Source: an optimization exercise on an open RTL-to-GDS flow (aim: small area and a short achievable clock period). Production flows keep margins and buffers that such runs may drop.
Where RTL was checked, it was by simulation tests only, not by an equivalence proof against the original.
Some runs may be left out. An edit can pass the tests and still lose a function that they never use.
Function not checked in runs 4 to 9: the RTL went through the layout flow alone.

--- flow/design.v: outline only ---
// module MAC: 3803 lines
module MAC(
	clk,
	rst_n,
	in_valid,
	in_mode,
	in_act,
	in_wgt,
	out_act_idx,
	out_wgt_idx,
	out_idx,
	out_valid,
	out_data,
	out_finish
);
  // ...
==> flow/flow/run.sh <==
#!/bin/bash
# Layout flow: the standard flow, except that synthesis skips Yosys's early
# "abc -fast" pass (SYNTH_ARGS=-noabc), so the full adders the RTL spells out
# map to full-adder cells without inverters between them. The registers keep
# the standard synthesis's instance names and cell types: the standard
# synthesis is run first for reference, and if the two differ in anything but
# the names, its netlist is used unchanged. Ports are buffered with buf_2 rather
# than the delay cell buffer_ports picks by default. Each step logs to a file here.
set -u
RES=$PWD/orfs/results/$FLOW_PLATFORM/MAC/base

bash standard.sh synth > 1_synth_standard.log 2>&1 || exit 1
cp "$RES/1_2_yosys.v" standard_netlist.v

bash standard.sh clean_synth > 1_clean.log 2>&1
if SYNTH_ARGS=-noabc bash standard.sh "$RES/1_2_yosys.v" > 1_synth_noabc.log 2>&1 &&
   python3 flow/match_regs.py standard_netlist.v "$RES/1_2_yosys.v" > 1_match_regs.log 2>&1; then
  echo "using the netlist synthesized without the early ABC pass" >> 1_match_regs.log
else
  echo "falling back to the standard netlist" >> 1_match_regs.log
  bash standard.sh clean_synth >> 1_clean.log 2>&1
  bash standard.sh synth > 1_synth_standard2.log 2>&1 || exit 1
fi

export BUFFER_PORTS_ARGS="-buffer_cell sky130_fd_sc_hd__buf_2"
bash standard.sh > 2_layout.log 2>&1
==> flow/flow/match_regs.py <==
#!/usr/bin/env python3
"""Give the registers of a netlist the instance names of a reference netlist.

usage: match_regs.py REF.v NET.v

Both netlists come from the same RTL; register instance names have the form
<register bit>$<Yosys flip-flop type>, and the type part can differ between two
syntheses (an enable or reset absorbed with the other polarity). Each register
of NET.v is renamed to the reference register with the same register bit. NET.v
is rewritten only if both hold the same register bits in the same cell types;
otherwise the script exits with status 1 and leaves NET.v alone.
"""
import re
import sys

INST = re.compile(r'^(\s*)(sky130_fd_sc_hd__\w+)(\s+)(\S+)(\s*\()')
SEQ = re.compile(r'sky130_fd_sc_hd__(df|edf|sdf|dl)')


def regs(lines):
    found = {}
    for k, line in enumerate(lines):
        m = INST.match(line)
        if not m or not SEQ.match(m.group(2)):
            continue
        name = m.group(4)
        plain = name[1:] if name.startswith('\\') else name
        cut = plain.rfind('$_')
        base = plain[:cut] if cut >= 0 else plain
        if base in found:
            raise SystemExit(f"two registers share the bit name {base}")
        found[base] = (m.group(2), name, k)
    return found


def main():
    ref_lines = open(sys.argv[1]).read().split('\n')
    net_lines = open(sys.argv[2]).read().split('\n')
    ref, net = regs(ref_lines), regs(net_lines)
    if set(ref) != set(net):
        print("register bits differ:", sorted(set(ref) ^ set(net))[:20])
        return 1
    bad = [b for b in ref if ref[b][0] != net[b][0]]
    if bad:
        print("cell types differ:", [(b, ref[b][0], net[b][0]) for b in bad[:20]])
        return 1
    renamed = 0
    for b, (cell, name, k) in net.items():
        new = ref[b][1]
        if new != name:
            m = INST.match(net_lines[k])
            net_lines[k] = m.group(1) + cell + m.group(3) + new + \
                (' ' if new.startswith('\\') and not m.group(5).startswith(' ') else '') + \
                m.group(5) + net_lines[k][m.end():]
            renamed += 1
    open(sys.argv[2], 'w').write('\n'.join(net_lines))
    print(f"{len(net)} registers, {renamed} renamed")
    return 0


if __name__ == '__main__':
    sys.exit(main())
==> flow/standard.sh <==
#!/bin/bash
# synth_recipe.tcl (not shown) runs the flow's synth.tcl, then flattens the netlist and writes it again
# the make line also repeats each setting of config.mk as NAME=value (left out here)
make -C /OpenROAD-flow-scripts/flow DESIGN_CONFIG=/design/flow/config.mk WORK_HOME=/design/flow/orfs CLKGATE_MAP_FILE= SYNTH_SCRIPT=/design/flow/synth_recipe.tcl "${@:-finish}"
==> flow/config.mk <==
export PLATFORM = sky130hd
export DESIGN_NAME = MAC
export DESIGN_NICKNAME = MAC
export VERILOG_FILES = /design/flow/design.v
export SDC_FILE = /design/flow/constraint.sdc
export NUM_CORES = 4
export LEC_CHECK = 0
export CAP_MARGIN = 20
export CORE_MARGIN = 2
export CORE_UTILIZATION = 40
export CTS_CLUSTER_DIAMETER = 150
export CTS_CLUSTER_SIZE = 20
export SETUP_SLACK_MARGIN = 4.0
export SLEW_MARGIN = 20
==> flow/constraint.sdc <==
create_clock -name core_clock -period 8.4 [get_ports {clk}]
set_input_delay 1.6800 -clock core_clock [delete_from_list [all_inputs] [get_ports {clk}]]
set_output_delay 1.6800 -clock core_clock [all_outputs]
set_load 0.01 [all_outputs]
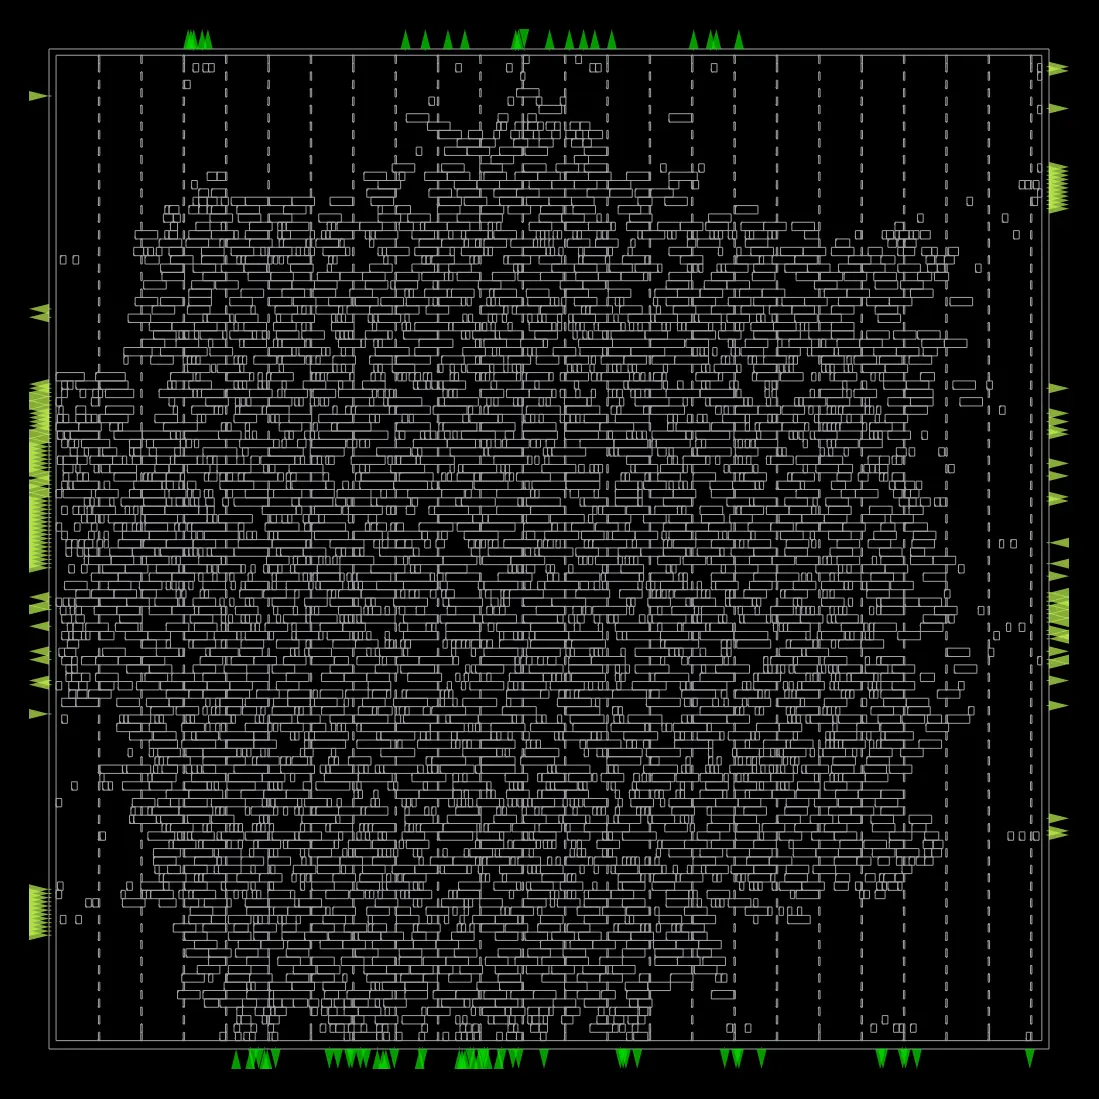
Run 1: placed standard cells
fraction of area in registers: 26.0%
Site Rows: 118
count of sequential standard cells: 456
final non-filler cell total: 5,077
Tap Cells: 1,380

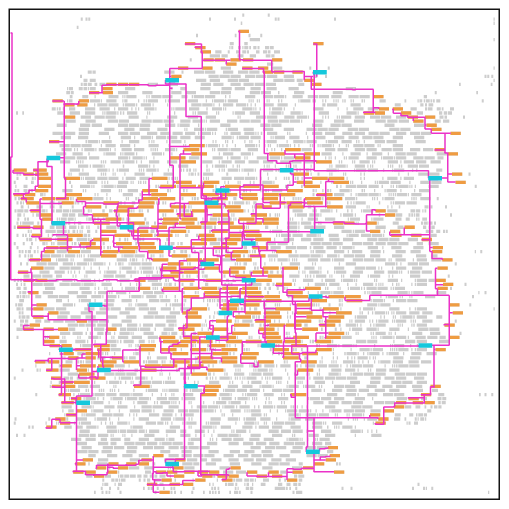
Run 1: clock wires, drivers and flops
Drawn at 1.5 px/um.
[magenta] clock wires | length: 6,430 um
[cyan] cells driving clock nets | count: 27
[orange] flip-flops | count: 456
routed clock nets	28
later-pin clock latency in the skew report: 0.64 ns
final setup skew: 0.0425 ns

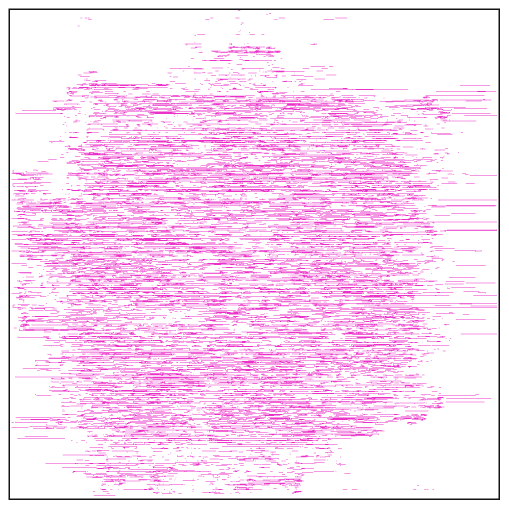
Run 1: metal 1
Drawn at 1.5 px/um.
wire length on this layer	53.0 mm
nets with wire on the layer	4,328
main direction	horizontal
share of all routed wire	36%
number of vias in the routed layout: 28,700
met1 GRT Util: 36.3%
DRT Wirelength: 146,000 um

==> metrics.log, run 1 <==
INFO  metric die_area = 106,000 sq um
INFO  metric die_h = 326 um
INFO  metric io_buffer_count = around 170
INFO  metric worst_pin_slew = 1.26 ns
INFO  metric fin_nets = 4,831
INFO  metric synthDistinctLibCells = 47
INFO  metric dpl_worst_slack = 3.32 ns
INFO  metric area_used_by_multi_input_combinational_logic = 28,200 sq um
INFO  metric clock_tree.root_cell = clkbuf_16
INFO  metric setup_viol_count_final = 0
INFO  metric ys_ff_latch = around 460
INFO  metric syn-mean-instance-area = 11.6 sq um
INFO  metric globalRouteTotalUtil = 26.7%
INFO  metric synthesis.area = 41,400 sq um
INFO  metric maximum_number_of_pins_on_one_net_before_global_route_repair = 176
INFO  metric grt_pass1_wl = 206,000 um
INFO  metric grt_antenna_before_repair = 14
INFO  metric maxSlewHeadroom = 16.1%
INFO  metric detail_route.drc_violations = 0
INFO  metric ctsHtreeMaxLevel = 1
INFO  metric cp_data_required_time = roughly 8.9 ns
INFO  metric netlist_instances = 3,560
INFO  metric final.min_clock_period = ~4.3 ns
INFO  metric main_combinational_cell_family_by_area_after_synthesis = adder cells
INFO  metric synth-main-ff-cell = edfxtp_1
INFO  metric crit_arrival = between 4 and 5 ns
INFO  metric synthXorXnorAreaFrac = 0.719%
INFO  metric starting_density_of_the_core = approximately 40%
INFO  metric final_hold_violating_endpoints = 0
INFO  metric fmax = 0.230 GHz
INFO  metric run_status = no timing/DRC/antenna violations
INFO  metric post_route_cells_drive_above_1_share = 9.04%
INFO  metric area_delta_synth_final = 9.80%
INFO  metric fin_util = 44.1%
INFO  metric ys_seq_area_share = 28.4%
INFO  metric critical_path_peak_fanout = 9
INFO  metric die_width = 326 um
INFO  metric compound_gate_portion_of_the_synthesized_area = under 10%
INFO  metric post_synth_and_or_nand_nor_area_fraction = 12.5%
INFO  metric num-fill-cells = 9,698
INFO  metric rsz_0062_raised_after_global_routing = true
INFO  metric final_antenna_net_count = 0
INFO  metric seq_area = 11,800 sq um
INFO  metric cts_inserted_buffers = 27
INFO  metric cts_hold_buffers = 0
INFO  metric first_pass_iters = 8
INFO  metric timing.critical_path.to_type = register
## run 1: what timing repair did
item,in CTS,in global routing
setup buffers,12,37
endpoints found under the setup margin,95,57
gates cloned,0,2
gates resized for setup,39,49
## run 1: critical path, stage by stage, from the launching register on
cell and delay, ns:
edfxtp_1 0.82, nor2_1 0.14, fa_1 0.60, fa_1 0.45, fa_1 0.41, fa_1 0.46, fa_1 0.43, fa_1 0.53
fa_1 0.40
## run 1: layout by cell type (no fill, tap or decap), types with 15 or more instances in the layout
master     synthesis  layout
clkbuf_1         123      20
buf_12             0      46
dfxtp_1          188     169
buf_4             21      33
buf_2             26     173
a21o_1            19      19
xnor2_1           24      24
inv_1            168     168
nor2_1          1230    1228
o21ai_0           15      15
dfxtp_4            0      16
edfxtp_1         256     256
fa_1             992     992
nand2_1           63      63
a21oi_1          194     194
ha_1              94      94
clkbuf_16          0      29
## run 1: per-layer routing
metal  share of wire (%)  global-route usage, %  routed length (um)
met2                  43                   39.3               62900
met3                  15                   9.02               21900
met4                 5.5                   10.5                7970
met5               0.059                  0.932                  86
met1                  36                   36.3               53000
## run 1: stage by stage
| step | cells | hold WS [ns] | area (sq um) |
|---|---|---|---|
| after global routing | 5074 | 0.520 | 45500 |
| after floorplan | 3567 | 0.441 | 41400 |
| after detailed placement | 4973 | 0.474 | 43600 |
| final | 5077 | 0.488 | 45500 |
| after global placement | 4973 | 0.456 | 43600 |
| after CTS | 5034 | 0.495 | 44600 |
## run 1: area by class of cell
cell class              instances  share of cell area, %
multi-input cells            2754                   62.1
flip-flops and latches        456                   26.0
repair buffers                266                   4.95
well taps                    1380                   3.80
clock buffers                  47                   1.65
inverters                     168                   1.39
clock inverters                 2                 0.0550
diodes                          4                 0.0220
## run 1: cells in the mapped netlist (16+ instances only)
master / number / area share, %
a21o_1: 19 / 0.34
a21oi_1: 194 / 2.3
buf_1: 19 / 0.17
buf_2: 26 / 0.31
buf_4: 21 / 0.38
clkbuf_1: 123 / 1.1
dfxtp_1: 188 / 9.1
edfxtp_1: 256 / 19
fa_1: 992 / 48
ha_1: 94 / 2.8
inv_1: 168 / 1.5
nand2_1: 63 / 0.57
nor2_1: 1230 / 11
nor2b_1: 16 / 0.24
xnor2_1: 24 / 0.51
## Run 2: what changed since run 1
--- a/flow/config.mk
+++ b/flow/config.mk
@@ -10,5 +10,5 @@
 export CORE_UTILIZATION = 40
 export CTS_CLUSTER_DIAMETER = 150
 export CTS_CLUSTER_SIZE = 20
-export SETUP_SLACK_MARGIN = 4.0
+export SETUP_SLACK_MARGIN = 4.2
 export SLEW_MARGIN = 20
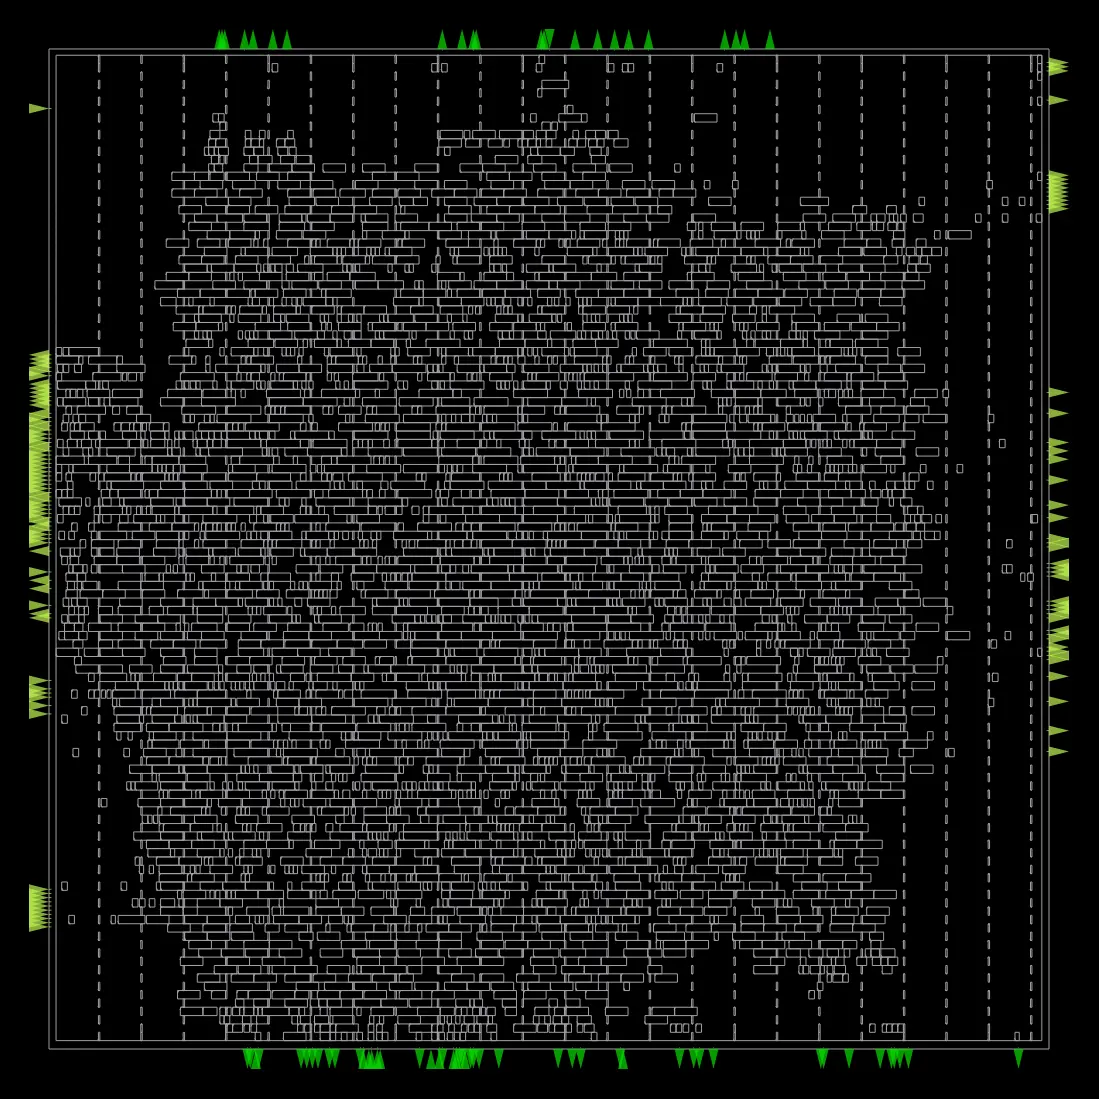
Run 2: placed standard cells
area inside the core boundary: 103,000 sq um
fill count: 9,294
fraction of area in registers: 24.5%
final non-filler cell total: 5,212

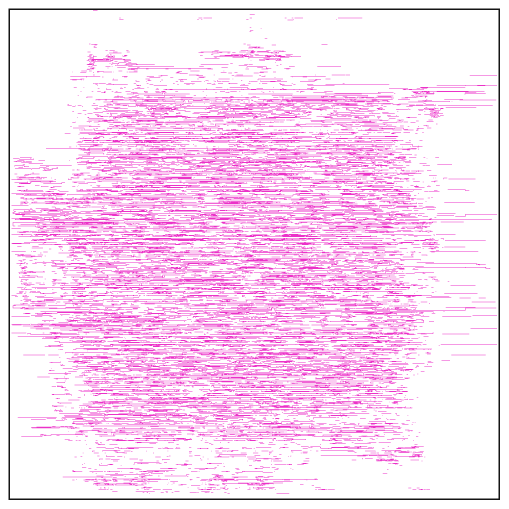
Run 2: metal 1
Drawn at 1.5 px/um.
wire length on this layer	55.0 mm
main direction	horizontal
nets with wire on the layer	4,429
longest straight run	85.1 um
share of all routed wire	33%
DRT Wirelength: 168,000 um
met1 GRT Util: 38.0%
number of vias in the routed layout: 30,600

==> metrics.log, run 2 <==
INFO  metric run_status = no timing/DRC/antenna violations
INFO  metric finish.instance_area = 48,400 sq um
INFO  metric starting_density_of_the_core = 40.2%
INFO  metric mostFrequentLayoutCell = nor2_1
INFO  metric detailed_place.area = ~44,000 sq um
INFO  metric row_count = about 120
INFO  metric fin_nets = 4,959
INFO  metric timing.critical_path.to_type = register
INFO  metric die_h = between 300 and 400 um
INFO  metric synth.top_cells.by_area = fa_1 48%, edfxtp_1 19%, nor2_1 11%, dfxtp_1 9.1%, ha_1 2.8%
INFO  metric post_route_cells_drive_above_1_share = 19.6%
INFO  metric fmax = 0.237 GHz
INFO  metric final_hold_violating_endpoints = 0
INFO  metric final.min_clock_period = 4.22 ns
INFO  metric grt_antenna_before_repair = 21
INFO  metric final_antenna_net_count = 0
INFO  metric rsz_0062_raised_after_global_routing = true
INFO  metric synth.cells.most_frequent = 1,230 x nor2_1, 992 x fa_1, 256 x edfxtp_1
INFO  metric io_buffer_count = 173
INFO  metric worst_pin_slew = about 1.3 ns
INFO  metric detail_route.drc_violations = 0
INFO  metric post-synth-top-area-cell = fa_1
INFO  metric cp_data_required_time = 8.86 ns
INFO  metric clock_tree.root_cell = clkbuf_16
INFO  metric critical_path_peak_fanout = 7
INFO  metric tns = 0 ns
INFO  metric yosysTopAreaCellShare = between 40% and 50%
INFO  metric setup_viol_count_final = 0
INFO  metric syn-mean-instance-area = roughly 12 sq um
INFO  metric globalRouteTotalUtil = 29.4%
INFO  metric most_frequent_cells_in_the_layout = 1,154 x nor2_1, 792 x fa_1, 256 x edfxtp_1, 200 x fa_2, 194 x a21oi_1
INFO  metric cts_hold_buffers = 0
INFO  metric first_pass_iters = 7
INFO  metric synth-main-ff-cell = edfxtp_1
INFO  metric die_area = 106,000 sq um
INFO  metric netlist_instances = ~3,600
INFO  metric fin_util = 47.0%
INFO  metric ctsHtreeMaxLevel = 1
INFO  metric maxSlewHeadroom = between 10% and 20%
INFO  metric ys_seq_area_share = 28.4%
INFO  metric synthDistinctLibCells = 47
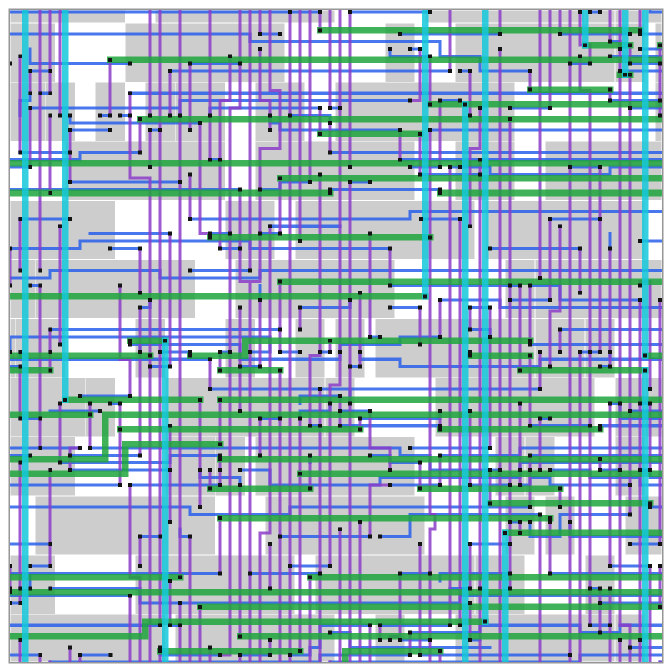
Run 2: a small window of the routed layout
Window x 66 to 96, y 229 to 259 um. Cells in grey, sequential cells in the stronger grey; small squares are vias.
colour	layer
cyan	met4
blue	met1
purple	met2
green	met3
most frequent	nor2_1 (26), fa_1 (17), nor2_2 (7)
sequential cells in the window	0
cells with their middle in the window	57

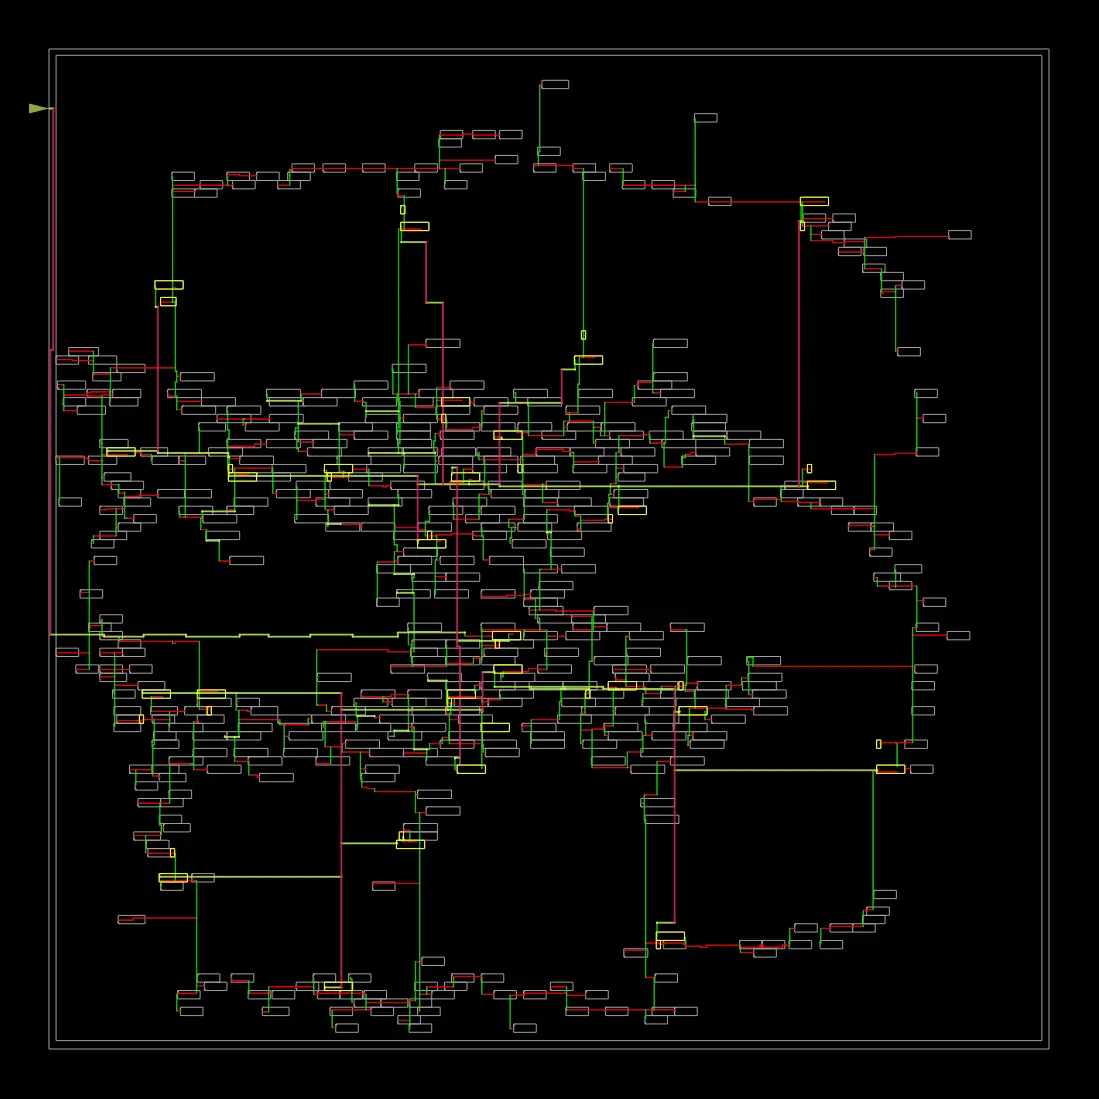
Run 2: clock wiring as the flow saved it
CTS buffer count: 26
final setup skew: 0.0216 ns

## run 2: kinds of logic after synthesis
group	after synthesis	share of synthesized area (%)
AND/OR/NAND/NOR	1338	12.5
AO/OA/AOI/OAI	287	4.00
multiplexers	1	0.0544
flip-flops	456	28.4
other	1	0.00906
buffers and inverters	357	3.51
adder cells (fa/ha/maj)	1086	50.8
XOR/XNOR	34	0.719
## run 2: through the flow
step / hold slack (ns) / cells
2_1_floorplan: 0.441 / 3567
3_3_place_gp: 0.471 / 4975
3_5_place_dp: 0.492 / 4975
4_1_cts: 0.514 / 5135
5_1_grt: 0.542 / 5201
6_report: 0.512 / 5212
## run 2: cell type report
| type | instances | area [sq um] |
|---|---|---|
| Timing Repair Buffer | 395 | 4460 |
| Sequential cell | 456 | 11900 |
| Antenna cell | 11 | 27.5 |
| Tap cell | 1380 | 1730 |
| Multi-Input combinational cell | 2754 | 28900 |
| Clock buffer | 48 | 764 |
| Inverter | 168 | 631 |
| Fill cell | 9294 | 54600 |
## run 2: worst max-delay path, cell delays in order (launching register included)
cell and delay (ns):
dfxtp_4 0.49, clkbuf_16 0.26, nor2_1 0.08, fa_1 0.51
fa_1 0.46, fa_1 0.49, fa_1 0.57, fa_1 0.42
ha_1 0.23, fa_1 0.53
## run 2: routing by layer
| layer | track usage, % | vias up | wire length [um] |
|---|---|---|---|
| li1 | - | 11600 | - |
| met1 | 38.0 | 15400 | 55000 |
| met2 | 42.0 | 2814 | 66900 |
| met3 | 12.3 | 699 | 31100 |
| met4 | 16.2 | 32 | 14600 |
| met5 | 0 | - | 370 |
## run 2: repair_timing
item / CTS / global route
endpoints found under the setup margin: 96 / 51
hold endpoints to repair: 0 / 0
buffers inserted: 99 / 44
pin swaps: 24 / 46
resized for setup: 185 / 221
cloned: 13 / 22
## Run 3: what changed since run 2
--- a/flow/config.mk
+++ b/flow/config.mk
@@ -8,7 +8,6 @@
 export CAP_MARGIN = 20
 export CORE_MARGIN = 2
 export CORE_UTILIZATION = 40
-export CTS_CLUSTER_DIAMETER = 150
-export CTS_CLUSTER_SIZE = 20
-export SETUP_SLACK_MARGIN = 4.2
+export CTS_BUF_LIST = sky130_fd_sc_hd__clkbuf_8
+export SETUP_SLACK_MARGIN = 3.8
 export SLEW_MARGIN = 20
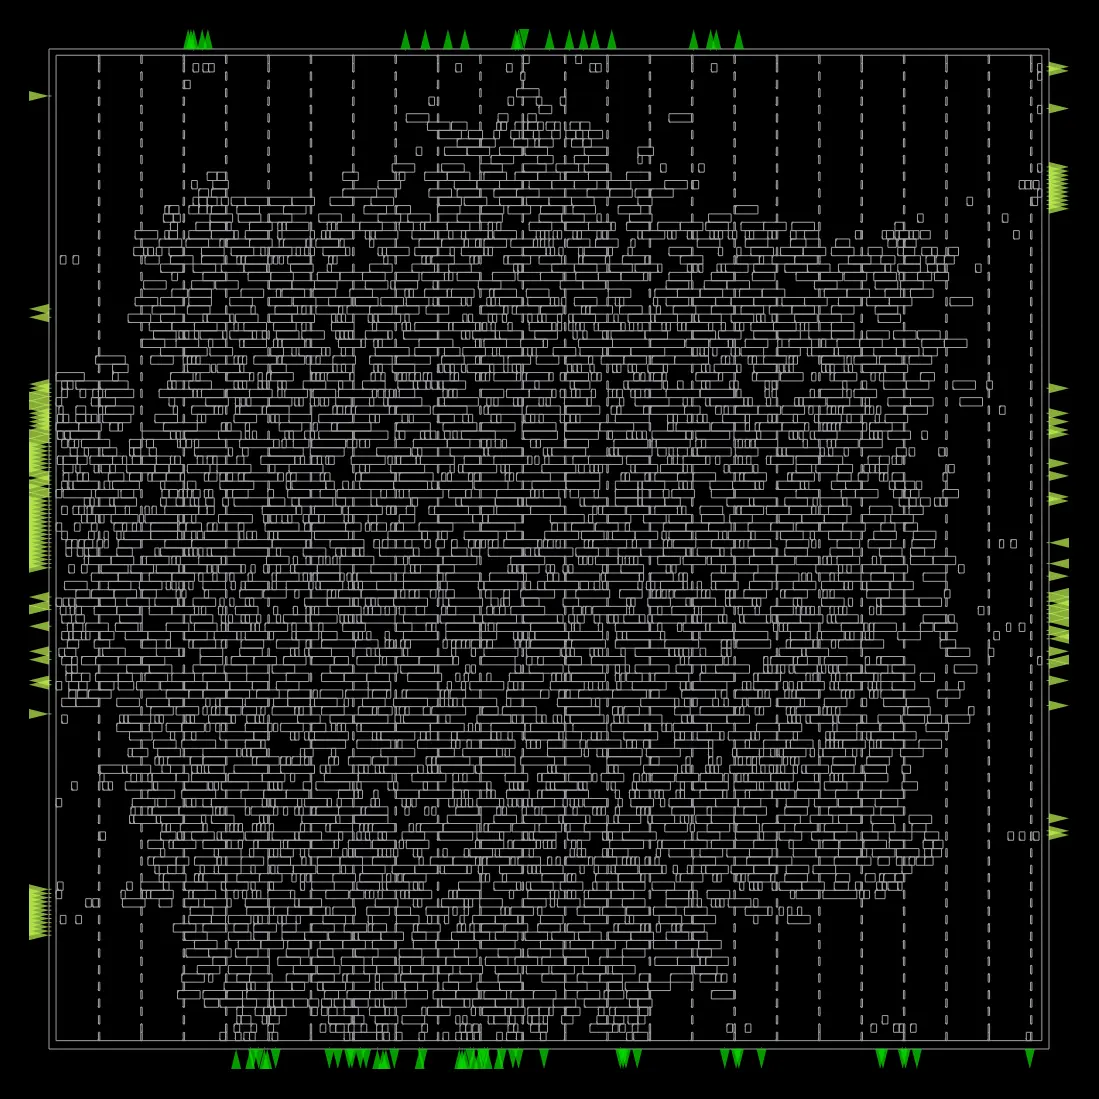
Run 3: placed standard cells
fraction of area in registers: 26.0%
final non-filler cell total: 5,133

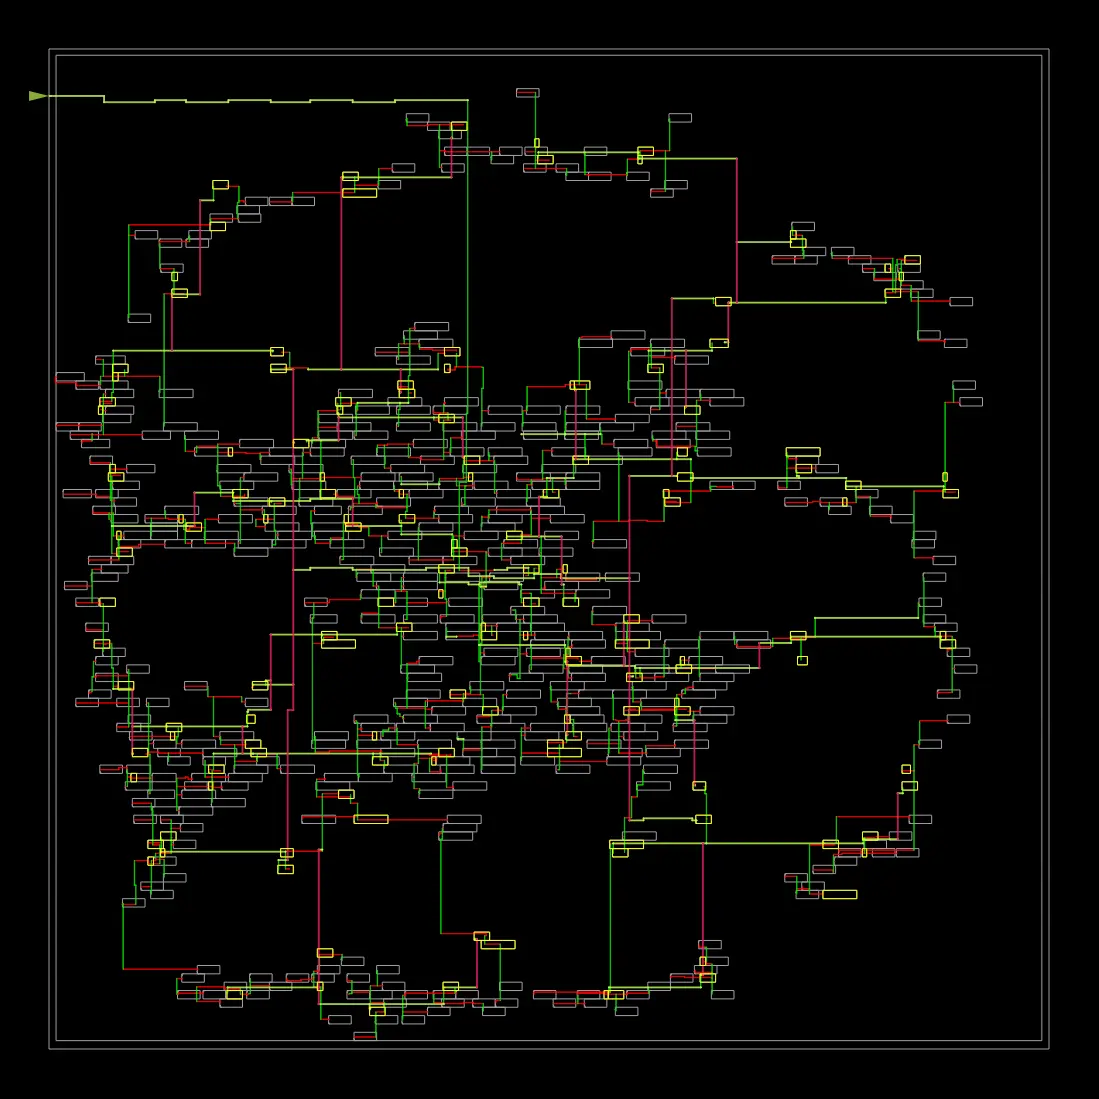
Run 3: clock wiring as the flow saved it
TritonCTS Sinks: 456
CTS buffer count: 83
later-pin clock latency in the skew report: 0.74 ns
final setup skew: 0.0393 ns

==> metrics.log, run 3 <==
INFO  metric run_status = no timing/DRC/antenna violations
INFO  metric ys_seq_area_share = 28.4%
INFO  metric clock_tree.root_cell = clkbuf_8
INFO  metric yosysTopAreaCellShare = between 40% and 50%
INFO  metric synthesis.area = slightly above 40,000 sq um
INFO  metric synth.cells.most_frequent = 1,230 x nor2_1, 992 x fa_1, 256 x edfxtp_1
INFO  metric rsz_0062_raised_after_global_routing = false
INFO  metric cp_data_required_time = between 8 and 9 ns
INFO  metric setup_viol_count_final = 0
INFO  metric timing.critical_path.to_type = register
INFO  metric maximum_number_of_pins_on_one_net_before_global_route_repair = 176
INFO  metric row_count = around 120
INFO  metric dpl.hpwl = 101,000 um
INFO  metric finish.instance_area = 45,500 sq um
INFO  metric hold_slack = 0.481 ns
INFO  metric synth.top_cells.by_area = fa_1 48%, edfxtp_1 19%, nor2_1 11%, dfxtp_1 9.1%, ha_1 2.8%
INFO  metric synthDistinctLibCells = 47
INFO  metric worst_pin_slew = between 1 and 1.5 ns
INFO  metric syn-mean-instance-area = about 12 sq um
INFO  metric mostFrequentLayoutCell = nor2_1
INFO  metric final_hold_violating_endpoints = 0
INFO  metric final_antenna_net_count = 0
INFO  metric ys_ff_latch = 456
INFO  metric synth_edf_count = approximately 260
INFO  metric cts_hold_buffers = 0
INFO  metric synth-main-ff-cell = edfxtp_1
INFO  metric die_h = between 300 and 400 um
INFO  metric die_area = 106,000 sq um
INFO  metric fin_nets = 4,840
INFO  metric detailed_place.area = around 44,000 sq um
INFO  metric final.min_clock_period = ~4.5 ns
INFO  metric globalRouteTotalUtil = between 20% and 30%
INFO  metric first_pass_iters = 6
INFO  metric num-fill-cells = approximately 9,700
INFO  metric gr-total-overflow = 0
INFO  metric critical_path_peak_fanout = 28
INFO  metric crit_arrival = 5.13 ns
INFO  metric placedCellCount = 4,973
INFO  metric fp.coreArea = 103,000 sq um
INFO  metric grt_antenna_before_repair = 15
INFO  metric ctsHtreeMaxLevel = 3
INFO  metric post_route_cells_drive_above_1_share = 10.1%
INFO  metric die_width = between 300 and 400 um
INFO  metric post-synth-top-area-cell = fa_1
INFO  metric most_frequent_cells_in_the_layout = 1,228 x nor2_1, 992 x fa_1, 256 x edfxtp_1, 194 x a21oi_1, 181 x inv_1
INFO  metric starting_density_of_the_core = 40.2%
INFO  metric netlist_instances = 3,560
INFO  metric fmax = 0.220 GHz
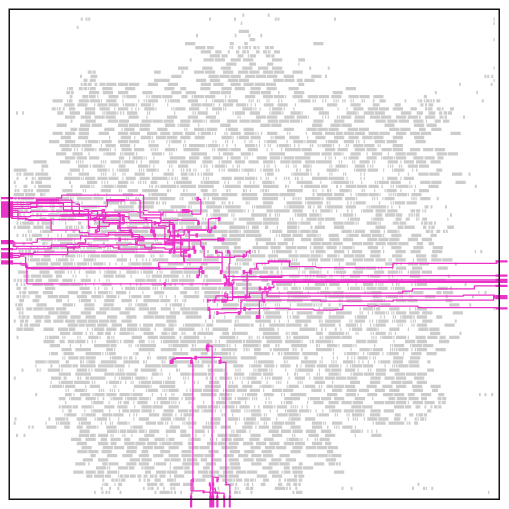
Run 3: nets reached from selected ports
Drawn at 1.5 px/um.
colour	port	bits	direction	end cells	buffers	wire
magenta	in_act	32	input	90	32	4,530 um
quantity of I/O buffers inserted on ports: 173
count of pins on the block boundary: 182

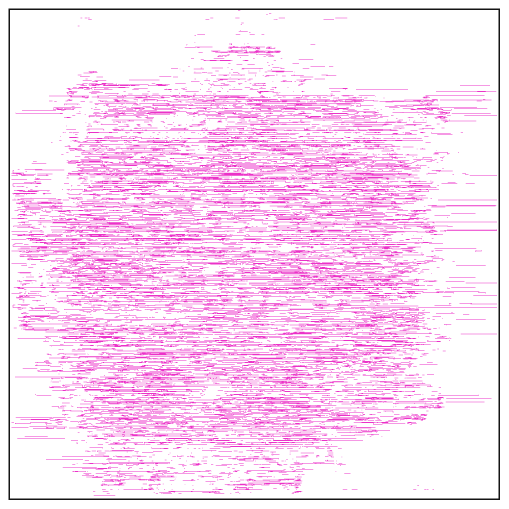
Run 3: metal 1
Drawn at 1.5 px/um.
share of all routed wire	38%
main direction	horizontal
met1 GRT Util: 36.5%
number of vias in the routed layout: 28,500
DRT Wirelength: 140,000 um

[run 3: cell types whose count changed in the layout (fill, tap and decap cells not counted), moves of 61 or more]
cell and delta:
nor2_1 +74, fa_1 +200, nor2_2 -74, buf_4 -61, fa_2 -200, clkbuf_8 +87, buf_12 -91
[run 3: stage by stage]
stage | setup WS [ns] | util, %
final | 3.86 | 44.2
after global routing | 3.80 | 44.2
after CTS | 3.81 | 44.0
after detailed placement | 3.32 | 42.3
after global placement | 3.49 | 42.3
after floorplan | 4.07 | -
[run 3: logic make-up (layout without fill, tap and decap cells)]
family | count (synthesis) | in the layout | synth area share (%)
AO/OA/AOI/OAI | 287 | 287 | 4.00
XOR/XNOR | 34 | 34 | 0.719
adder cells (fa/ha/maj) | 1086 | 1086 | 50.8
buffers and inverters | 357 | 536 | 3.51
flip-flops | 456 | 456 | 28.4
multiplexers | 1 | 1 | 0.0544
other | 1 | 15 | 0.00906
AND/OR/NAND/NOR | 1338 | 1338 | 12.5
[run 3: layout make-up]
cell class,count,area (sq um),share of cell area [%]
clock buffer,88,1210,2.66
timing repair buffer,219,1340,2.94
antenna,7,17.5,0.0385
multi-input combinational,2754,28200,62.0
clock inverter,61,537,1.18
tap,1380,1730,3.79
inverter,168,631,1.39
sequential,456,11800,26.0
[run 3: repair_timing]
action | 4_1_cts | 5_1_grt
resized for setup | 16 | 18
setup endpoints to repair | 65 | 38
setup buffers | 0 | 4
gates cloned | 0 | 0
[run 3: layer usage]
| metal | up-vias | wire length, um | track usage [%] |
|---|---|---|---|
| met5 | - | 242 | 0.932 |
| met2 | 2072 | 60100 | 39.2 |
| met3 | 351 | 19900 | 9.40 |
| met4 | 16 | 6710 | 11.6 |
| met1 | 14700 | 52700 | 36.5 |
| li1 | 11400 | - | - |
[run 3: critical path: stages, from the launching register on]
cell and delay (ns):
dfxtp_2 0.31, buf_4 0.55, nor2_1 0.17, fa_1 0.63
fa_1 0.47, fa_1 0.43, fa_1 0.47, fa_1 0.43
fa_1 0.53, fa_1 0.40
## Run 4: large edit since run 3, in outline
flow/design.v: 3803 -> 3808 lines; modules unchanged: 0
  MAC: edited, 3803 -> 3808 lines
--- a/flow/config.mk
+++ b/flow/config.mk
@@ -9,5 +9,6 @@
 export CORE_MARGIN = 2
 export CORE_UTILIZATION = 40
-export CTS_BUF_LIST = sky130_fd_sc_hd__clkbuf_8
-export SETUP_SLACK_MARGIN = 3.8
+export CTS_CLUSTER_DIAMETER = 150
+export CTS_CLUSTER_SIZE = 20
+export SETUP_SLACK_MARGIN = 4.2
 export SLEW_MARGIN = 20
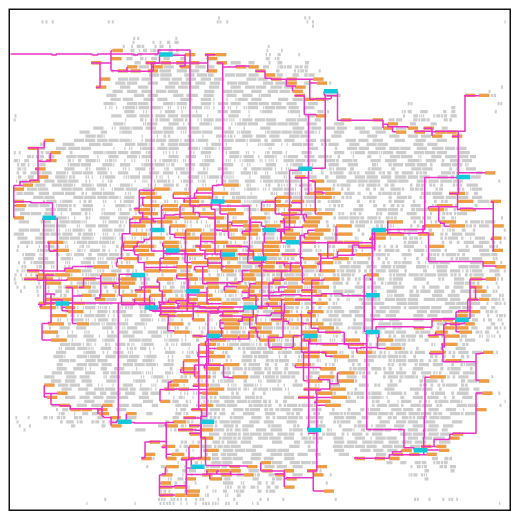
Run 4: clock wires, drivers and flops
Drawn at 1.5 px/um.
[magenta] clock wires | length: 6,720 um
[cyan] cells driving clock nets | count: 28
[orange] flip-flops | count: 488
routed clock nets	29
final setup skew: 0.0260 ns
later-pin clock latency in the skew report: 0.67 ns

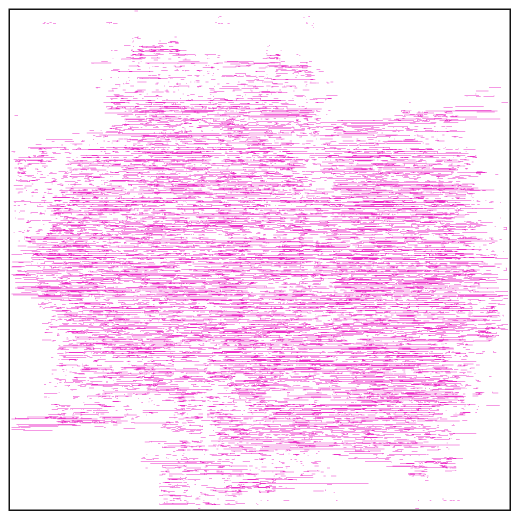
Run 4: metal 1
Drawn at 1.5 px/um.
share of all routed wire	37%
nets with wire on the layer	4,454
wire length on this layer	55.6 mm
longest straight run	171 um
DRT Wirelength: 152,000 um
number of vias in the routed layout: 29,600
met1 GRT Util: 35.9%

==> metrics.log, run 4 <==
INFO  metric maximum_number_of_pins_on_one_net_before_global_route_repair = 77
INFO  metric starting_density_of_the_core = 40.4%
INFO  metric dpl_worst_slack = 3.63 ns
INFO  metric cts_hold_buffers = 0
INFO  metric postLayoutSetupSlackWorst = 4.25 ns
INFO  metric post-synth-top-area-cell = fa_1
INFO  metric die_area = 111,000 sq um
INFO  metric critical_path_peak_fanout = 5
INFO  metric cts_num_sinks = 488
INFO  metric hold_slack = about 0.48 ns
INFO  metric first_pass_iters = 5
INFO  metric final_hold_violating_endpoints = 0
INFO  metric area_delta_synth_final = 14.2%
INFO  metric grt_pass1_wl = 216,000 um
INFO  metric maxSlewHeadroom = 15.8%
INFO  metric crit_arrival = 4.68 ns
INFO  metric synth.cells.most_frequent = 992 x fa_1, 745 x nor2_1, 494 x nor2b_1
INFO  metric ys_seq_area_share = 28.6%
INFO  metric fin_nets = 4,998
INFO  metric ys_ff_latch = 488
INFO  metric rsz_0062_raised_after_global_routing = true
INFO  metric clock_tree.root_cell = clkbuf_16
INFO  metric die_h = 333 um
INFO  metric synthesis.area = between 40,000 and 50,000 sq um
INFO  metric run_status = no timing/DRC/antenna violations
INFO  metric synthDistinctLibCells = 46
INFO  metric timing.critical_path.to_type = register
INFO  metric fin_util = 46.1%
INFO  metric final.min_clock_period = 4.15 ns
INFO  metric fmax = 0.241 GHz
INFO  metric synth.top_cells.by_area = fa_1 46%, edfxtp_1 18%, dfxtp_1 10%, nor2b_1 7.1%, nor2_1 6.5%
INFO  metric globalRouteTotalUtil = 27.0%
INFO  metric mostFrequentLayoutCell = fa_1
INFO  metric most_frequent_cells_in_the_layout = 917 x fa_1, 688 x nor2_1, 378 x nor2b_1, 256 x edfxtp_1, 185 x a21oi_1
INFO  metric worst_pin_slew = 1.26 ns
INFO  metric synth-main-ff-cell = edfxtp_1
INFO  metric synth.most_common_cell = fa_1
INFO  metric yosysTopAreaCellShare = approximately 46%
INFO  metric io_buffer_count = 173
INFO  metric syn-mean-instance-area = between 10 and 15 sq um
INFO  metric dpl.hpwl = 110,000 um
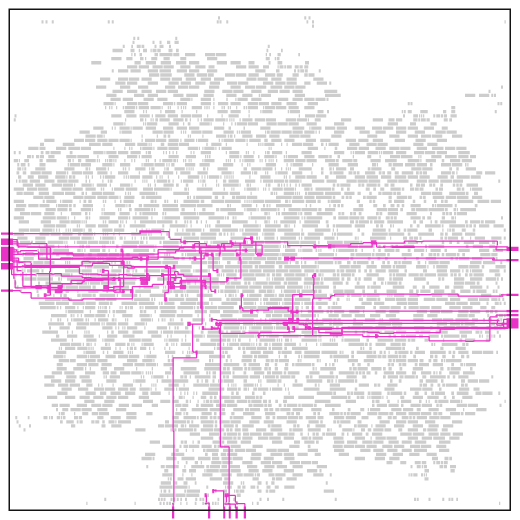
Run 4: nets reached from selected ports
Drawn at 1.5 px/um.
colour	port	bits	direction	end cells	buffers	wire
magenta	in_act	32	input	92	32	4,740 um

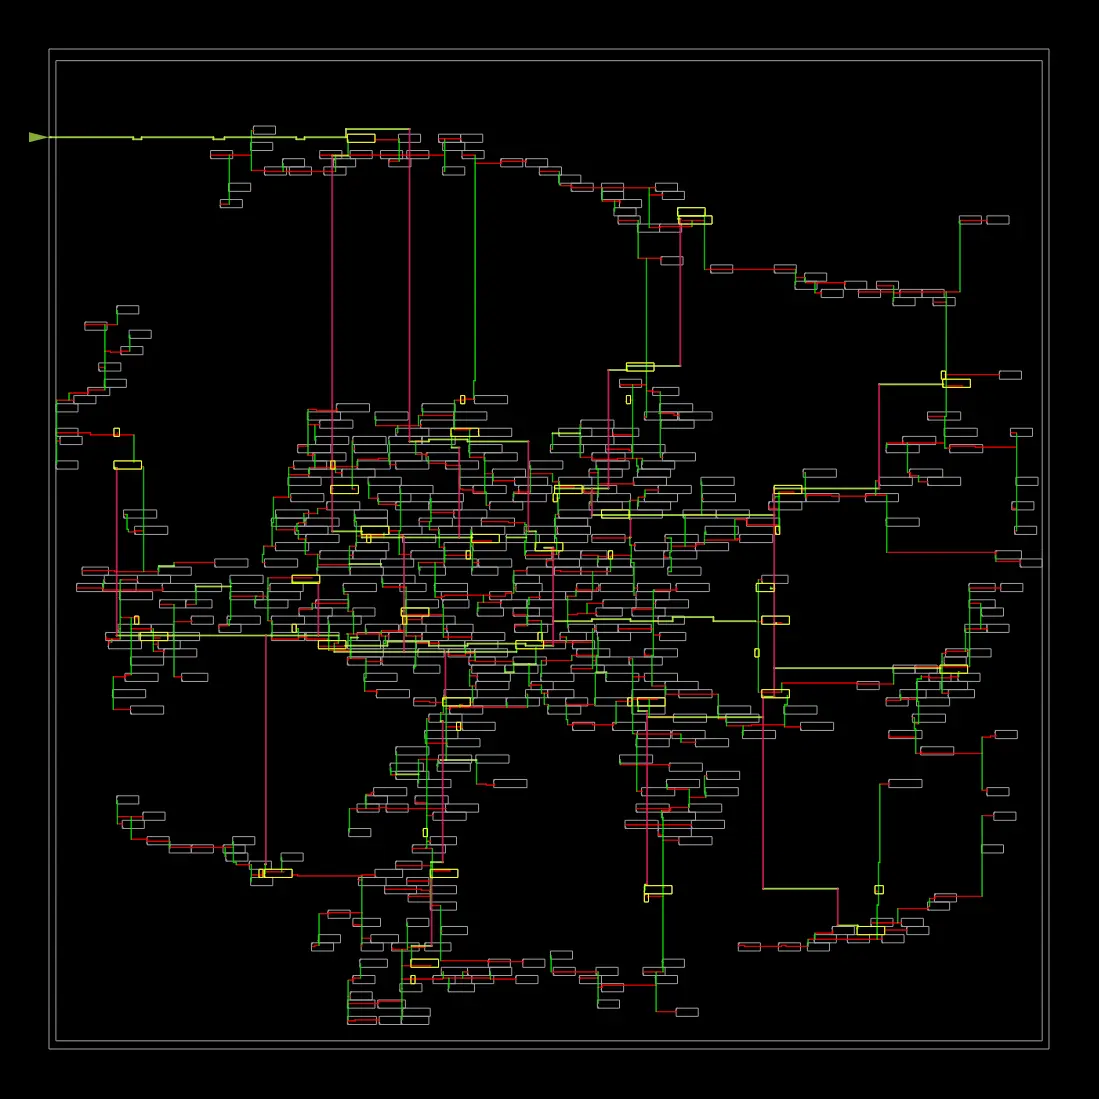
Run 4: clock wiring as the flow saved it
count of sequential standard cells: 488
CTS buffer count: 28
number of clock-tree buffers in the layout: 48

## run 4: worst max-delay path: stages (launching register included)
cell	delay, ns
edfxtp_1	0.58
nor2b_1	0.24
fa_1	0.48
fa_1	0.46
fa_2	0.39
fa_1	0.46
fa_1	0.45
fa_1	0.54
fa_1	0.42
## run 4: timing repair
action | 4_1_cts | 5_1_grt
gates cloned | 0 | 1
buffers inserted | 71 | 112
gates resized for setup | 116 | 270
pin swaps | 0 | 18
setup endpoints to repair | 97 | 57
## run 4: stage by stage
step,cell area [sq um],instances
2_1_floorplan,43300,3598
3_3_place_gp,45500,5029
3_5_place_dp,45500,5029
4_1_cts,47500,5152
5_1_grt,49400,5265
6_report,49500,5271
## run 4: kinds of logic after synthesis
group / synth area share, %
muxes: 0.0549
AOI/OAI and AO/OA: 3.88
DFF: 28.6
other: 0.00866
and+or+nand+nor: 15.0
xor gates and xnor gates: 0.688
adders and majority gates: 48.6
buffers and inverters: 3.15
## run 4: cell type report
cell class	instances	area (sq um)
fill	9774	57700
multi-input combinational	2774	30200
sequential	488	12600
timing repair buffer	389	3400
tap	1403	1760
clock buffer	48	776
inverter	159	597
clock inverter	4	58.8
antenna	6	15.0
## run 4: layer usage
layer	global-route usage, %	part of all wire (%)	wire length [um]	vias up
met5	0	0.078	118	-
met3	8.46	13	20400	366
li1	-	-	-	11700
met2	41.9	45	69100	2063
met1	35.9	37	55600	15400
met4	9.46	4.4	6750	16
## Run 5: what changed since run 4
--- a/flow/config.mk
+++ b/flow/config.mk
@@ -10,5 +10,5 @@
 export CORE_UTILIZATION = 40
 export CTS_CLUSTER_DIAMETER = 150
 export CTS_CLUSTER_SIZE = 20
-export SETUP_SLACK_MARGIN = 4.2
+export SETUP_SLACK_MARGIN = 4.0
 export SLEW_MARGIN = 20
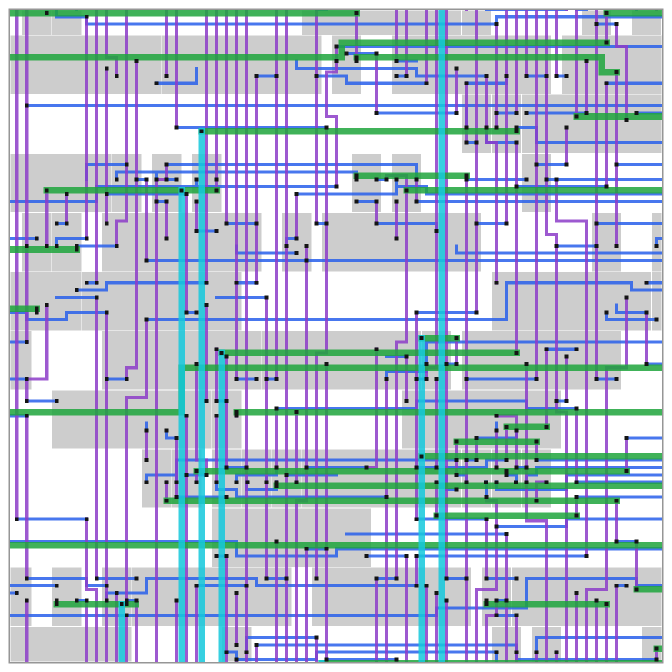
Run 5: a small window of the routed layout
Window x 68 to 98, y 235 to 265 um. Cells in grey, sequential cells in the stronger grey; small squares are vias.
colour	layer
blue	met1
green	met3
purple	met2
cyan	met4
cells with their middle in the window	51
sequential cells in the window	0
most frequent	nor2_1 (30), fa_1 (21)

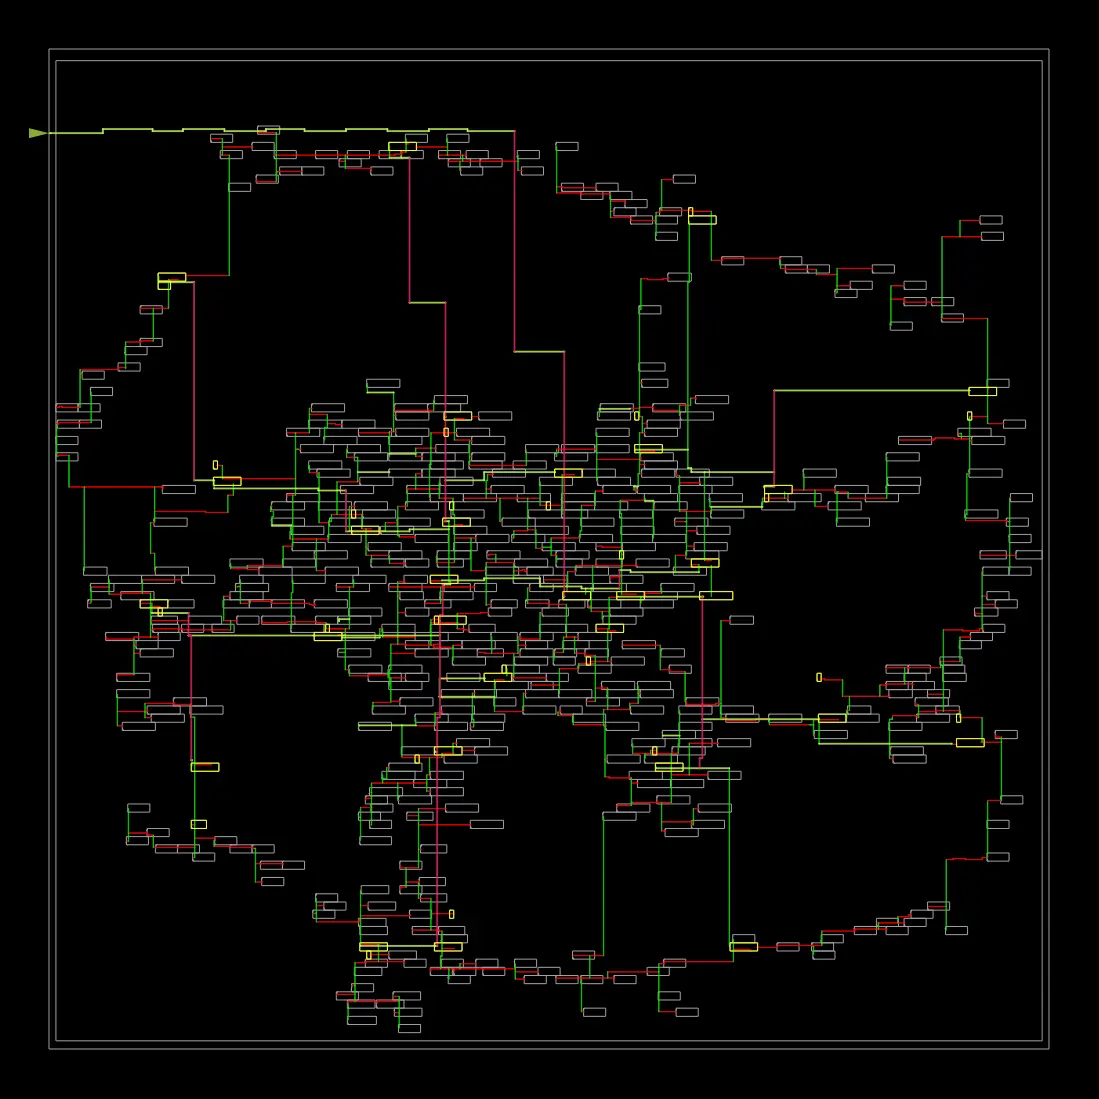
Run 5: clock wiring as the flow saved it
final setup skew: 0.0527 ns

==> metrics.log, run 5 <==
INFO  metric cp_data_required_time = 8.90 ns
INFO  metric grt_pass1_wl = 208,000 um
INFO  metric netlist_instances = 3,591
INFO  metric starting_density_of_the_core = approximately 40%
INFO  metric rsz_0062_raised_after_global_routing = true
INFO  metric syn-mean-instance-area = 12.1 sq um
INFO  metric synth.cells.most_frequent = 992 x fa_1, 745 x nor2_1, 494 x nor2b_1
INFO  metric yosysTopAreaCellShare = 45.9%
INFO  metric synth.top_cells.by_area = fa_1 46%, edfxtp_1 18%, dfxtp_1 10%, nor2b_1 7.1%, nor2_1 6.5%
INFO  metric crit_arrival = slightly below 5 ns
INFO  metric tns = 0 ns
INFO  metric grt_most_used_layer = met2
INFO  metric synthesis.area = 43,300 sq um
INFO  metric run_status = no timing/DRC/antenna violations
INFO  metric die_area = 111,000 sq um
INFO  metric cts_num_sinks = 488
INFO  metric fin_nets = 4,834
INFO  metric grt_util_met2 = around 40%
INFO  metric dpl_worst_slack = 3.66 ns
INFO  metric synthDistinctLibCells = 46
INFO  metric dpl.hpwl = 108,000 um
INFO  metric compound_gate_portion_of_the_synthesized_area = under 10%
INFO  metric ys_seq_area_share = 28.6%
INFO  metric post_route_cells_drive_above_1_share = about a tenth
INFO  metric cts_inserted_buffers = 28
INFO  metric timing.critical_path.to_type = register
INFO  metric synth.most_common_cell = fa_1
INFO  metric placedCellCount = 5,030
INFO  metric fmax = 0.232 GHz
INFO  metric final_hold_violating_endpoints = 0
INFO  metric fin_util = 43.6%
INFO  metric synthAdderAreaFrac = 48.6%
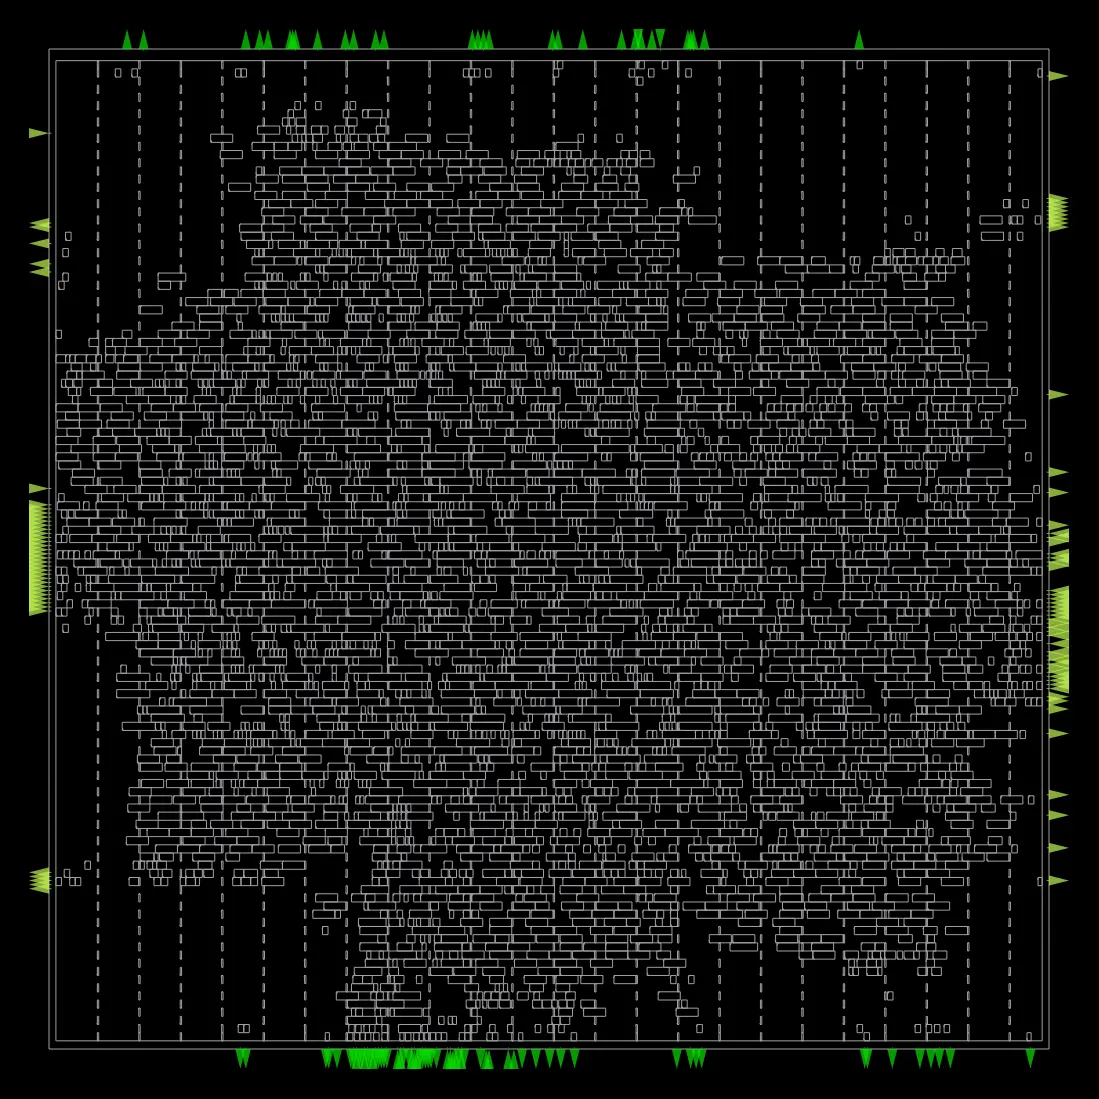
Run 5: placed standard cells
area inside the core boundary: 107,000 sq um
Tap Cells: 1,403
fill count: 9,987
Site Rows: 120

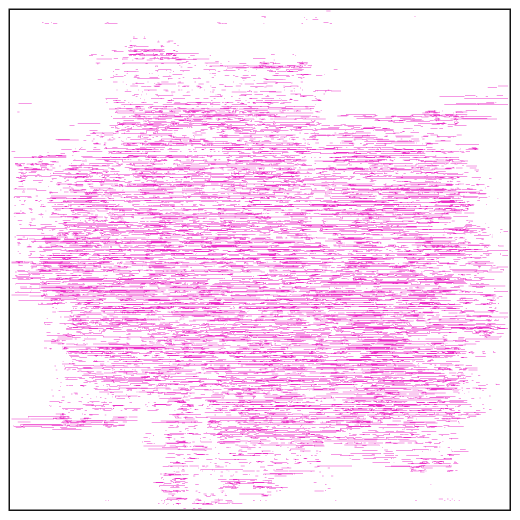
Run 5: metal 1
Drawn at 1.5 px/um.
main direction	horizontal
share of all routed wire	38%
nets with wire on the layer	4,314
DRT Wirelength: 141,000 um
number of vias in the routed layout: 28,400

## run 5: cell counts after synthesis
No cell type changed its count.
## run 5: timing repair
| action | in CTS | in global routing |
|---|---|---|
| resized for setup | 57 | 37 |
| setup endpoints to repair | 78 | 46 |
| setup buffers | 1 | 18 |
| cloned | 0 | 0 |
| hold endpoints to repair | 0 | 0 |
| pin swaps | 0 | 0 |
## run 5: kinds of logic (layout without fill, tap and decap cells)
logic type	after synthesis	count (layout)
AO/OA/AOI/OAI	289	289
XOR/XNOR	34	34
adder cells (fa/ha/maj)	1086	1086
buffers and inverters	336	436
flip-flops	488	488
multiplexers	2	2
other	1	13
AND/OR/NAND/NOR	1355	1355
## run 5: layout make-up
| class | instances | share of cell area, % |
|---|---|---|
| multi-input combinational | 2774 | 63.3 |
| sequential | 488 | 26.8 |
| tap | 1403 | 3.75 |
| timing repair buffer | 225 | 3.04 |
| clock buffer | 50 | 1.70 |
| inverter | 159 | 1.28 |
| clock inverter | 2 | 0.0883 |
| antenna | 5 | 0.0267 |
## run 5: worst max-delay path: stages (launching register included)
cell and delay, ns:
edfxtp_1 0.65, nor2b_1 0.30, fa_1 0.48, fa_1 0.44
fa_1 0.43, fa_1 0.46, fa_1 0.45, fa_1 0.53
fa_1 0.41
## run 5: through the flow
stage / hold slack, ns
finish: 0.481
global route: 0.500
CTS: 0.482
detailed placement: 0.468
global placement: 0.460
floorplan: 0.441
## run 5: layer usage
| metal | wire, um | vias to the layer above |
|---|---|---|
| met5 | 33 | - |
| met4 | 4830 | 6 |
| met3 | 18700 | 275 |
| met2 | 63800 | 1806 |
| met1 | 53500 | 14900 |
| li1 | - | 11400 |
## Run 6: large edit since run 5, in outline
flow/design.v: 3808 -> 3809 lines; modules unchanged: 0
  MAC: edited, 3808 -> 3809 lines
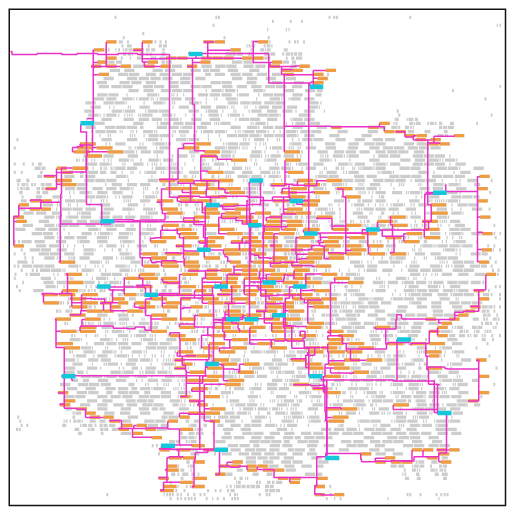
Run 6: clock wires, drivers and flops
Drawn at 1.5 px/um.
[magenta] clock wires | length: 6,800 um
[orange] flip-flops | count: 488
[cyan] cells driving clock nets | count: 28
routed clock nets	29
final setup skew: 0.0493 ns

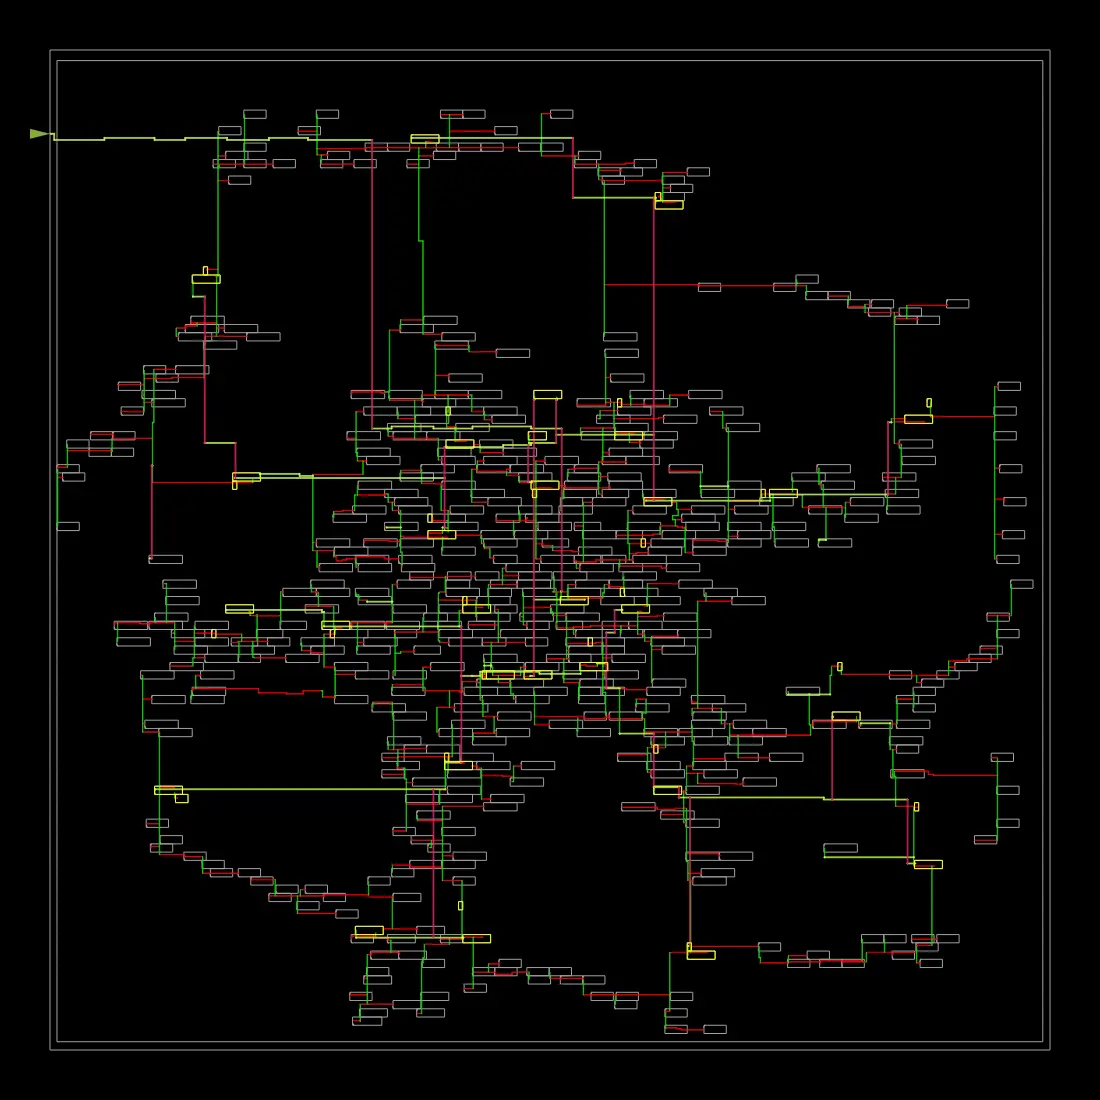
Run 6: clock wiring as the flow saved it
TritonCTS Sinks: 488
number of clock-tree buffers in the layout: 49

==> metrics.log, run 6 <==
INFO  metric area_delta_synth_final = 9.21%
INFO  metric dpl.hpwl = between 100,000 and 150,000 um
INFO  metric ctsHtreeMaxLevel = 1
INFO  metric first_pass_iters = 6
INFO  metric clock_tree.root_cell = clkbuf_16
INFO  metric crit_arrival = 4.86 ns
INFO  metric starting_density_of_the_core = 40.4%
INFO  metric maxSlewHeadroom = 16.6%
INFO  metric ys_seq_area_share = around 30%
INFO  metric setup_viol_count_final = 0
INFO  metric rsz_0062_raised_after_global_routing = true
INFO  metric gr-total-overflow = 0
INFO  metric most_frequent_cells_in_the_layout = 1,191 x nor2_1, 992 x fa_1, 288 x edfxtp_1, 185 x a21oi_1, 173 x buf_2
INFO  metric post_route_cells_drive_above_1_share = 10.0%
INFO  metric cts_hold_buffers = 0
INFO  metric run_status = no timing/DRC/antenna violations
INFO  metric synth.most_common_cell = nor2_1
INFO  metric final_antenna_net_count = 0
INFO  metric synthDistinctLibCells = 49
INFO  metric mostFrequentLayoutCell = nor2_1
INFO  metric grt_antenna_before_repair = 10
INFO  metric finish.instance_area = between 40,000 and 50,000 sq um
INFO  metric cts_inserted_buffers = 28
INFO  metric synth.top_cells.by_area = fa_1 47%, edfxtp_1 20%, nor2_1 11%, dfxtp_1 8.9%, ha_1 2.8%
INFO  metric final.min_clock_period = approximately 4.4 ns
INFO  metric io_buffer_count = roughly 170
INFO  metric grt_pass1_wl = between 200,000 and 250,000 um
INFO  metric detail_route.drc_violations = 0
INFO  metric worst_pin_slew = 1.25 ns
INFO  metric die_width = 330 um
INFO  metric top_level_ports = 182
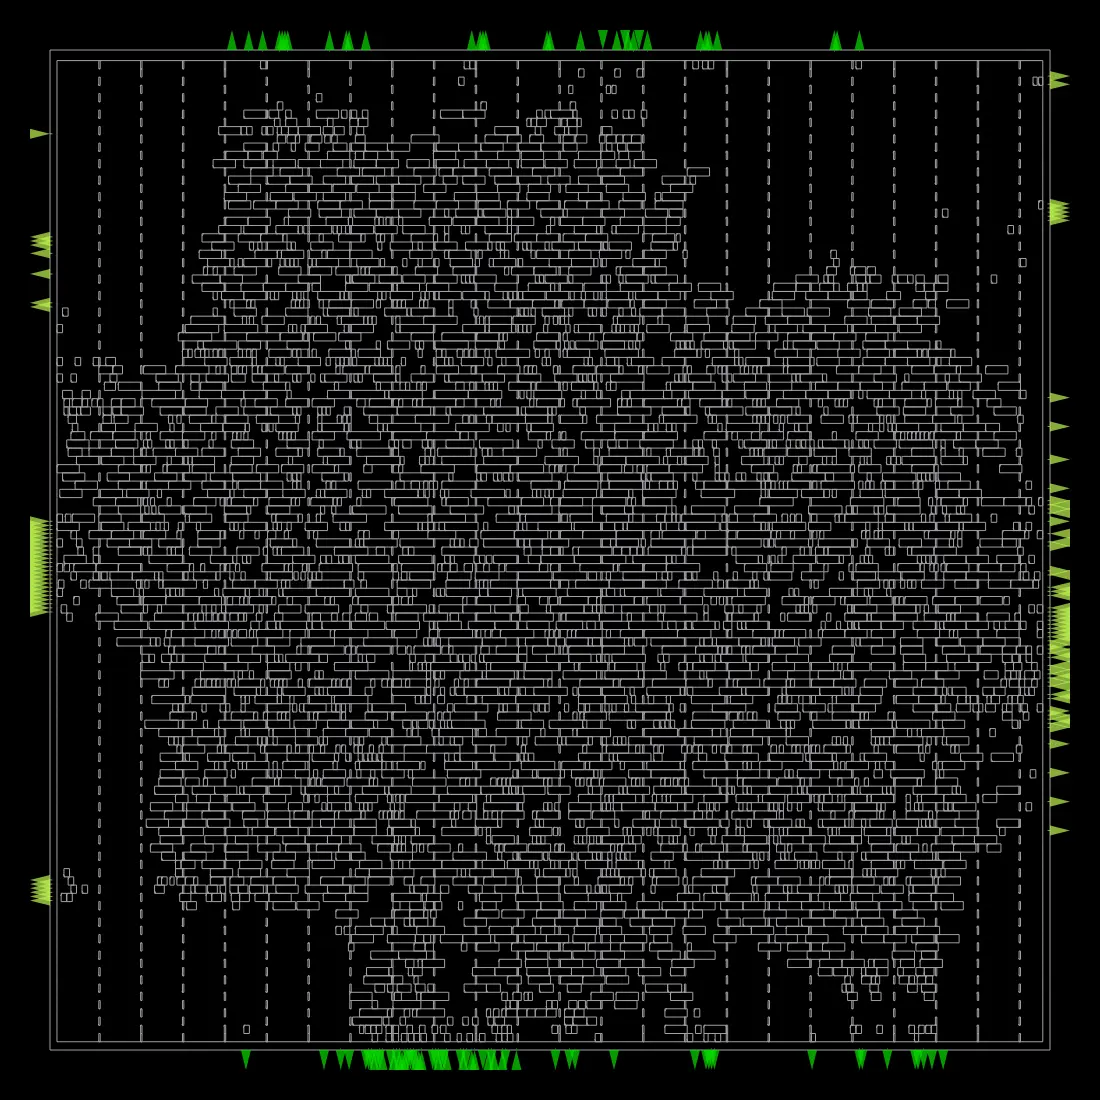
Run 6: placed standard cells
Tap Cells: 1,391
Site Rows: 119
final non-filler cell total: 5,126
fill count: 9,717

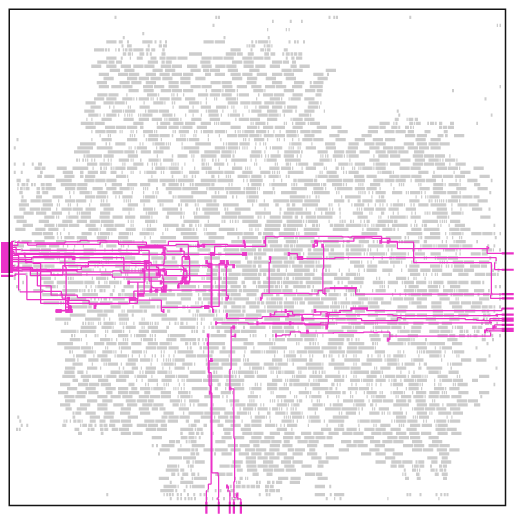
Run 6: nets reached from selected ports
Drawn at 1.5 px/um.
colour	port	bits	direction	end cells	buffers	wire
magenta	in_act	32	input	91	32	4,570 um

## run 6: layer usage
layer	GRT usage [%]	routed length, um	up-vias
li1	-	-	11500
met1	35.7	52300	15000
met2	41.8	65100	1958
met3	9.96	20300	351
met4	10.9	6980	12
met5	0	82	-
## run 6: worst max-delay path, cell delays in order, from the launching register on
cell,delay [ns]
dfxtp_2,0.66
nor2_1,0.14
fa_1,0.59
fa_1,0.49
fa_1,0.47
fa_1,0.46
fa_1,0.44
fa_1,0.53
fa_1,0.41
## run 6: cells by family (layout without fill, tap and decap cells)
| kind of cell | count (synthesis) | after routing | share of synthesized area, % |
|---|---|---|---|
| compound gates | 312 | 312 | 4.40 |
| xor+xnor | 35 | 35 | 0.722 |
| fa+ha+maj | 1086 | 1086 | 49.5 |
| buf+inv | 359 | 497 | 3.53 |
| flops | 488 | 488 | 29.9 |
| mux | 2 | 2 | 0.0559 |
| other cells | 1 | 13 | 0.00883 |
| simple gates | 1302 | 1302 | 11.8 |
## run 6: through the flow
step | setup WS, ns | std cells | hold slack [ns] | utilization (%)
final | 4.05 | 5126 | 0.480 | 44.1
after global routing | 3.97 | 5122 | 0.516 | 44.1
after CTS | 3.99 | 5105 | 0.485 | 43.8
after detailed placement | 3.60 | 4996 | 0.465 | 42.3
after global placement | 3.61 | 4996 | 0.460 | 42.3
after floorplan | 4.13 | 3592 | 0.442 | -
## run 6: timing repair
item | CTS | global route
endpoints found under the setup margin | 81 | 41
endpoints found under the hold margin | 0 | 0
setup buffers | 57 | 16
gates cloned | 0 | 0
gates resized for setup | 32 | 13
## run 6: cell type report
| class | instances | area, sq um |
|---|---|---|
| fill | 9717 | 58900 |
| multi-input combinational | 2745 | 28300 |
| sequential | 488 | 12800 |
| timing repair buffer | 286 | 2100 |
| tap | 1391 | 1740 |
| clock buffer | 49 | 779 |
| inverter | 159 | 597 |
| clock inverter | 3 | 32.5 |
| antenna | 5 | 12.5 |
## Run 7: what changed since run 6
--- a/flow/config.mk
+++ b/flow/config.mk
@@ -10,5 +10,5 @@
 export CORE_UTILIZATION = 40
 export CTS_CLUSTER_DIAMETER = 150
 export CTS_CLUSTER_SIZE = 20
-export SETUP_SLACK_MARGIN = 4.0
+export SETUP_SLACK_MARGIN = 4.2
 export SLEW_MARGIN = 20
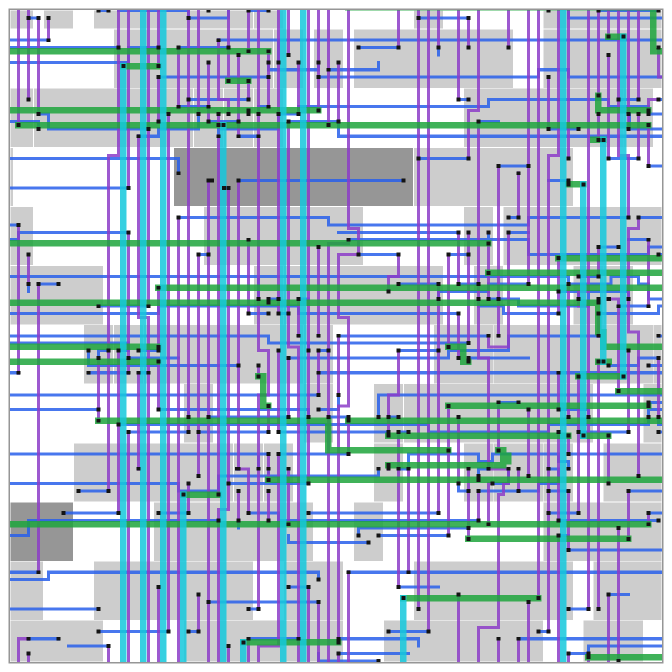
Run 7: a small window of the routed layout
Window x 67 to 97, y 232 to 262 um. Cells in grey, sequential cells in the stronger grey; small squares are vias.
colour	layer
purple	met2
blue	met1
cyan	met4
green	met3
cells with their middle in the window	52
sequential cells in the window	1
most frequent	nor2_1 (25), fa_1 (21), buf_4 (4)

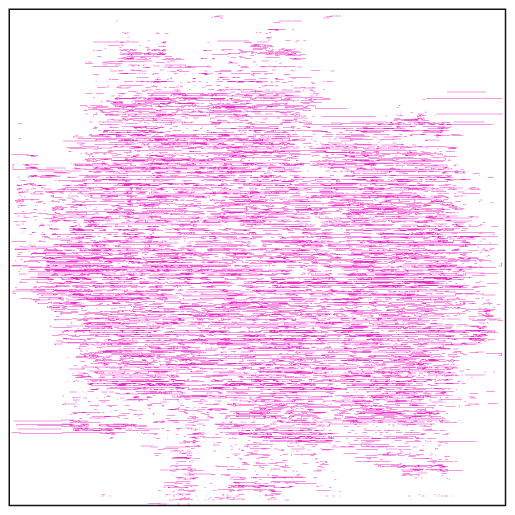
Run 7: metal 1
Drawn at 1.5 px/um.
share of all routed wire	36%
wire length on this layer	53.5 mm
longest straight run	152 um
DRT Wirelength: 149,000 um
number of vias in the routed layout: 29,500

==> metrics.log, run 7 <==
INFO  metric detail_route.drc_violations = 0
INFO  metric die_area = 109,000 sq um
INFO  metric synthDistinctLibCells = 49
INFO  metric first_pass_iters = 6
INFO  metric worst_pin_slew = 1.34 ns
INFO  metric synth.top_cells.by_area = fa_1 47%, edfxtp_1 20%, nor2_1 11%, dfxtp_1 8.9%, ha_1 2.8%
INFO  metric io_buffer_count = 173
INFO  metric row_count = 119
INFO  metric synth.most_common_cell = nor2_1
INFO  metric maximum_number_of_pins_on_one_net_before_global_route_repair = 82
INFO  metric ys_ff_latch = 488
INFO  metric gr-total-overflow = 0
INFO  metric grt_most_used_layer = met2
INFO  metric final_hold_violating_endpoints = 0
INFO  metric synth.cells.most_frequent = 1,199 x nor2_1, 992 x fa_1, 288 x edfxtp_1
INFO  metric final_antenna_net_count = 0
INFO  metric globalRouteTotalUtil = 27.6%
INFO  metric die_h = 330 um
INFO  metric cp_data_required_time = between 8 and 9 ns
INFO  metric globalRouteMet1Util = ~36%
INFO  metric synthesis.area = 42,500 sq um
INFO  metric clock_tree.root_cell = clkbuf_16
INFO  metric met3_track_usage_gr = 9.14%
INFO  metric timing.critical_path.to_type = register
INFO  metric critical_path_peak_fanout = 7
INFO  metric cts_hold_buffers = 0
INFO  metric hold_slack = 0.482 ns
INFO  metric grt_antenna_before_repair = 7
INFO  metric dpl.hpwl = 109,000 um
INFO  metric num-fill-cells = 9,532
INFO  metric syn-mean-instance-area = 11.9 sq um
INFO  metric post_route_cells_drive_above_1_share = 18.6%
INFO  metric grt_util_met2 = 41.5%
INFO  metric post-synth-top-area-cell = fa_1
INFO  metric tns = 0 ns
INFO  metric run_status = no timing/DRC/antenna violations
INFO  metric final.min_clock_period = approximately 4.2 ns
INFO  metric netlist_instances = between 3,000 and 4,000
INFO  metric die_width = about 330 um
INFO  metric crit_arrival = 4.68 ns
INFO  metric rsz_0062_raised_after_global_routing = true
INFO  metric ctsHtreeMaxLevel = 1
INFO  metric mostFrequentLayoutCell = nor2_1
INFO  metric cts_inserted_buffers = 28
INFO  metric synth_edf_count = about 290
INFO  metric fmax = roughly 0.24 GHz
INFO  metric fin_util = 45.9%
INFO  metric yosysTopAreaCellShare = 46.7%
INFO  metric area_delta_synth_final = 13.8%
INFO  metric top_level_ports = approximately 180
INFO  metric cts_num_sinks = between 400 and 500
INFO  metric setup_viol_count_final = 0
INFO  metric maxSlewHeadroom = 10.8%
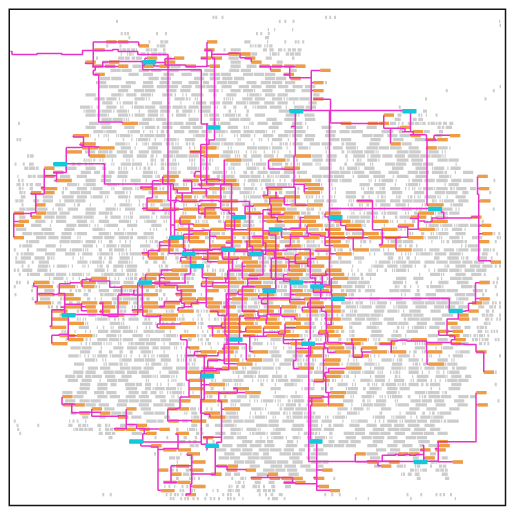
Run 7: clock wires, drivers and flops
Drawn at 1.5 px/um.
[cyan] cells driving clock nets | count: 28
[magenta] clock wires | length: 6,580 um
[orange] flip-flops | count: 488
routed clock nets	29
later-pin clock latency in the skew report: 0.64 ns
final setup skew: 0.0191 ns

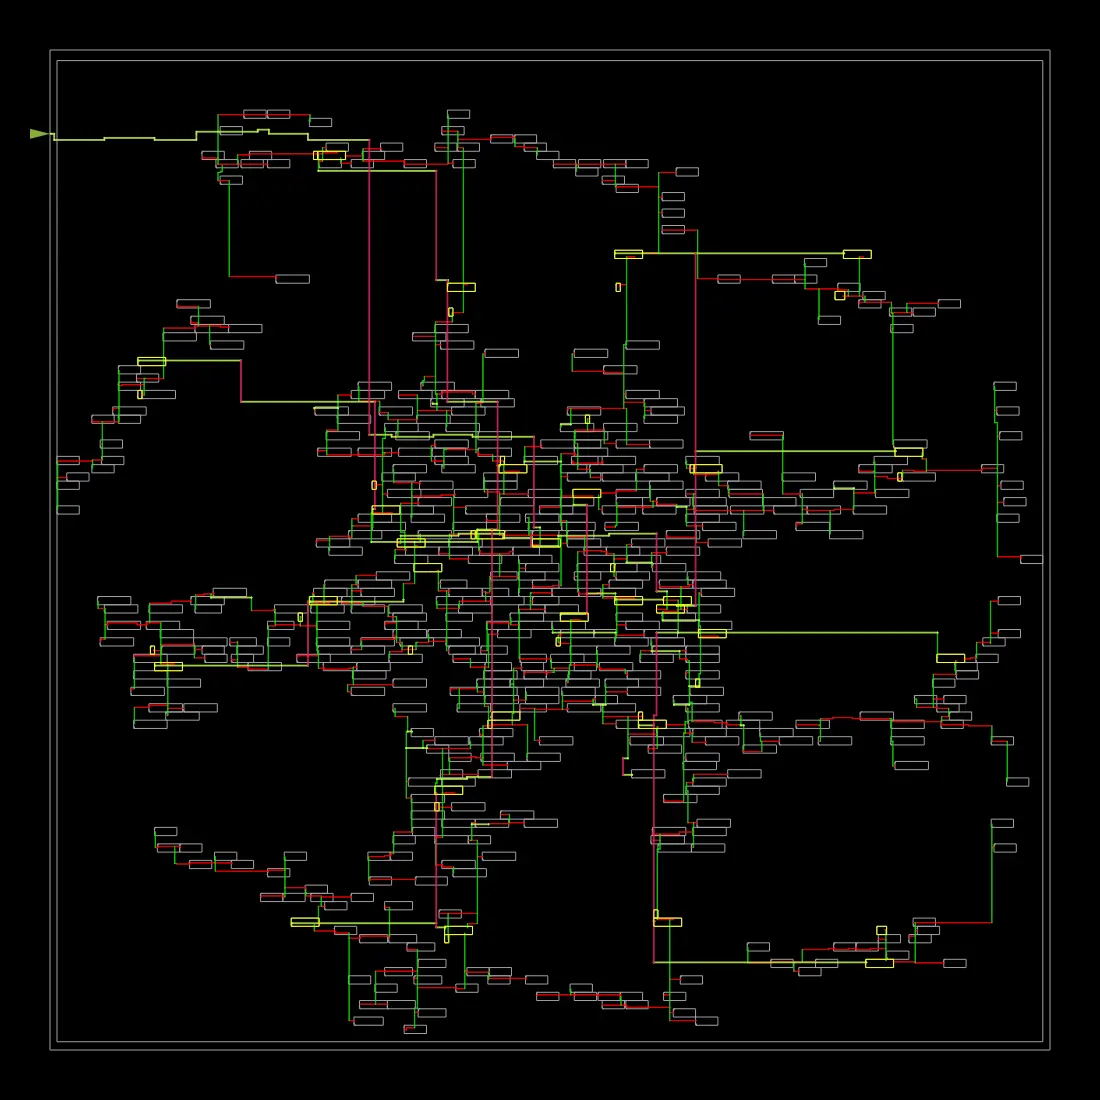
Run 7: clock wiring as the flow saved it
number of clock-tree buffers in the layout: 50

[run 7: cell count changes in the layout (fill, tap and decap cells not counted), sizes merged]
cell    delta
clkbuf     +3
buf       +98
inv        -1
[run 7: area by class of cell]
type,count,area (sq um),area share (%)
inverters,159,597,1.23
multi-input cells,2745,29000,59.9
diodes,5,12.5,0.0259
clock inverters,2,17.5,0.0362
repair buffers,386,3390,7.02
flip-flops and latches,488,12800,26.5
well taps,1391,1740,3.60
clock buffers,50,805,1.66
[run 7: through the flow]
stage | worst slack, ns | area, sq um
floorplan | 4.20 | 42500
global placement | 3.67 | 44600
detailed placement | 3.63 | 44600
CTS | 4.20 | 46900
global route | 4.15 | 48300
finish | 4.23 | 48300
[run 7: cell families after synthesis]
family	count (synthesis)	synth area share (%)
compound gates	312	4.40
mux	2	0.0559
buf+inv	359	3.53
flops	488	29.9
fa+ha+maj	1086	49.5
other cells	1	0.00883
xor+xnor	35	0.722
simple gates	1302	11.8
[run 7: critical path, cell delays in order, from the launching register on]
cell and delay (ns):
edfxtp_1 0.43, buf_4 0.18, clkbuf_16 0.19, nor2_4 0.12, fa_1 0.46, fa_2 0.52, fa_2 0.37, fa_1 0.44
fa_2 0.37, fa_2 0.55, fa_1 0.40
[run 7: timing repair]
action                     4_1_cts  5_1_grt
gates resized for setup         75      263
buffers inserted               106       64
setup endpoints to repair       97       54
pin swaps                        3       52
gates cloned                     0        2
[run 7: metal layers]
layer / vias up / share of wire (%)
met4: 8 / 5.4
met5: - / 0.031
met2: 2090 / 45
met1: 15300 / 36
met3: 396 / 14
li1: 11700 / -
## Run 8: files that changed since run 7, shown whole
removed: flow/flow/run.sh
removed: flow/flow/match_regs.py
removed: flow/standard.sh
==> flow/design.v <==
module MAC(
	clk,
	rst_n,
	in_valid,
	in_mode,
	in_act,
	in_wgt,
	out_act_idx,
	out_wgt_idx,
	out_idx,
    out_valid,
	out_data,
	out_finish
);
input clk, rst_n, in_valid, in_mode;
input [0:7][3:0] in_act;
input [0:8][3:0] in_wgt;
output logic [3:0] out_act_idx, out_wgt_idx, out_idx;
output logic out_valid, out_finish;
output logic [0:7][11:0] out_data;
logic cs, ns;
logic mode;
logic [3:0] cnt_reg, cnt, cnt_nxt;
logic [0:7][0:7][3:0] in;  
logic [0:9][0:9][3:0] act;  
logic [0:8][3:0] wgt;
logic [0:7][0:8][3:0] a;
logic [0:8][3:0] w;
logic [0:7][11:0] d;
logic [0:7][11:0] data;
logic [2:0] out_cnt;  
logic out_valid_nxt;
always @(*) begin
	case (cs)
	0: ns = (in_valid)? 1 : cs;
	1: ns = (out_finish)? 0 : cs;
	endcase
end
always @(posedge clk or negedge rst_n) begin
	if (~rst_n) begin
		cs <= 0;
	end else begin
		cs <= ns;
	end
end
always @(posedge clk or negedge rst_n) begin
	if (~rst_n) begin
		mode <= 0;
	end else if (in_valid) begin  
		mode <= in_mode;
	end	else begin  
		mode <= mode;
	end
end
assign out_act_idx = cnt;
assign out_wgt_idx = cnt + 1;
always @(*) begin
	if (in_valid) begin
		cnt_nxt = 0;
	end else if (cnt == 15) begin 
		cnt_nxt = 0;
	end else begin
		cnt_nxt = cnt + 1;
	end
end
always @(posedge clk or negedge rst_n) begin
	if (!rst_n) begin
		cnt <= 0;
		cnt_reg <= 0;
	end
	else begin
		cnt <= cnt_nxt;
		cnt_reg <= cnt;
	end
end
genvar i;
genvar j;
generate
	for (i = 0; i < 8; i = i + 1) begin  
		for (j = 0; j < 8; j = j + 1) begin  
			always @(posedge clk or negedge rst_n) begin
				if (~rst_n) begin
					in[i][j] <= 0;
				end else if (i == out_act_idx) begin  
					in[i][j] <= in_act[j];
				end else begin
					in[i][j] <= in[i][j];  
				end
			end
		end
	end
endgenerate
generate
	for(i = 0;i<10; i = i+1)begin
		assign act[0][i] = 0;
		assign act[9][i] = 0;
		assign act[i][0] = 0;
		assign act[i][9] = 0;
	end
	for (i = 1; i < 9; i = i + 1) begin
		for (j = 1; j < 9; j = j + 1) begin
			assign act[i][j] = in[i-1][j-1]; 
		end
	end
endgenerate
generate
	for (i = 0; i < 9; i = i + 1) begin  
		always @(posedge clk or negedge rst_n) begin  
			if (~rst_n) begin
				wgt[i] <= 0;
			end else begin
				wgt[i] <= in_wgt[i];
			end
		end
	end
endgenerate
always @(*) begin
	if (mode) begin  
		case (cnt - 2)  
		0:begin  
			for (integer n = 0; n < 8; n = n + 1) begin
				a[n][0] = act[0][n];
				a[n][1] = act[0][n + 1];
				a[n][2] = act[0][n + 2];
				a[n][3] = act[1][n];
				a[n][4] = act[1][n + 1];
				a[n][5] = act[1][n + 2];
				a[n][6] = act[2][n];
				a[n][7] = act[2][n + 1];
				a[n][8] = act[2][n + 2];
			end
		end
		1:begin  
			for (integer n = 0; n < 8; n = n + 1) begin
				a[n][0] = act[1][n];
				a[n][1] = act[1][n + 1];
				a[n][2] = act[1][n + 2];
				a[n][3] = act[2][n];
				a[n][4] = act[2][n + 1];
				a[n][5] = act[2][n + 2];
				a[n][6] = act[3][n];
				a[n][7] = act[3][n + 1];
				a[n][8] = act[3][n + 2];
			end
		end
		2:begin  
			for (integer n = 0; n < 8; n = n + 1) begin
				a[n][0] = act[2][n];
				a[n][1] = act[2][n + 1];
				a[n][2] = act[2][n + 2];
				a[n][3] = act[3][n];
				a[n][4] = act[3][n + 1];
				a[n][5] = act[3][n + 2];
				a[n][6] = act[4][n];
				a[n][7] = act[4][n + 1];
				a[n][8] = act[4][n + 2];
			end
		end
		3:begin  
			for (integer n = 0; n < 8; n = n + 1) begin
				a[n][0] = act[3][n];
				a[n][1] = act[3][n + 1];
				a[n][2] = act[3][n + 2];
				a[n][3] = act[4][n];
				a[n][4] = act[4][n + 1];
				a[n][5] = act[4][n + 2];
				a[n][6] = act[5][n];
				a[n][7] = act[5][n + 1];
				a[n][8] = act[5][n + 2];
			end
		end
		4:begin  
			for (integer n = 0; n < 8; n = n + 1) begin
				a[n][0] = act[4][n];
				a[n][1] = act[4][n + 1];
				a[n][2] = act[4][n + 2];
				a[n][3] = act[5][n];
				a[n][4] = act[5][n + 1];
				a[n][5] = act[5][n + 2];
				a[n][6] = act[6][n];
				a[n][7] = act[6][n + 1];
				a[n][8] = act[6][n + 2];
			end
		end
		5:begin  
			for (integer n = 0; n < 8; n = n + 1) begin
				a[n][0] = act[5][n];
				a[n][1] = act[5][n + 1];
				a[n][2] = act[5][n + 2];
				a[n][3] = act[6][n];
				a[n][4] = act[6][n + 1];
				a[n][5] = act[6][n + 2];
				a[n][6] = act[7][n];
				a[n][7] = act[7][n + 1];
				a[n][8] = act[7][n + 2];
			end
		end
		6:begin  
			for (integer n = 0; n < 8; n = n + 1) begin
				a[n][0] = act[6][n];
				a[n][1] = act[6][n + 1];
				a[n][2] = act[6][n + 2];
				a[n][3] = act[7][n];
				a[n][4] = act[7][n + 1];
				a[n][5] = act[7][n + 2];
				a[n][6] = act[8][n];
				a[n][7] = act[8][n + 1];
				a[n][8] = act[8][n + 2];
			end
		end
		7:begin  
			for (integer n = 0; n < 8; n = n + 1) begin
				a[n][0] = act[7][n];
				a[n][1] = act[7][n + 1];
				a[n][2] = act[7][n + 2];
				a[n][3] = act[8][n];
				a[n][4] = act[8][n + 1];
				a[n][5] = act[8][n + 2];
				a[n][6] = act[9][n];
				a[n][7] = act[9][n + 1];
				a[n][8] = act[9][n + 2];
			end
		end
		default:begin  
			for (integer n = 0; n < 8; n = n + 1) begin
				for (integer m = 0; m < 9; m = m + 1) begin
					a[n][m] = 0;
				end
			end
		end
		endcase
	end else begin  
		for (integer n = 0; n < 8; n = n + 1) begin
			for (integer m = 0; m < 9; m = m + 1) begin
				a[n][m] = act [n + 1][m + 1];
			end
		end
	end
end
generate
	for (i = 0; i < 9; i = i + 1) begin
		always @(*) begin
			w[i] = wgt[i];  
			if (~mode) begin  
				if (i == 8) begin
					w[i] = 0;
				end
			end
		end
	end
endgenerate
genvar n;
generate
	for (n = 0; n < 8; n = n + 1) begin  
		always @(*) begin
			data[n] =  a[n][0]*w[0] + a[n][1]*w[1] + a[n][2]*w[2] + a[n][3]*w[3] + a[n][4]*w[4] + a[n][5]*w[5] + a[n][6]*w[6] + a[n][7]*w[7] + a[n][8]*w[8];
		end
	end
endgenerate
generate
	for (i = 0; i < 8; i = i + 1) begin
		always @(posedge clk or negedge rst_n) begin
			if (~rst_n) begin  
				out_data[i] <= 0;
			end else begin  
				out_data[i] <= data[i];
			end
		end
	end
endgenerate
assign out_cnt = (mode)? (cnt - 2) : (cnt - 8);  
always @(*) begin
	out_valid_nxt = 0;
	if (in_valid) begin
		out_valid_nxt = 0;
	end else if (mode && cs) begin  
		out_valid_nxt = ((cnt >= 2) && (cnt <= 9));
	end else if (~mode && cs) begin  
		out_valid_nxt = ((cnt >= 8) && (cnt <= 15));
	end
end
always @(posedge clk or negedge rst_n) begin
	if (~rst_n) begin  
		out_valid <= 0;
	end else begin 
		out_valid <= out_valid_nxt;
	end 
end
always @(posedge clk or negedge rst_n) begin
	if (~rst_n) begin
		out_idx[2:0] <= 0;
	end else begin
		out_idx[2:0] <= out_cnt;  
	end
end
always @(posedge clk or negedge rst_n) begin
	if (~rst_n) begin
		out_idx[3] <= 0;
	end else begin
		out_idx[3] <= ~mode;  
	end
end
always @(posedge clk or negedge rst_n) begin
	if (~rst_n) begin
		out_finish <= 0;
	end else begin
		out_finish <= out_valid && (out_cnt == 7);  
	end
end
endmodule
==> flow/run.sh <==
#!/bin/bash
# synth_recipe.tcl (not shown) runs the flow's synth.tcl, then flattens the netlist and writes it again
# the make line also repeats each setting of config.mk as NAME=value (left out here)
make -C /OpenROAD-flow-scripts/flow DESIGN_CONFIG=/design/flow/config.mk WORK_HOME=/design/flow/orfs CLKGATE_MAP_FILE= SYNTH_SCRIPT=/design/flow/synth_recipe.tcl finish
==> flow/config.mk <==
export PLATFORM = sky130hd
export DESIGN_NAME = MAC
export DESIGN_NICKNAME = MAC
export VERILOG_FILES = /design/flow/design.v
export SDC_FILE = /design/flow/constraint.sdc
export NUM_CORES = 4
export LEC_CHECK = 0
export CAP_MARGIN = 20
export CORE_MARGIN = 2
export CORE_UTILIZATION = 40
export SLEW_MARGIN = 20
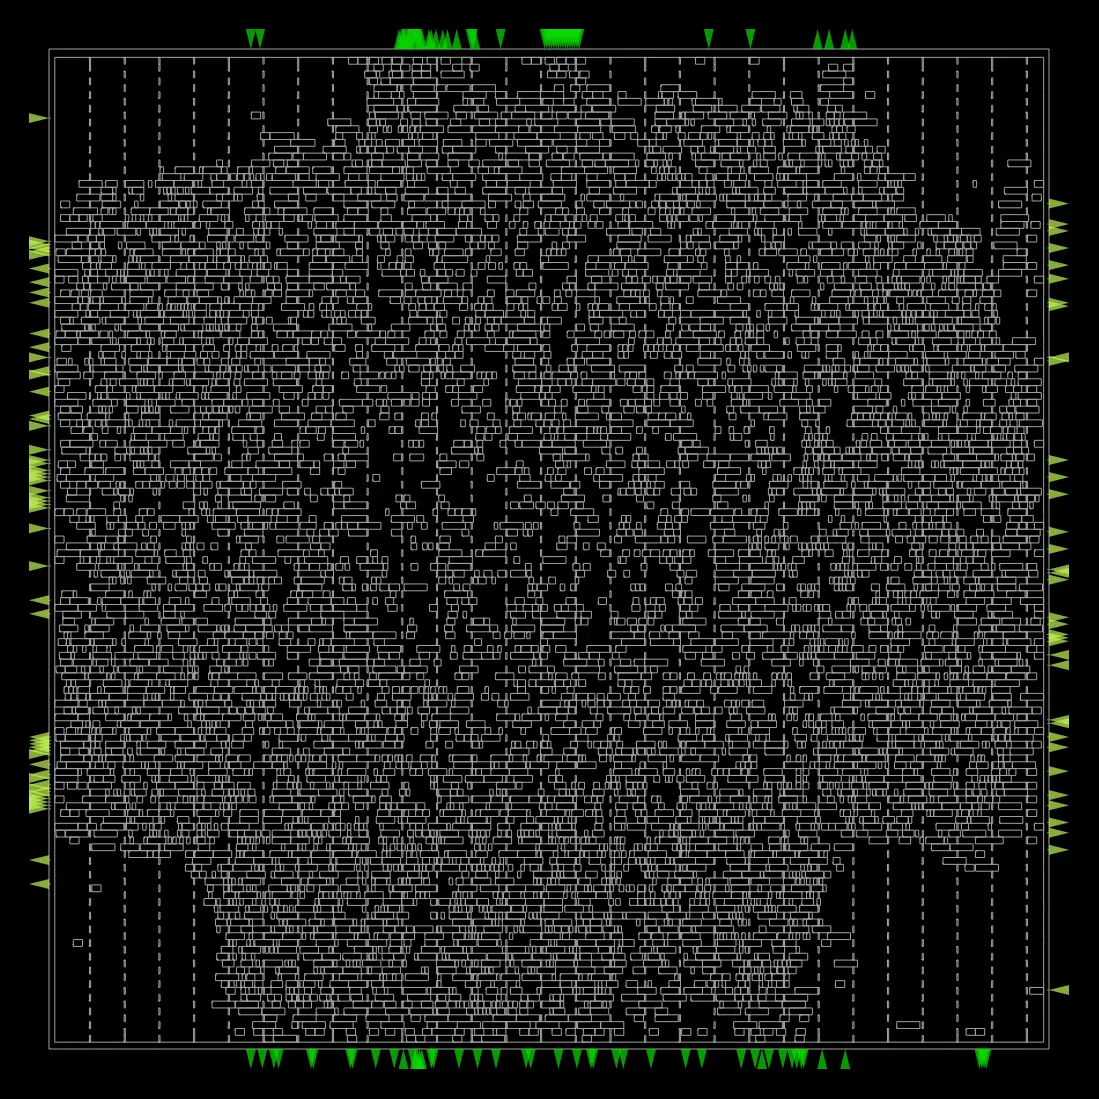
Run 8: placed standard cells
fraction of area in registers: 14.1%
fill count: 14,800

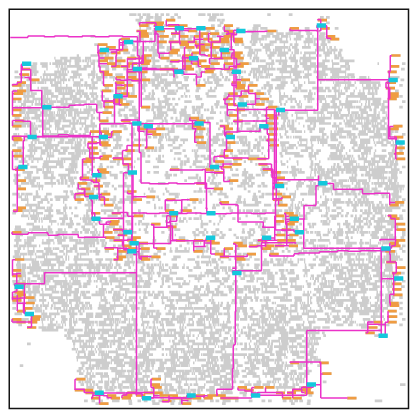
Run 8: clock wires, drivers and flops
Drawn at 1 px/um.
[orange] flip-flops | count: 400
[magenta] clock wires | length: 8,070 um
[cyan] cells driving clock nets | count: 54
flops lie	spread over the die
routed clock nets	55
later-pin clock latency in the skew report: 0.75 ns
final setup skew: 0.0866 ns

==> metrics.log, run 8 <==
INFO  metric run_status = no timing/DRC/antenna violations
INFO  metric detailed_place.area = a little under 70,000 sq um
INFO  metric critical_path_peak_fanout = 23
INFO  metric post-synth-top-area-cell = fa_1
INFO  metric final_antenna_net_count = 0
INFO  metric postLayoutSetupSlackWorst = approximately 0.16 ns
INFO  metric met3_track_usage_gr = 7.64%
INFO  metric cts_num_sinks = 400
INFO  metric starting_density_of_the_core = 40.3%
INFO  metric area_used_by_multi_input_combinational_logic = 45,700 sq um
INFO  metric most_frequent_cells_in_the_layout = 1,279 x inv_1, 993 x fa_1, 590 x ha_1, 393 x dfrtp_1, 351 x buf_4
INFO  metric synth.most_common_cell = inv_1
INFO  metric die_area = ~160,000 sq um
INFO  metric synth-main-ff-cell = dfrtp_1
INFO  metric hold_slack = ~0.46 ns
INFO  metric timing.critical_path.slowest_cell_delay = 0.55 ns
INFO  metric synth.top_cells.by_area = fa_1 32%, dfrtp_1 16%, ha_1 12%, inv_1 7.7%, mux2_2 4.6%
INFO  metric die_width = approximately 400 um
INFO  metric fin_nets = between 8,000 and 9,000
INFO  metric final.min_clock_period = 8.24 ns
INFO  metric cp_data_required_time = 8.95 ns
INFO  metric grt_util_met2 = between 50% and 60%
INFO  metric ys_seq_area_share = between 10% and 20%
INFO  metric top_level_ports = 182
INFO  metric yosysTopAreaCellShare = 32.3%
INFO  metric first_pass_iters = 9
INFO  metric dpl.hpwl = approximately 230,000 um
INFO  metric synthesis.area = 62,000 sq um
INFO  metric maximum_number_of_pins_on_one_net_before_global_route_repair = between 100 and 150
INFO  metric final_hold_violating_endpoints = 0
INFO  metric ys_ff_latch = 400
INFO  metric area_delta_synth_final = 14.9%
INFO  metric fmax = 0.121 GHz
INFO  metric die_h = 398 um
INFO  metric tns = 0 ns
INFO  metric critical_path_depth = 25
INFO  metric finish.instance_area = 71,300 sq um
INFO  metric timing.critical_path.to_type = register
INFO  metric setup_viol_count_final = 0
INFO  metric globalRouteTotalUtil = 34.9%
INFO  metric worst_path_max_delay_cell = a2111oi_0
INFO  metric ctsHtreeMaxLevel = 2
INFO  metric dpl_worst_slack = -0.329 ns
INFO  metric synthDistinctLibCells = 71
INFO  metric post_route_cells_drive_above_1_share = 16.3%
INFO  metric cts_inserted_buffers = 54
INFO  metric netlist_instances = about 6,400
INFO  metric maxSlewHeadroom = about 19%
INFO  metric wl = roughly 280,000 um
INFO  metric critical-path-top-delay-family = adder cells
INFO  metric clock_tree.root_cell = clkbuf_16
INFO  metric cts_hold_buffers = 0
INFO  metric crit_top_cell = fa_1
INFO  metric detail_route.drc_violations = 0
INFO  metric number_of_vias_in_the_routed_layout = 51,600
INFO  metric syn-mean-instance-area = 9.68 sq um
INFO  metric row_count = 144
INFO  metric synth_edf_count = 0
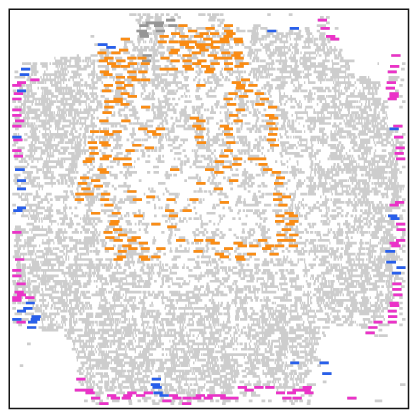
Run 8: sequential cells grouped by signal name
Drawn at 1 px/um. Other sequential cells in the stronger grey, the rest of the logic in the fainter grey.
colour	signal	flops
magenta	out_data	96
orange	in	256
blue	wgt	36
not coloured	12
Final Core Density: 46.3%
Sequential Area: 10,000 sq um

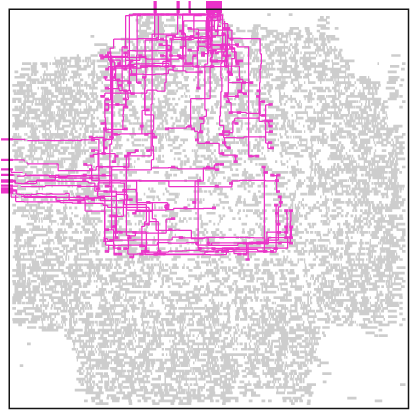
Run 8: nets reached from selected ports
Drawn at 1 px/um.
colour	port	bits	direction	end cells	buffers	wire
magenta	in_act	32	input	256	32	9,200 um
quantity of I/O buffers inserted on ports: 181

## run 8: stage by stage
| step | cells | utilization (%) |
|---|---|---|
| after detailed placement | 8649 | 44.6 |
| after global placement | 8649 | 44.6 |
| final | 8785 | 46.3 |
| after CTS | 8749 | 45.9 |
| after global routing | 8774 | 46.2 |
| after floorplan | 6408 | - |
## run 8: final cells by class
type,count,area share (%)
repair buffers,618,8.64
diodes,13,0.0457
clock buffers,70,2.12
inverters,1280,6.74
well taps,2044,3.59
multi-input cells,4330,64.2
flip-flops and latches,400,14.1
clock inverters,30,0.634
## run 8: repair_timing
action                                  in CTS  in global routing
endpoints found under the setup margin      19                 43
pin swaps                                    1                 28
gates cloned                                 0                  7
gates resized for setup                      8                102
endpoints found under the hold margin        0                  0
buffers inserted                             0                 16
## run 8: kinds of logic after synthesis
group	after synthesis	share of synthesized area [%]
AO/OA/AOI/OAI	648	7.27
multiplexers	256	4.65
flip-flops	400	16.1
buffers and inverters	1682	10.8
adder cells (fa/ha/maj)	1593	44.2
XOR/XNOR	48	0.678
AND/OR/NAND/NOR	1781	16.2
## run 8: metal layers
layer,part of all wire [%],vias to the layer above
met5,0.013,-
met1,38,26500
li1,-,21300
met3,9.2,835
met2,45,2927
met4,8.2,6
--- run 9: outline of the changes from run 8 ---
flow/design.v: 310 -> 3497 lines; modules unchanged: 0
  MAC: edited, 310 -> 3497 lines
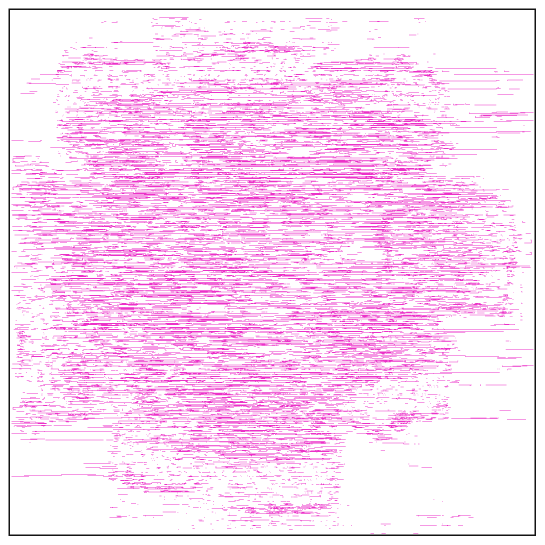
Run 9: metal 1
Drawn at 1.5 px/um.
wire length on this layer	61.7 mm
longest straight run	76.4 um
met1 GRT Util: 34.7%
number of vias in the routed layout: 33,000
DRT Wirelength: 162,000 um

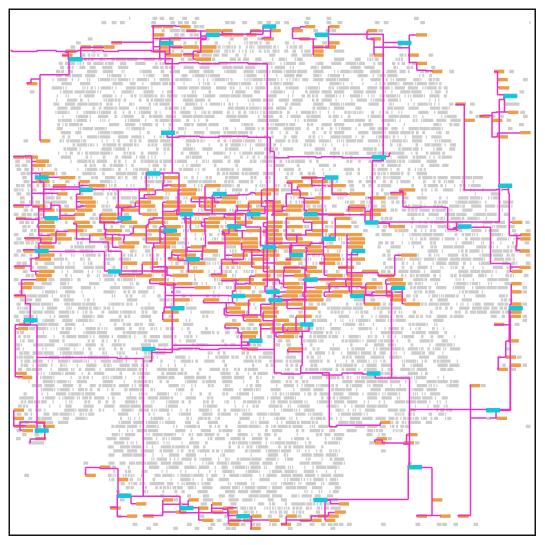
Run 9: clock wires, drivers and flops
Drawn at 1.5 px/um.
[magenta] clock wires | length: 7,260 um
[cyan] cells driving clock nets | count: 51
[orange] flip-flops | count: 398
routed clock nets	52
flops lie	spread over the die
final setup skew: 0.0419 ns
later-pin clock latency in the skew report: 0.70 ns

==> metrics.log, run 9 <==
INFO  metric syn-mean-instance-area = 10.4 sq um
INFO  metric critical_path_peak_fanout = 40
INFO  metric finish.instance_area = 53,500 sq um
INFO  metric grt_pass1_wl = around 240,000 um
INFO  metric rsz_0062_raised_after_global_routing = false
INFO  metric ys_seq_area_share = 22.1%
INFO  metric timing.critical_path.to_type = register
INFO  metric maximum_number_of_pins_on_one_net_before_global_route_repair = around 180
INFO  metric final.min_clock_period = 7.73 ns
INFO  metric die_width = 350 um
INFO  metric netlist_instances = 4,575
INFO  metric timing.critical_path.slowest_cell_delay = 0.77 ns
INFO  metric row_count = 126
INFO  metric synth.top_cells.by_area = fa_1 40%, edfxtp_1 16%, inv_1 8.3%, dfxtp_1 5.6%, ha_1 5.3%
INFO  metric mostFrequentLayoutCell = inv_1
INFO  metric die_h = 350 um
INFO  metric yosysTopAreaCellShare = between 40% and 50%
INFO  metric starting_density_of_the_core = 40.4%
INFO  metric critical_path_depth = 19
INFO  metric synth.most_common_cell = inv_1
INFO  metric crit_top_cell = fa_1
INFO  metric run_status = no timing/DRC/antenna violations
INFO  metric synthesis.area = 47,800 sq um
INFO  metric cp_data_required_time = 9.01 ns
INFO  metric area_delta_synth_final = 12.0%
INFO  metric final_antenna_net_count = 0
INFO  metric setup_viol_count_final = 0
INFO  metric most_frequent_cells_in_the_layout = 1,057 x inv_1, 962 x fa_1, 397 x nor2b_1, 376 x nand2_1, 315 x and2_1
INFO  metric fp.coreArea = 118,000 sq um
INFO  metric tns = 0 ns
INFO  metric io_buffer_count = between 150 and 200
INFO  metric detail_route.drc_violations = 0
INFO  metric num-fill-cells = about 11,000
INFO  metric cts_hold_buffers = 0
INFO  metric crit_arrival = 8.33 ns
INFO  metric first_pass_iters = 5
INFO  metric synth_edf_count = 256
INFO  metric dpl.hpwl = roughly 130,000 um
INFO  metric final_hold_violating_endpoints = 0
INFO  metric synth-main-ff-cell = edfxtp_1
INFO  metric synth.cells.most_frequent = 1,057 x inv_1, 962 x fa_1, 397 x nor2b_1
INFO  metric gr-total-overflow = 0
INFO  metric ys_ff_latch = 398
INFO  metric globalRouteTotalUtil = between 20% and 30%
INFO  metric maxSlewHeadroom = 18.3%
INFO  metric critical-path-top-delay-family = adder cells
INFO  metric grt_antenna_before_repair = 7
INFO  metric fmax = 0.129 GHz
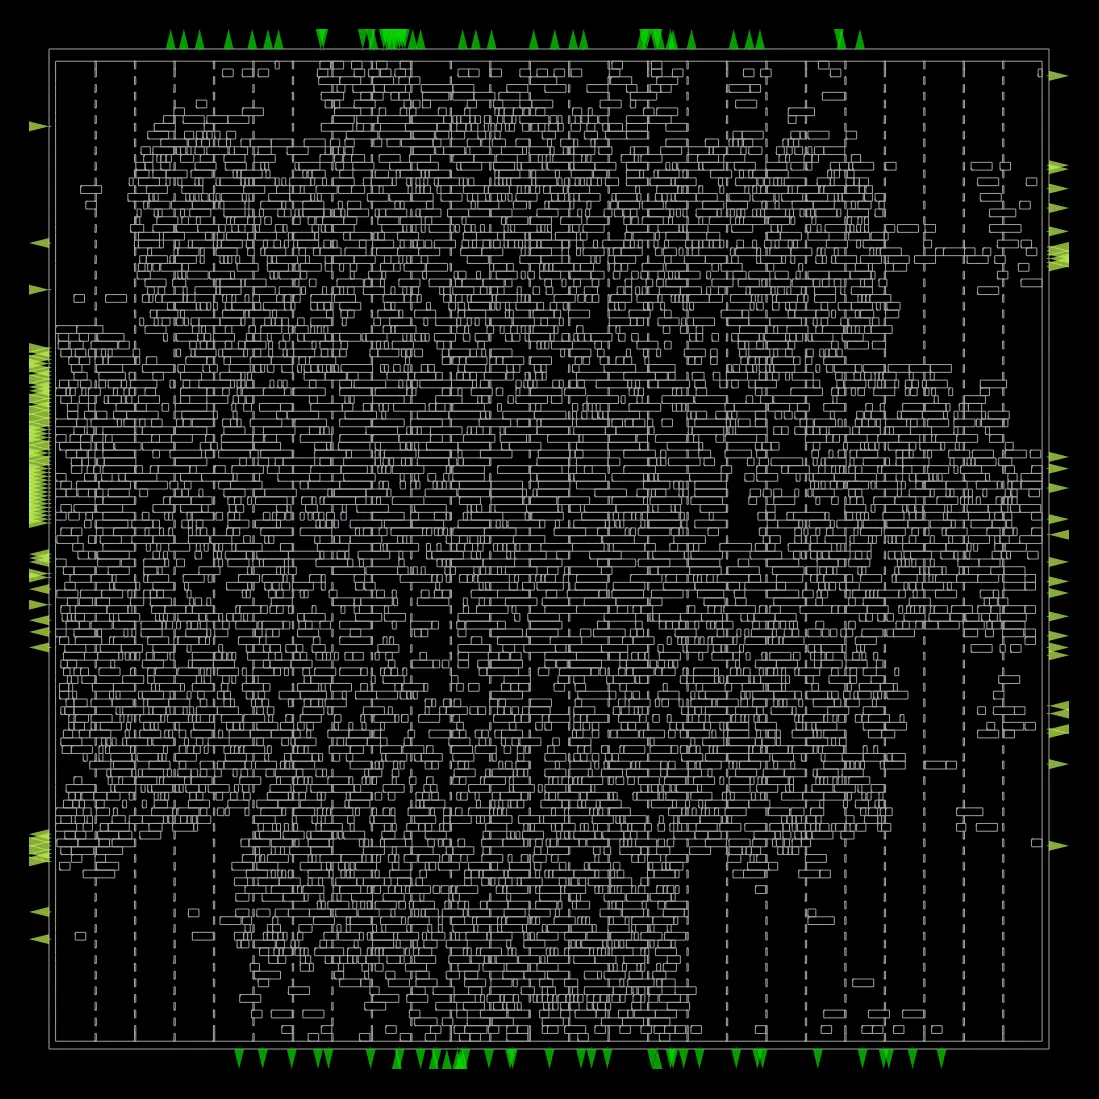
Run 9: placed standard cells
Tap Cells: 1,536
count of sequential standard cells: 398
final non-filler cell total: 6,330

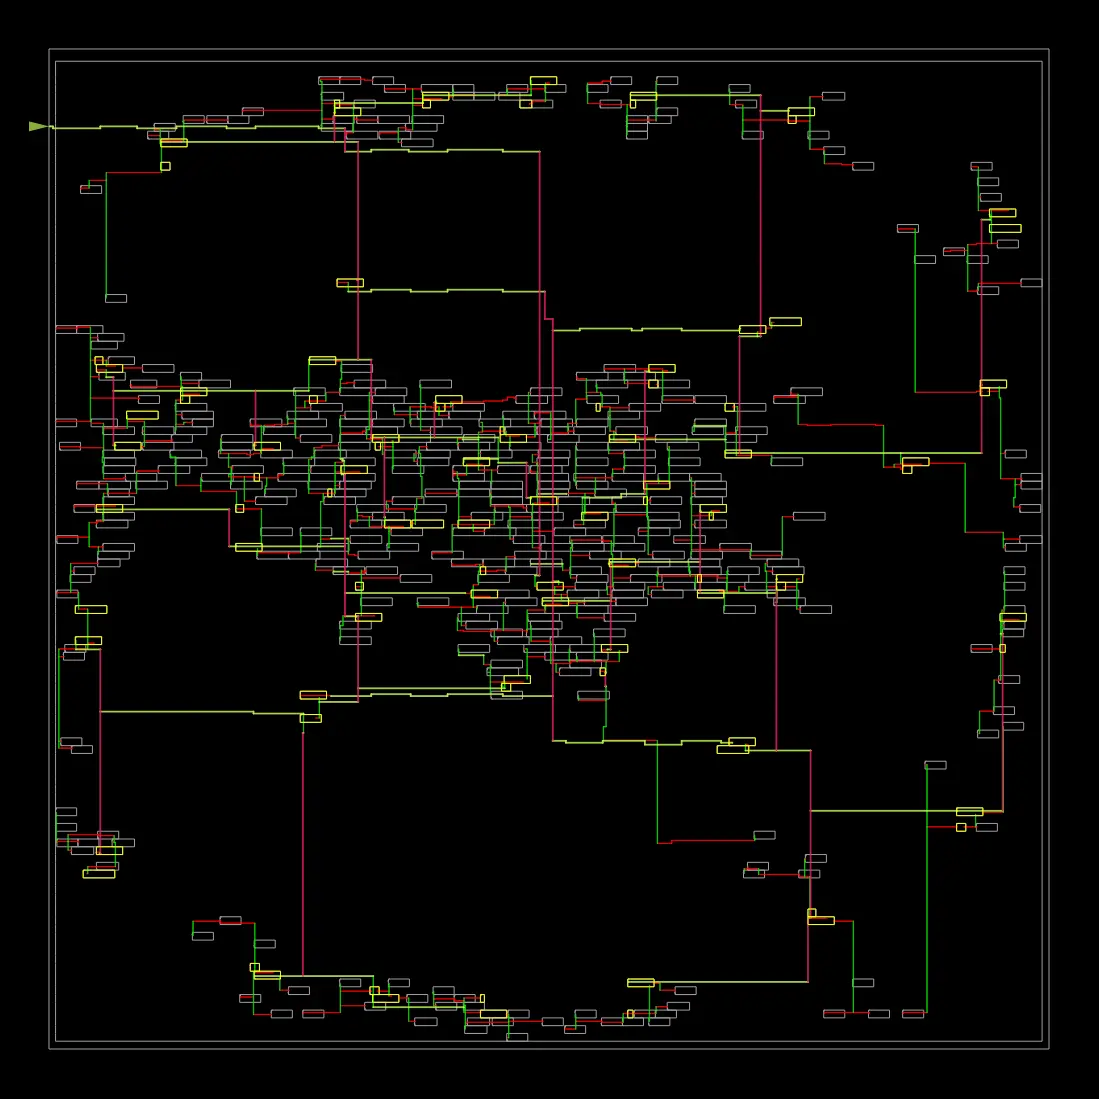
Run 9: clock wiring as the flow saved it
CTS buffer count: 51
number of clock-tree buffers in the layout: 54
TritonCTS Sinks: 398

==> run 9: cell types whose count changed after synthesis, sizes merged, moves of 212 or more <==
cell | previous run | this run
and2 | 73 | 316
edfxtp | 0 | 256
dfrtp | 400 | 8
mux2 | 256 | 29
inv | 1279 | 1057
nor2 | 279 | 32
ha | 594 | 203
nor3b | 256 | 2
nor2b | 40 | 397
and3 | 310 | 57
nand3 | 242 | 30
==> run 9: through the flow <==
step / setup slack [ns] / util (%) / hold slack [ns] / cells
finish: 0.673 / 45.3 / 0.434 / 6330
CTS: 0.727 / 45.3 / 0.434 / 6328
global route: 0.399 / 45.3 / 0.454 / 6328
floorplan: 1.69 / - / 0.420 / 4576
global placement: 0.863 / 43.8 / 0.428 / 6233
detailed placement: 0.770 / 43.8 / 0.432 / 6233
==> run 9: area by class of cell <==
cell class                      instances  share of cell area, %
Multi-Input combinational cell       2965                   61.0
Tap cell                             1536                   3.59
Inverter                             1057                   7.41
Timing Repair Buffer                  277                   4.86
Clock buffer                           54                   2.41
Antenna cell                            2                0.00935
Sequential cell                       398                   19.8
Clock inverter                         41                  0.905
==> run 9: kinds of logic after synthesis <==
kind of cell / after synthesis / share of synthesized area [%]
AO/OA/AOI/OAI: 290 / 3.84
XOR/XNOR: 72 / 1.32
adder cells (fa/ha/maj): 1165 / 45.6
buffers and inverters: 1213 / 9.62
flip-flops: 398 / 22.1
multiplexers: 109 / 2.36
other: 1 / 0.00784
AND/OR/NAND/NOR: 1327 / 15.1
==> run 9: per-layer routing <==
layer / routed length (um) / track usage, % / vias up / part of all wire (%)
li1: - / - / 14000 / -
met1: 61700 / 34.7 / 16900 / 38
met2: 76700 / 44.6 / 1612 / 47
met3: 14700 / 5.63 / 422 / 9.0
met4: 9060 / 12.5 / 6 / 5.6
met5: 49 / 0 / - / 0.030

## afterwards: timing with drivers on the ports
Ports are ideal in the flow. The routed layouts listed here were re-timed in OpenROAD. Step 1: set_driving_cell puts a clkbuf_16 on clk and a buf_2 on each other input, an assumption about the parent block. Step 2 also shifts input and output timing later by t, the mid clock arrival at the registers, as if the neighbouring blocks saw the same clock. a / b / c = no drivers / after step 1 / after step 2; a / b = the first two.
| run | t (ns) | setup WS [ns] | clock arrival spread, ns | pins driven straight from the clock port |
|---|---|---|---|---|
| run 1 | 0.691 | 4.058 / 4.058 / 4.058 | 0.047 / 0.047 | 1 |
| run 2 | 0.694 | 4.183 / 4.183 / 4.183 | 0.023 / 0.023 | 1 |
| run 3 | 0.780 | 3.856 / 3.856 / 3.856 | 0.043 / 0.044 | 1 |
| run 4 | 0.729 | 4.251 / 4.251 / 4.251 | 0.026 / 0.026 | 1 |
| run 5 | 0.720 | 4.084 / 4.084 / 4.084 | 0.054 / 0.055 | 1 |
| run 6 | 0.720 | 4.046 / 4.046 / 4.046 | 0.050 / 0.050 | 1 |
| run 7 | 0.710 | 4.232 / 4.232 / 4.232 | 0.026 / 0.025 | 1 |
| run 8 | 0.787 | 0.165 / 0.165 / 0.165 | 0.086 / 0.087 | 1 |
| run 9 | 0.756 | 0.673 / 0.673 / 0.673 | 0.043 / 0.043 | 1 |
After both steps every run listed still meets setup and hold.
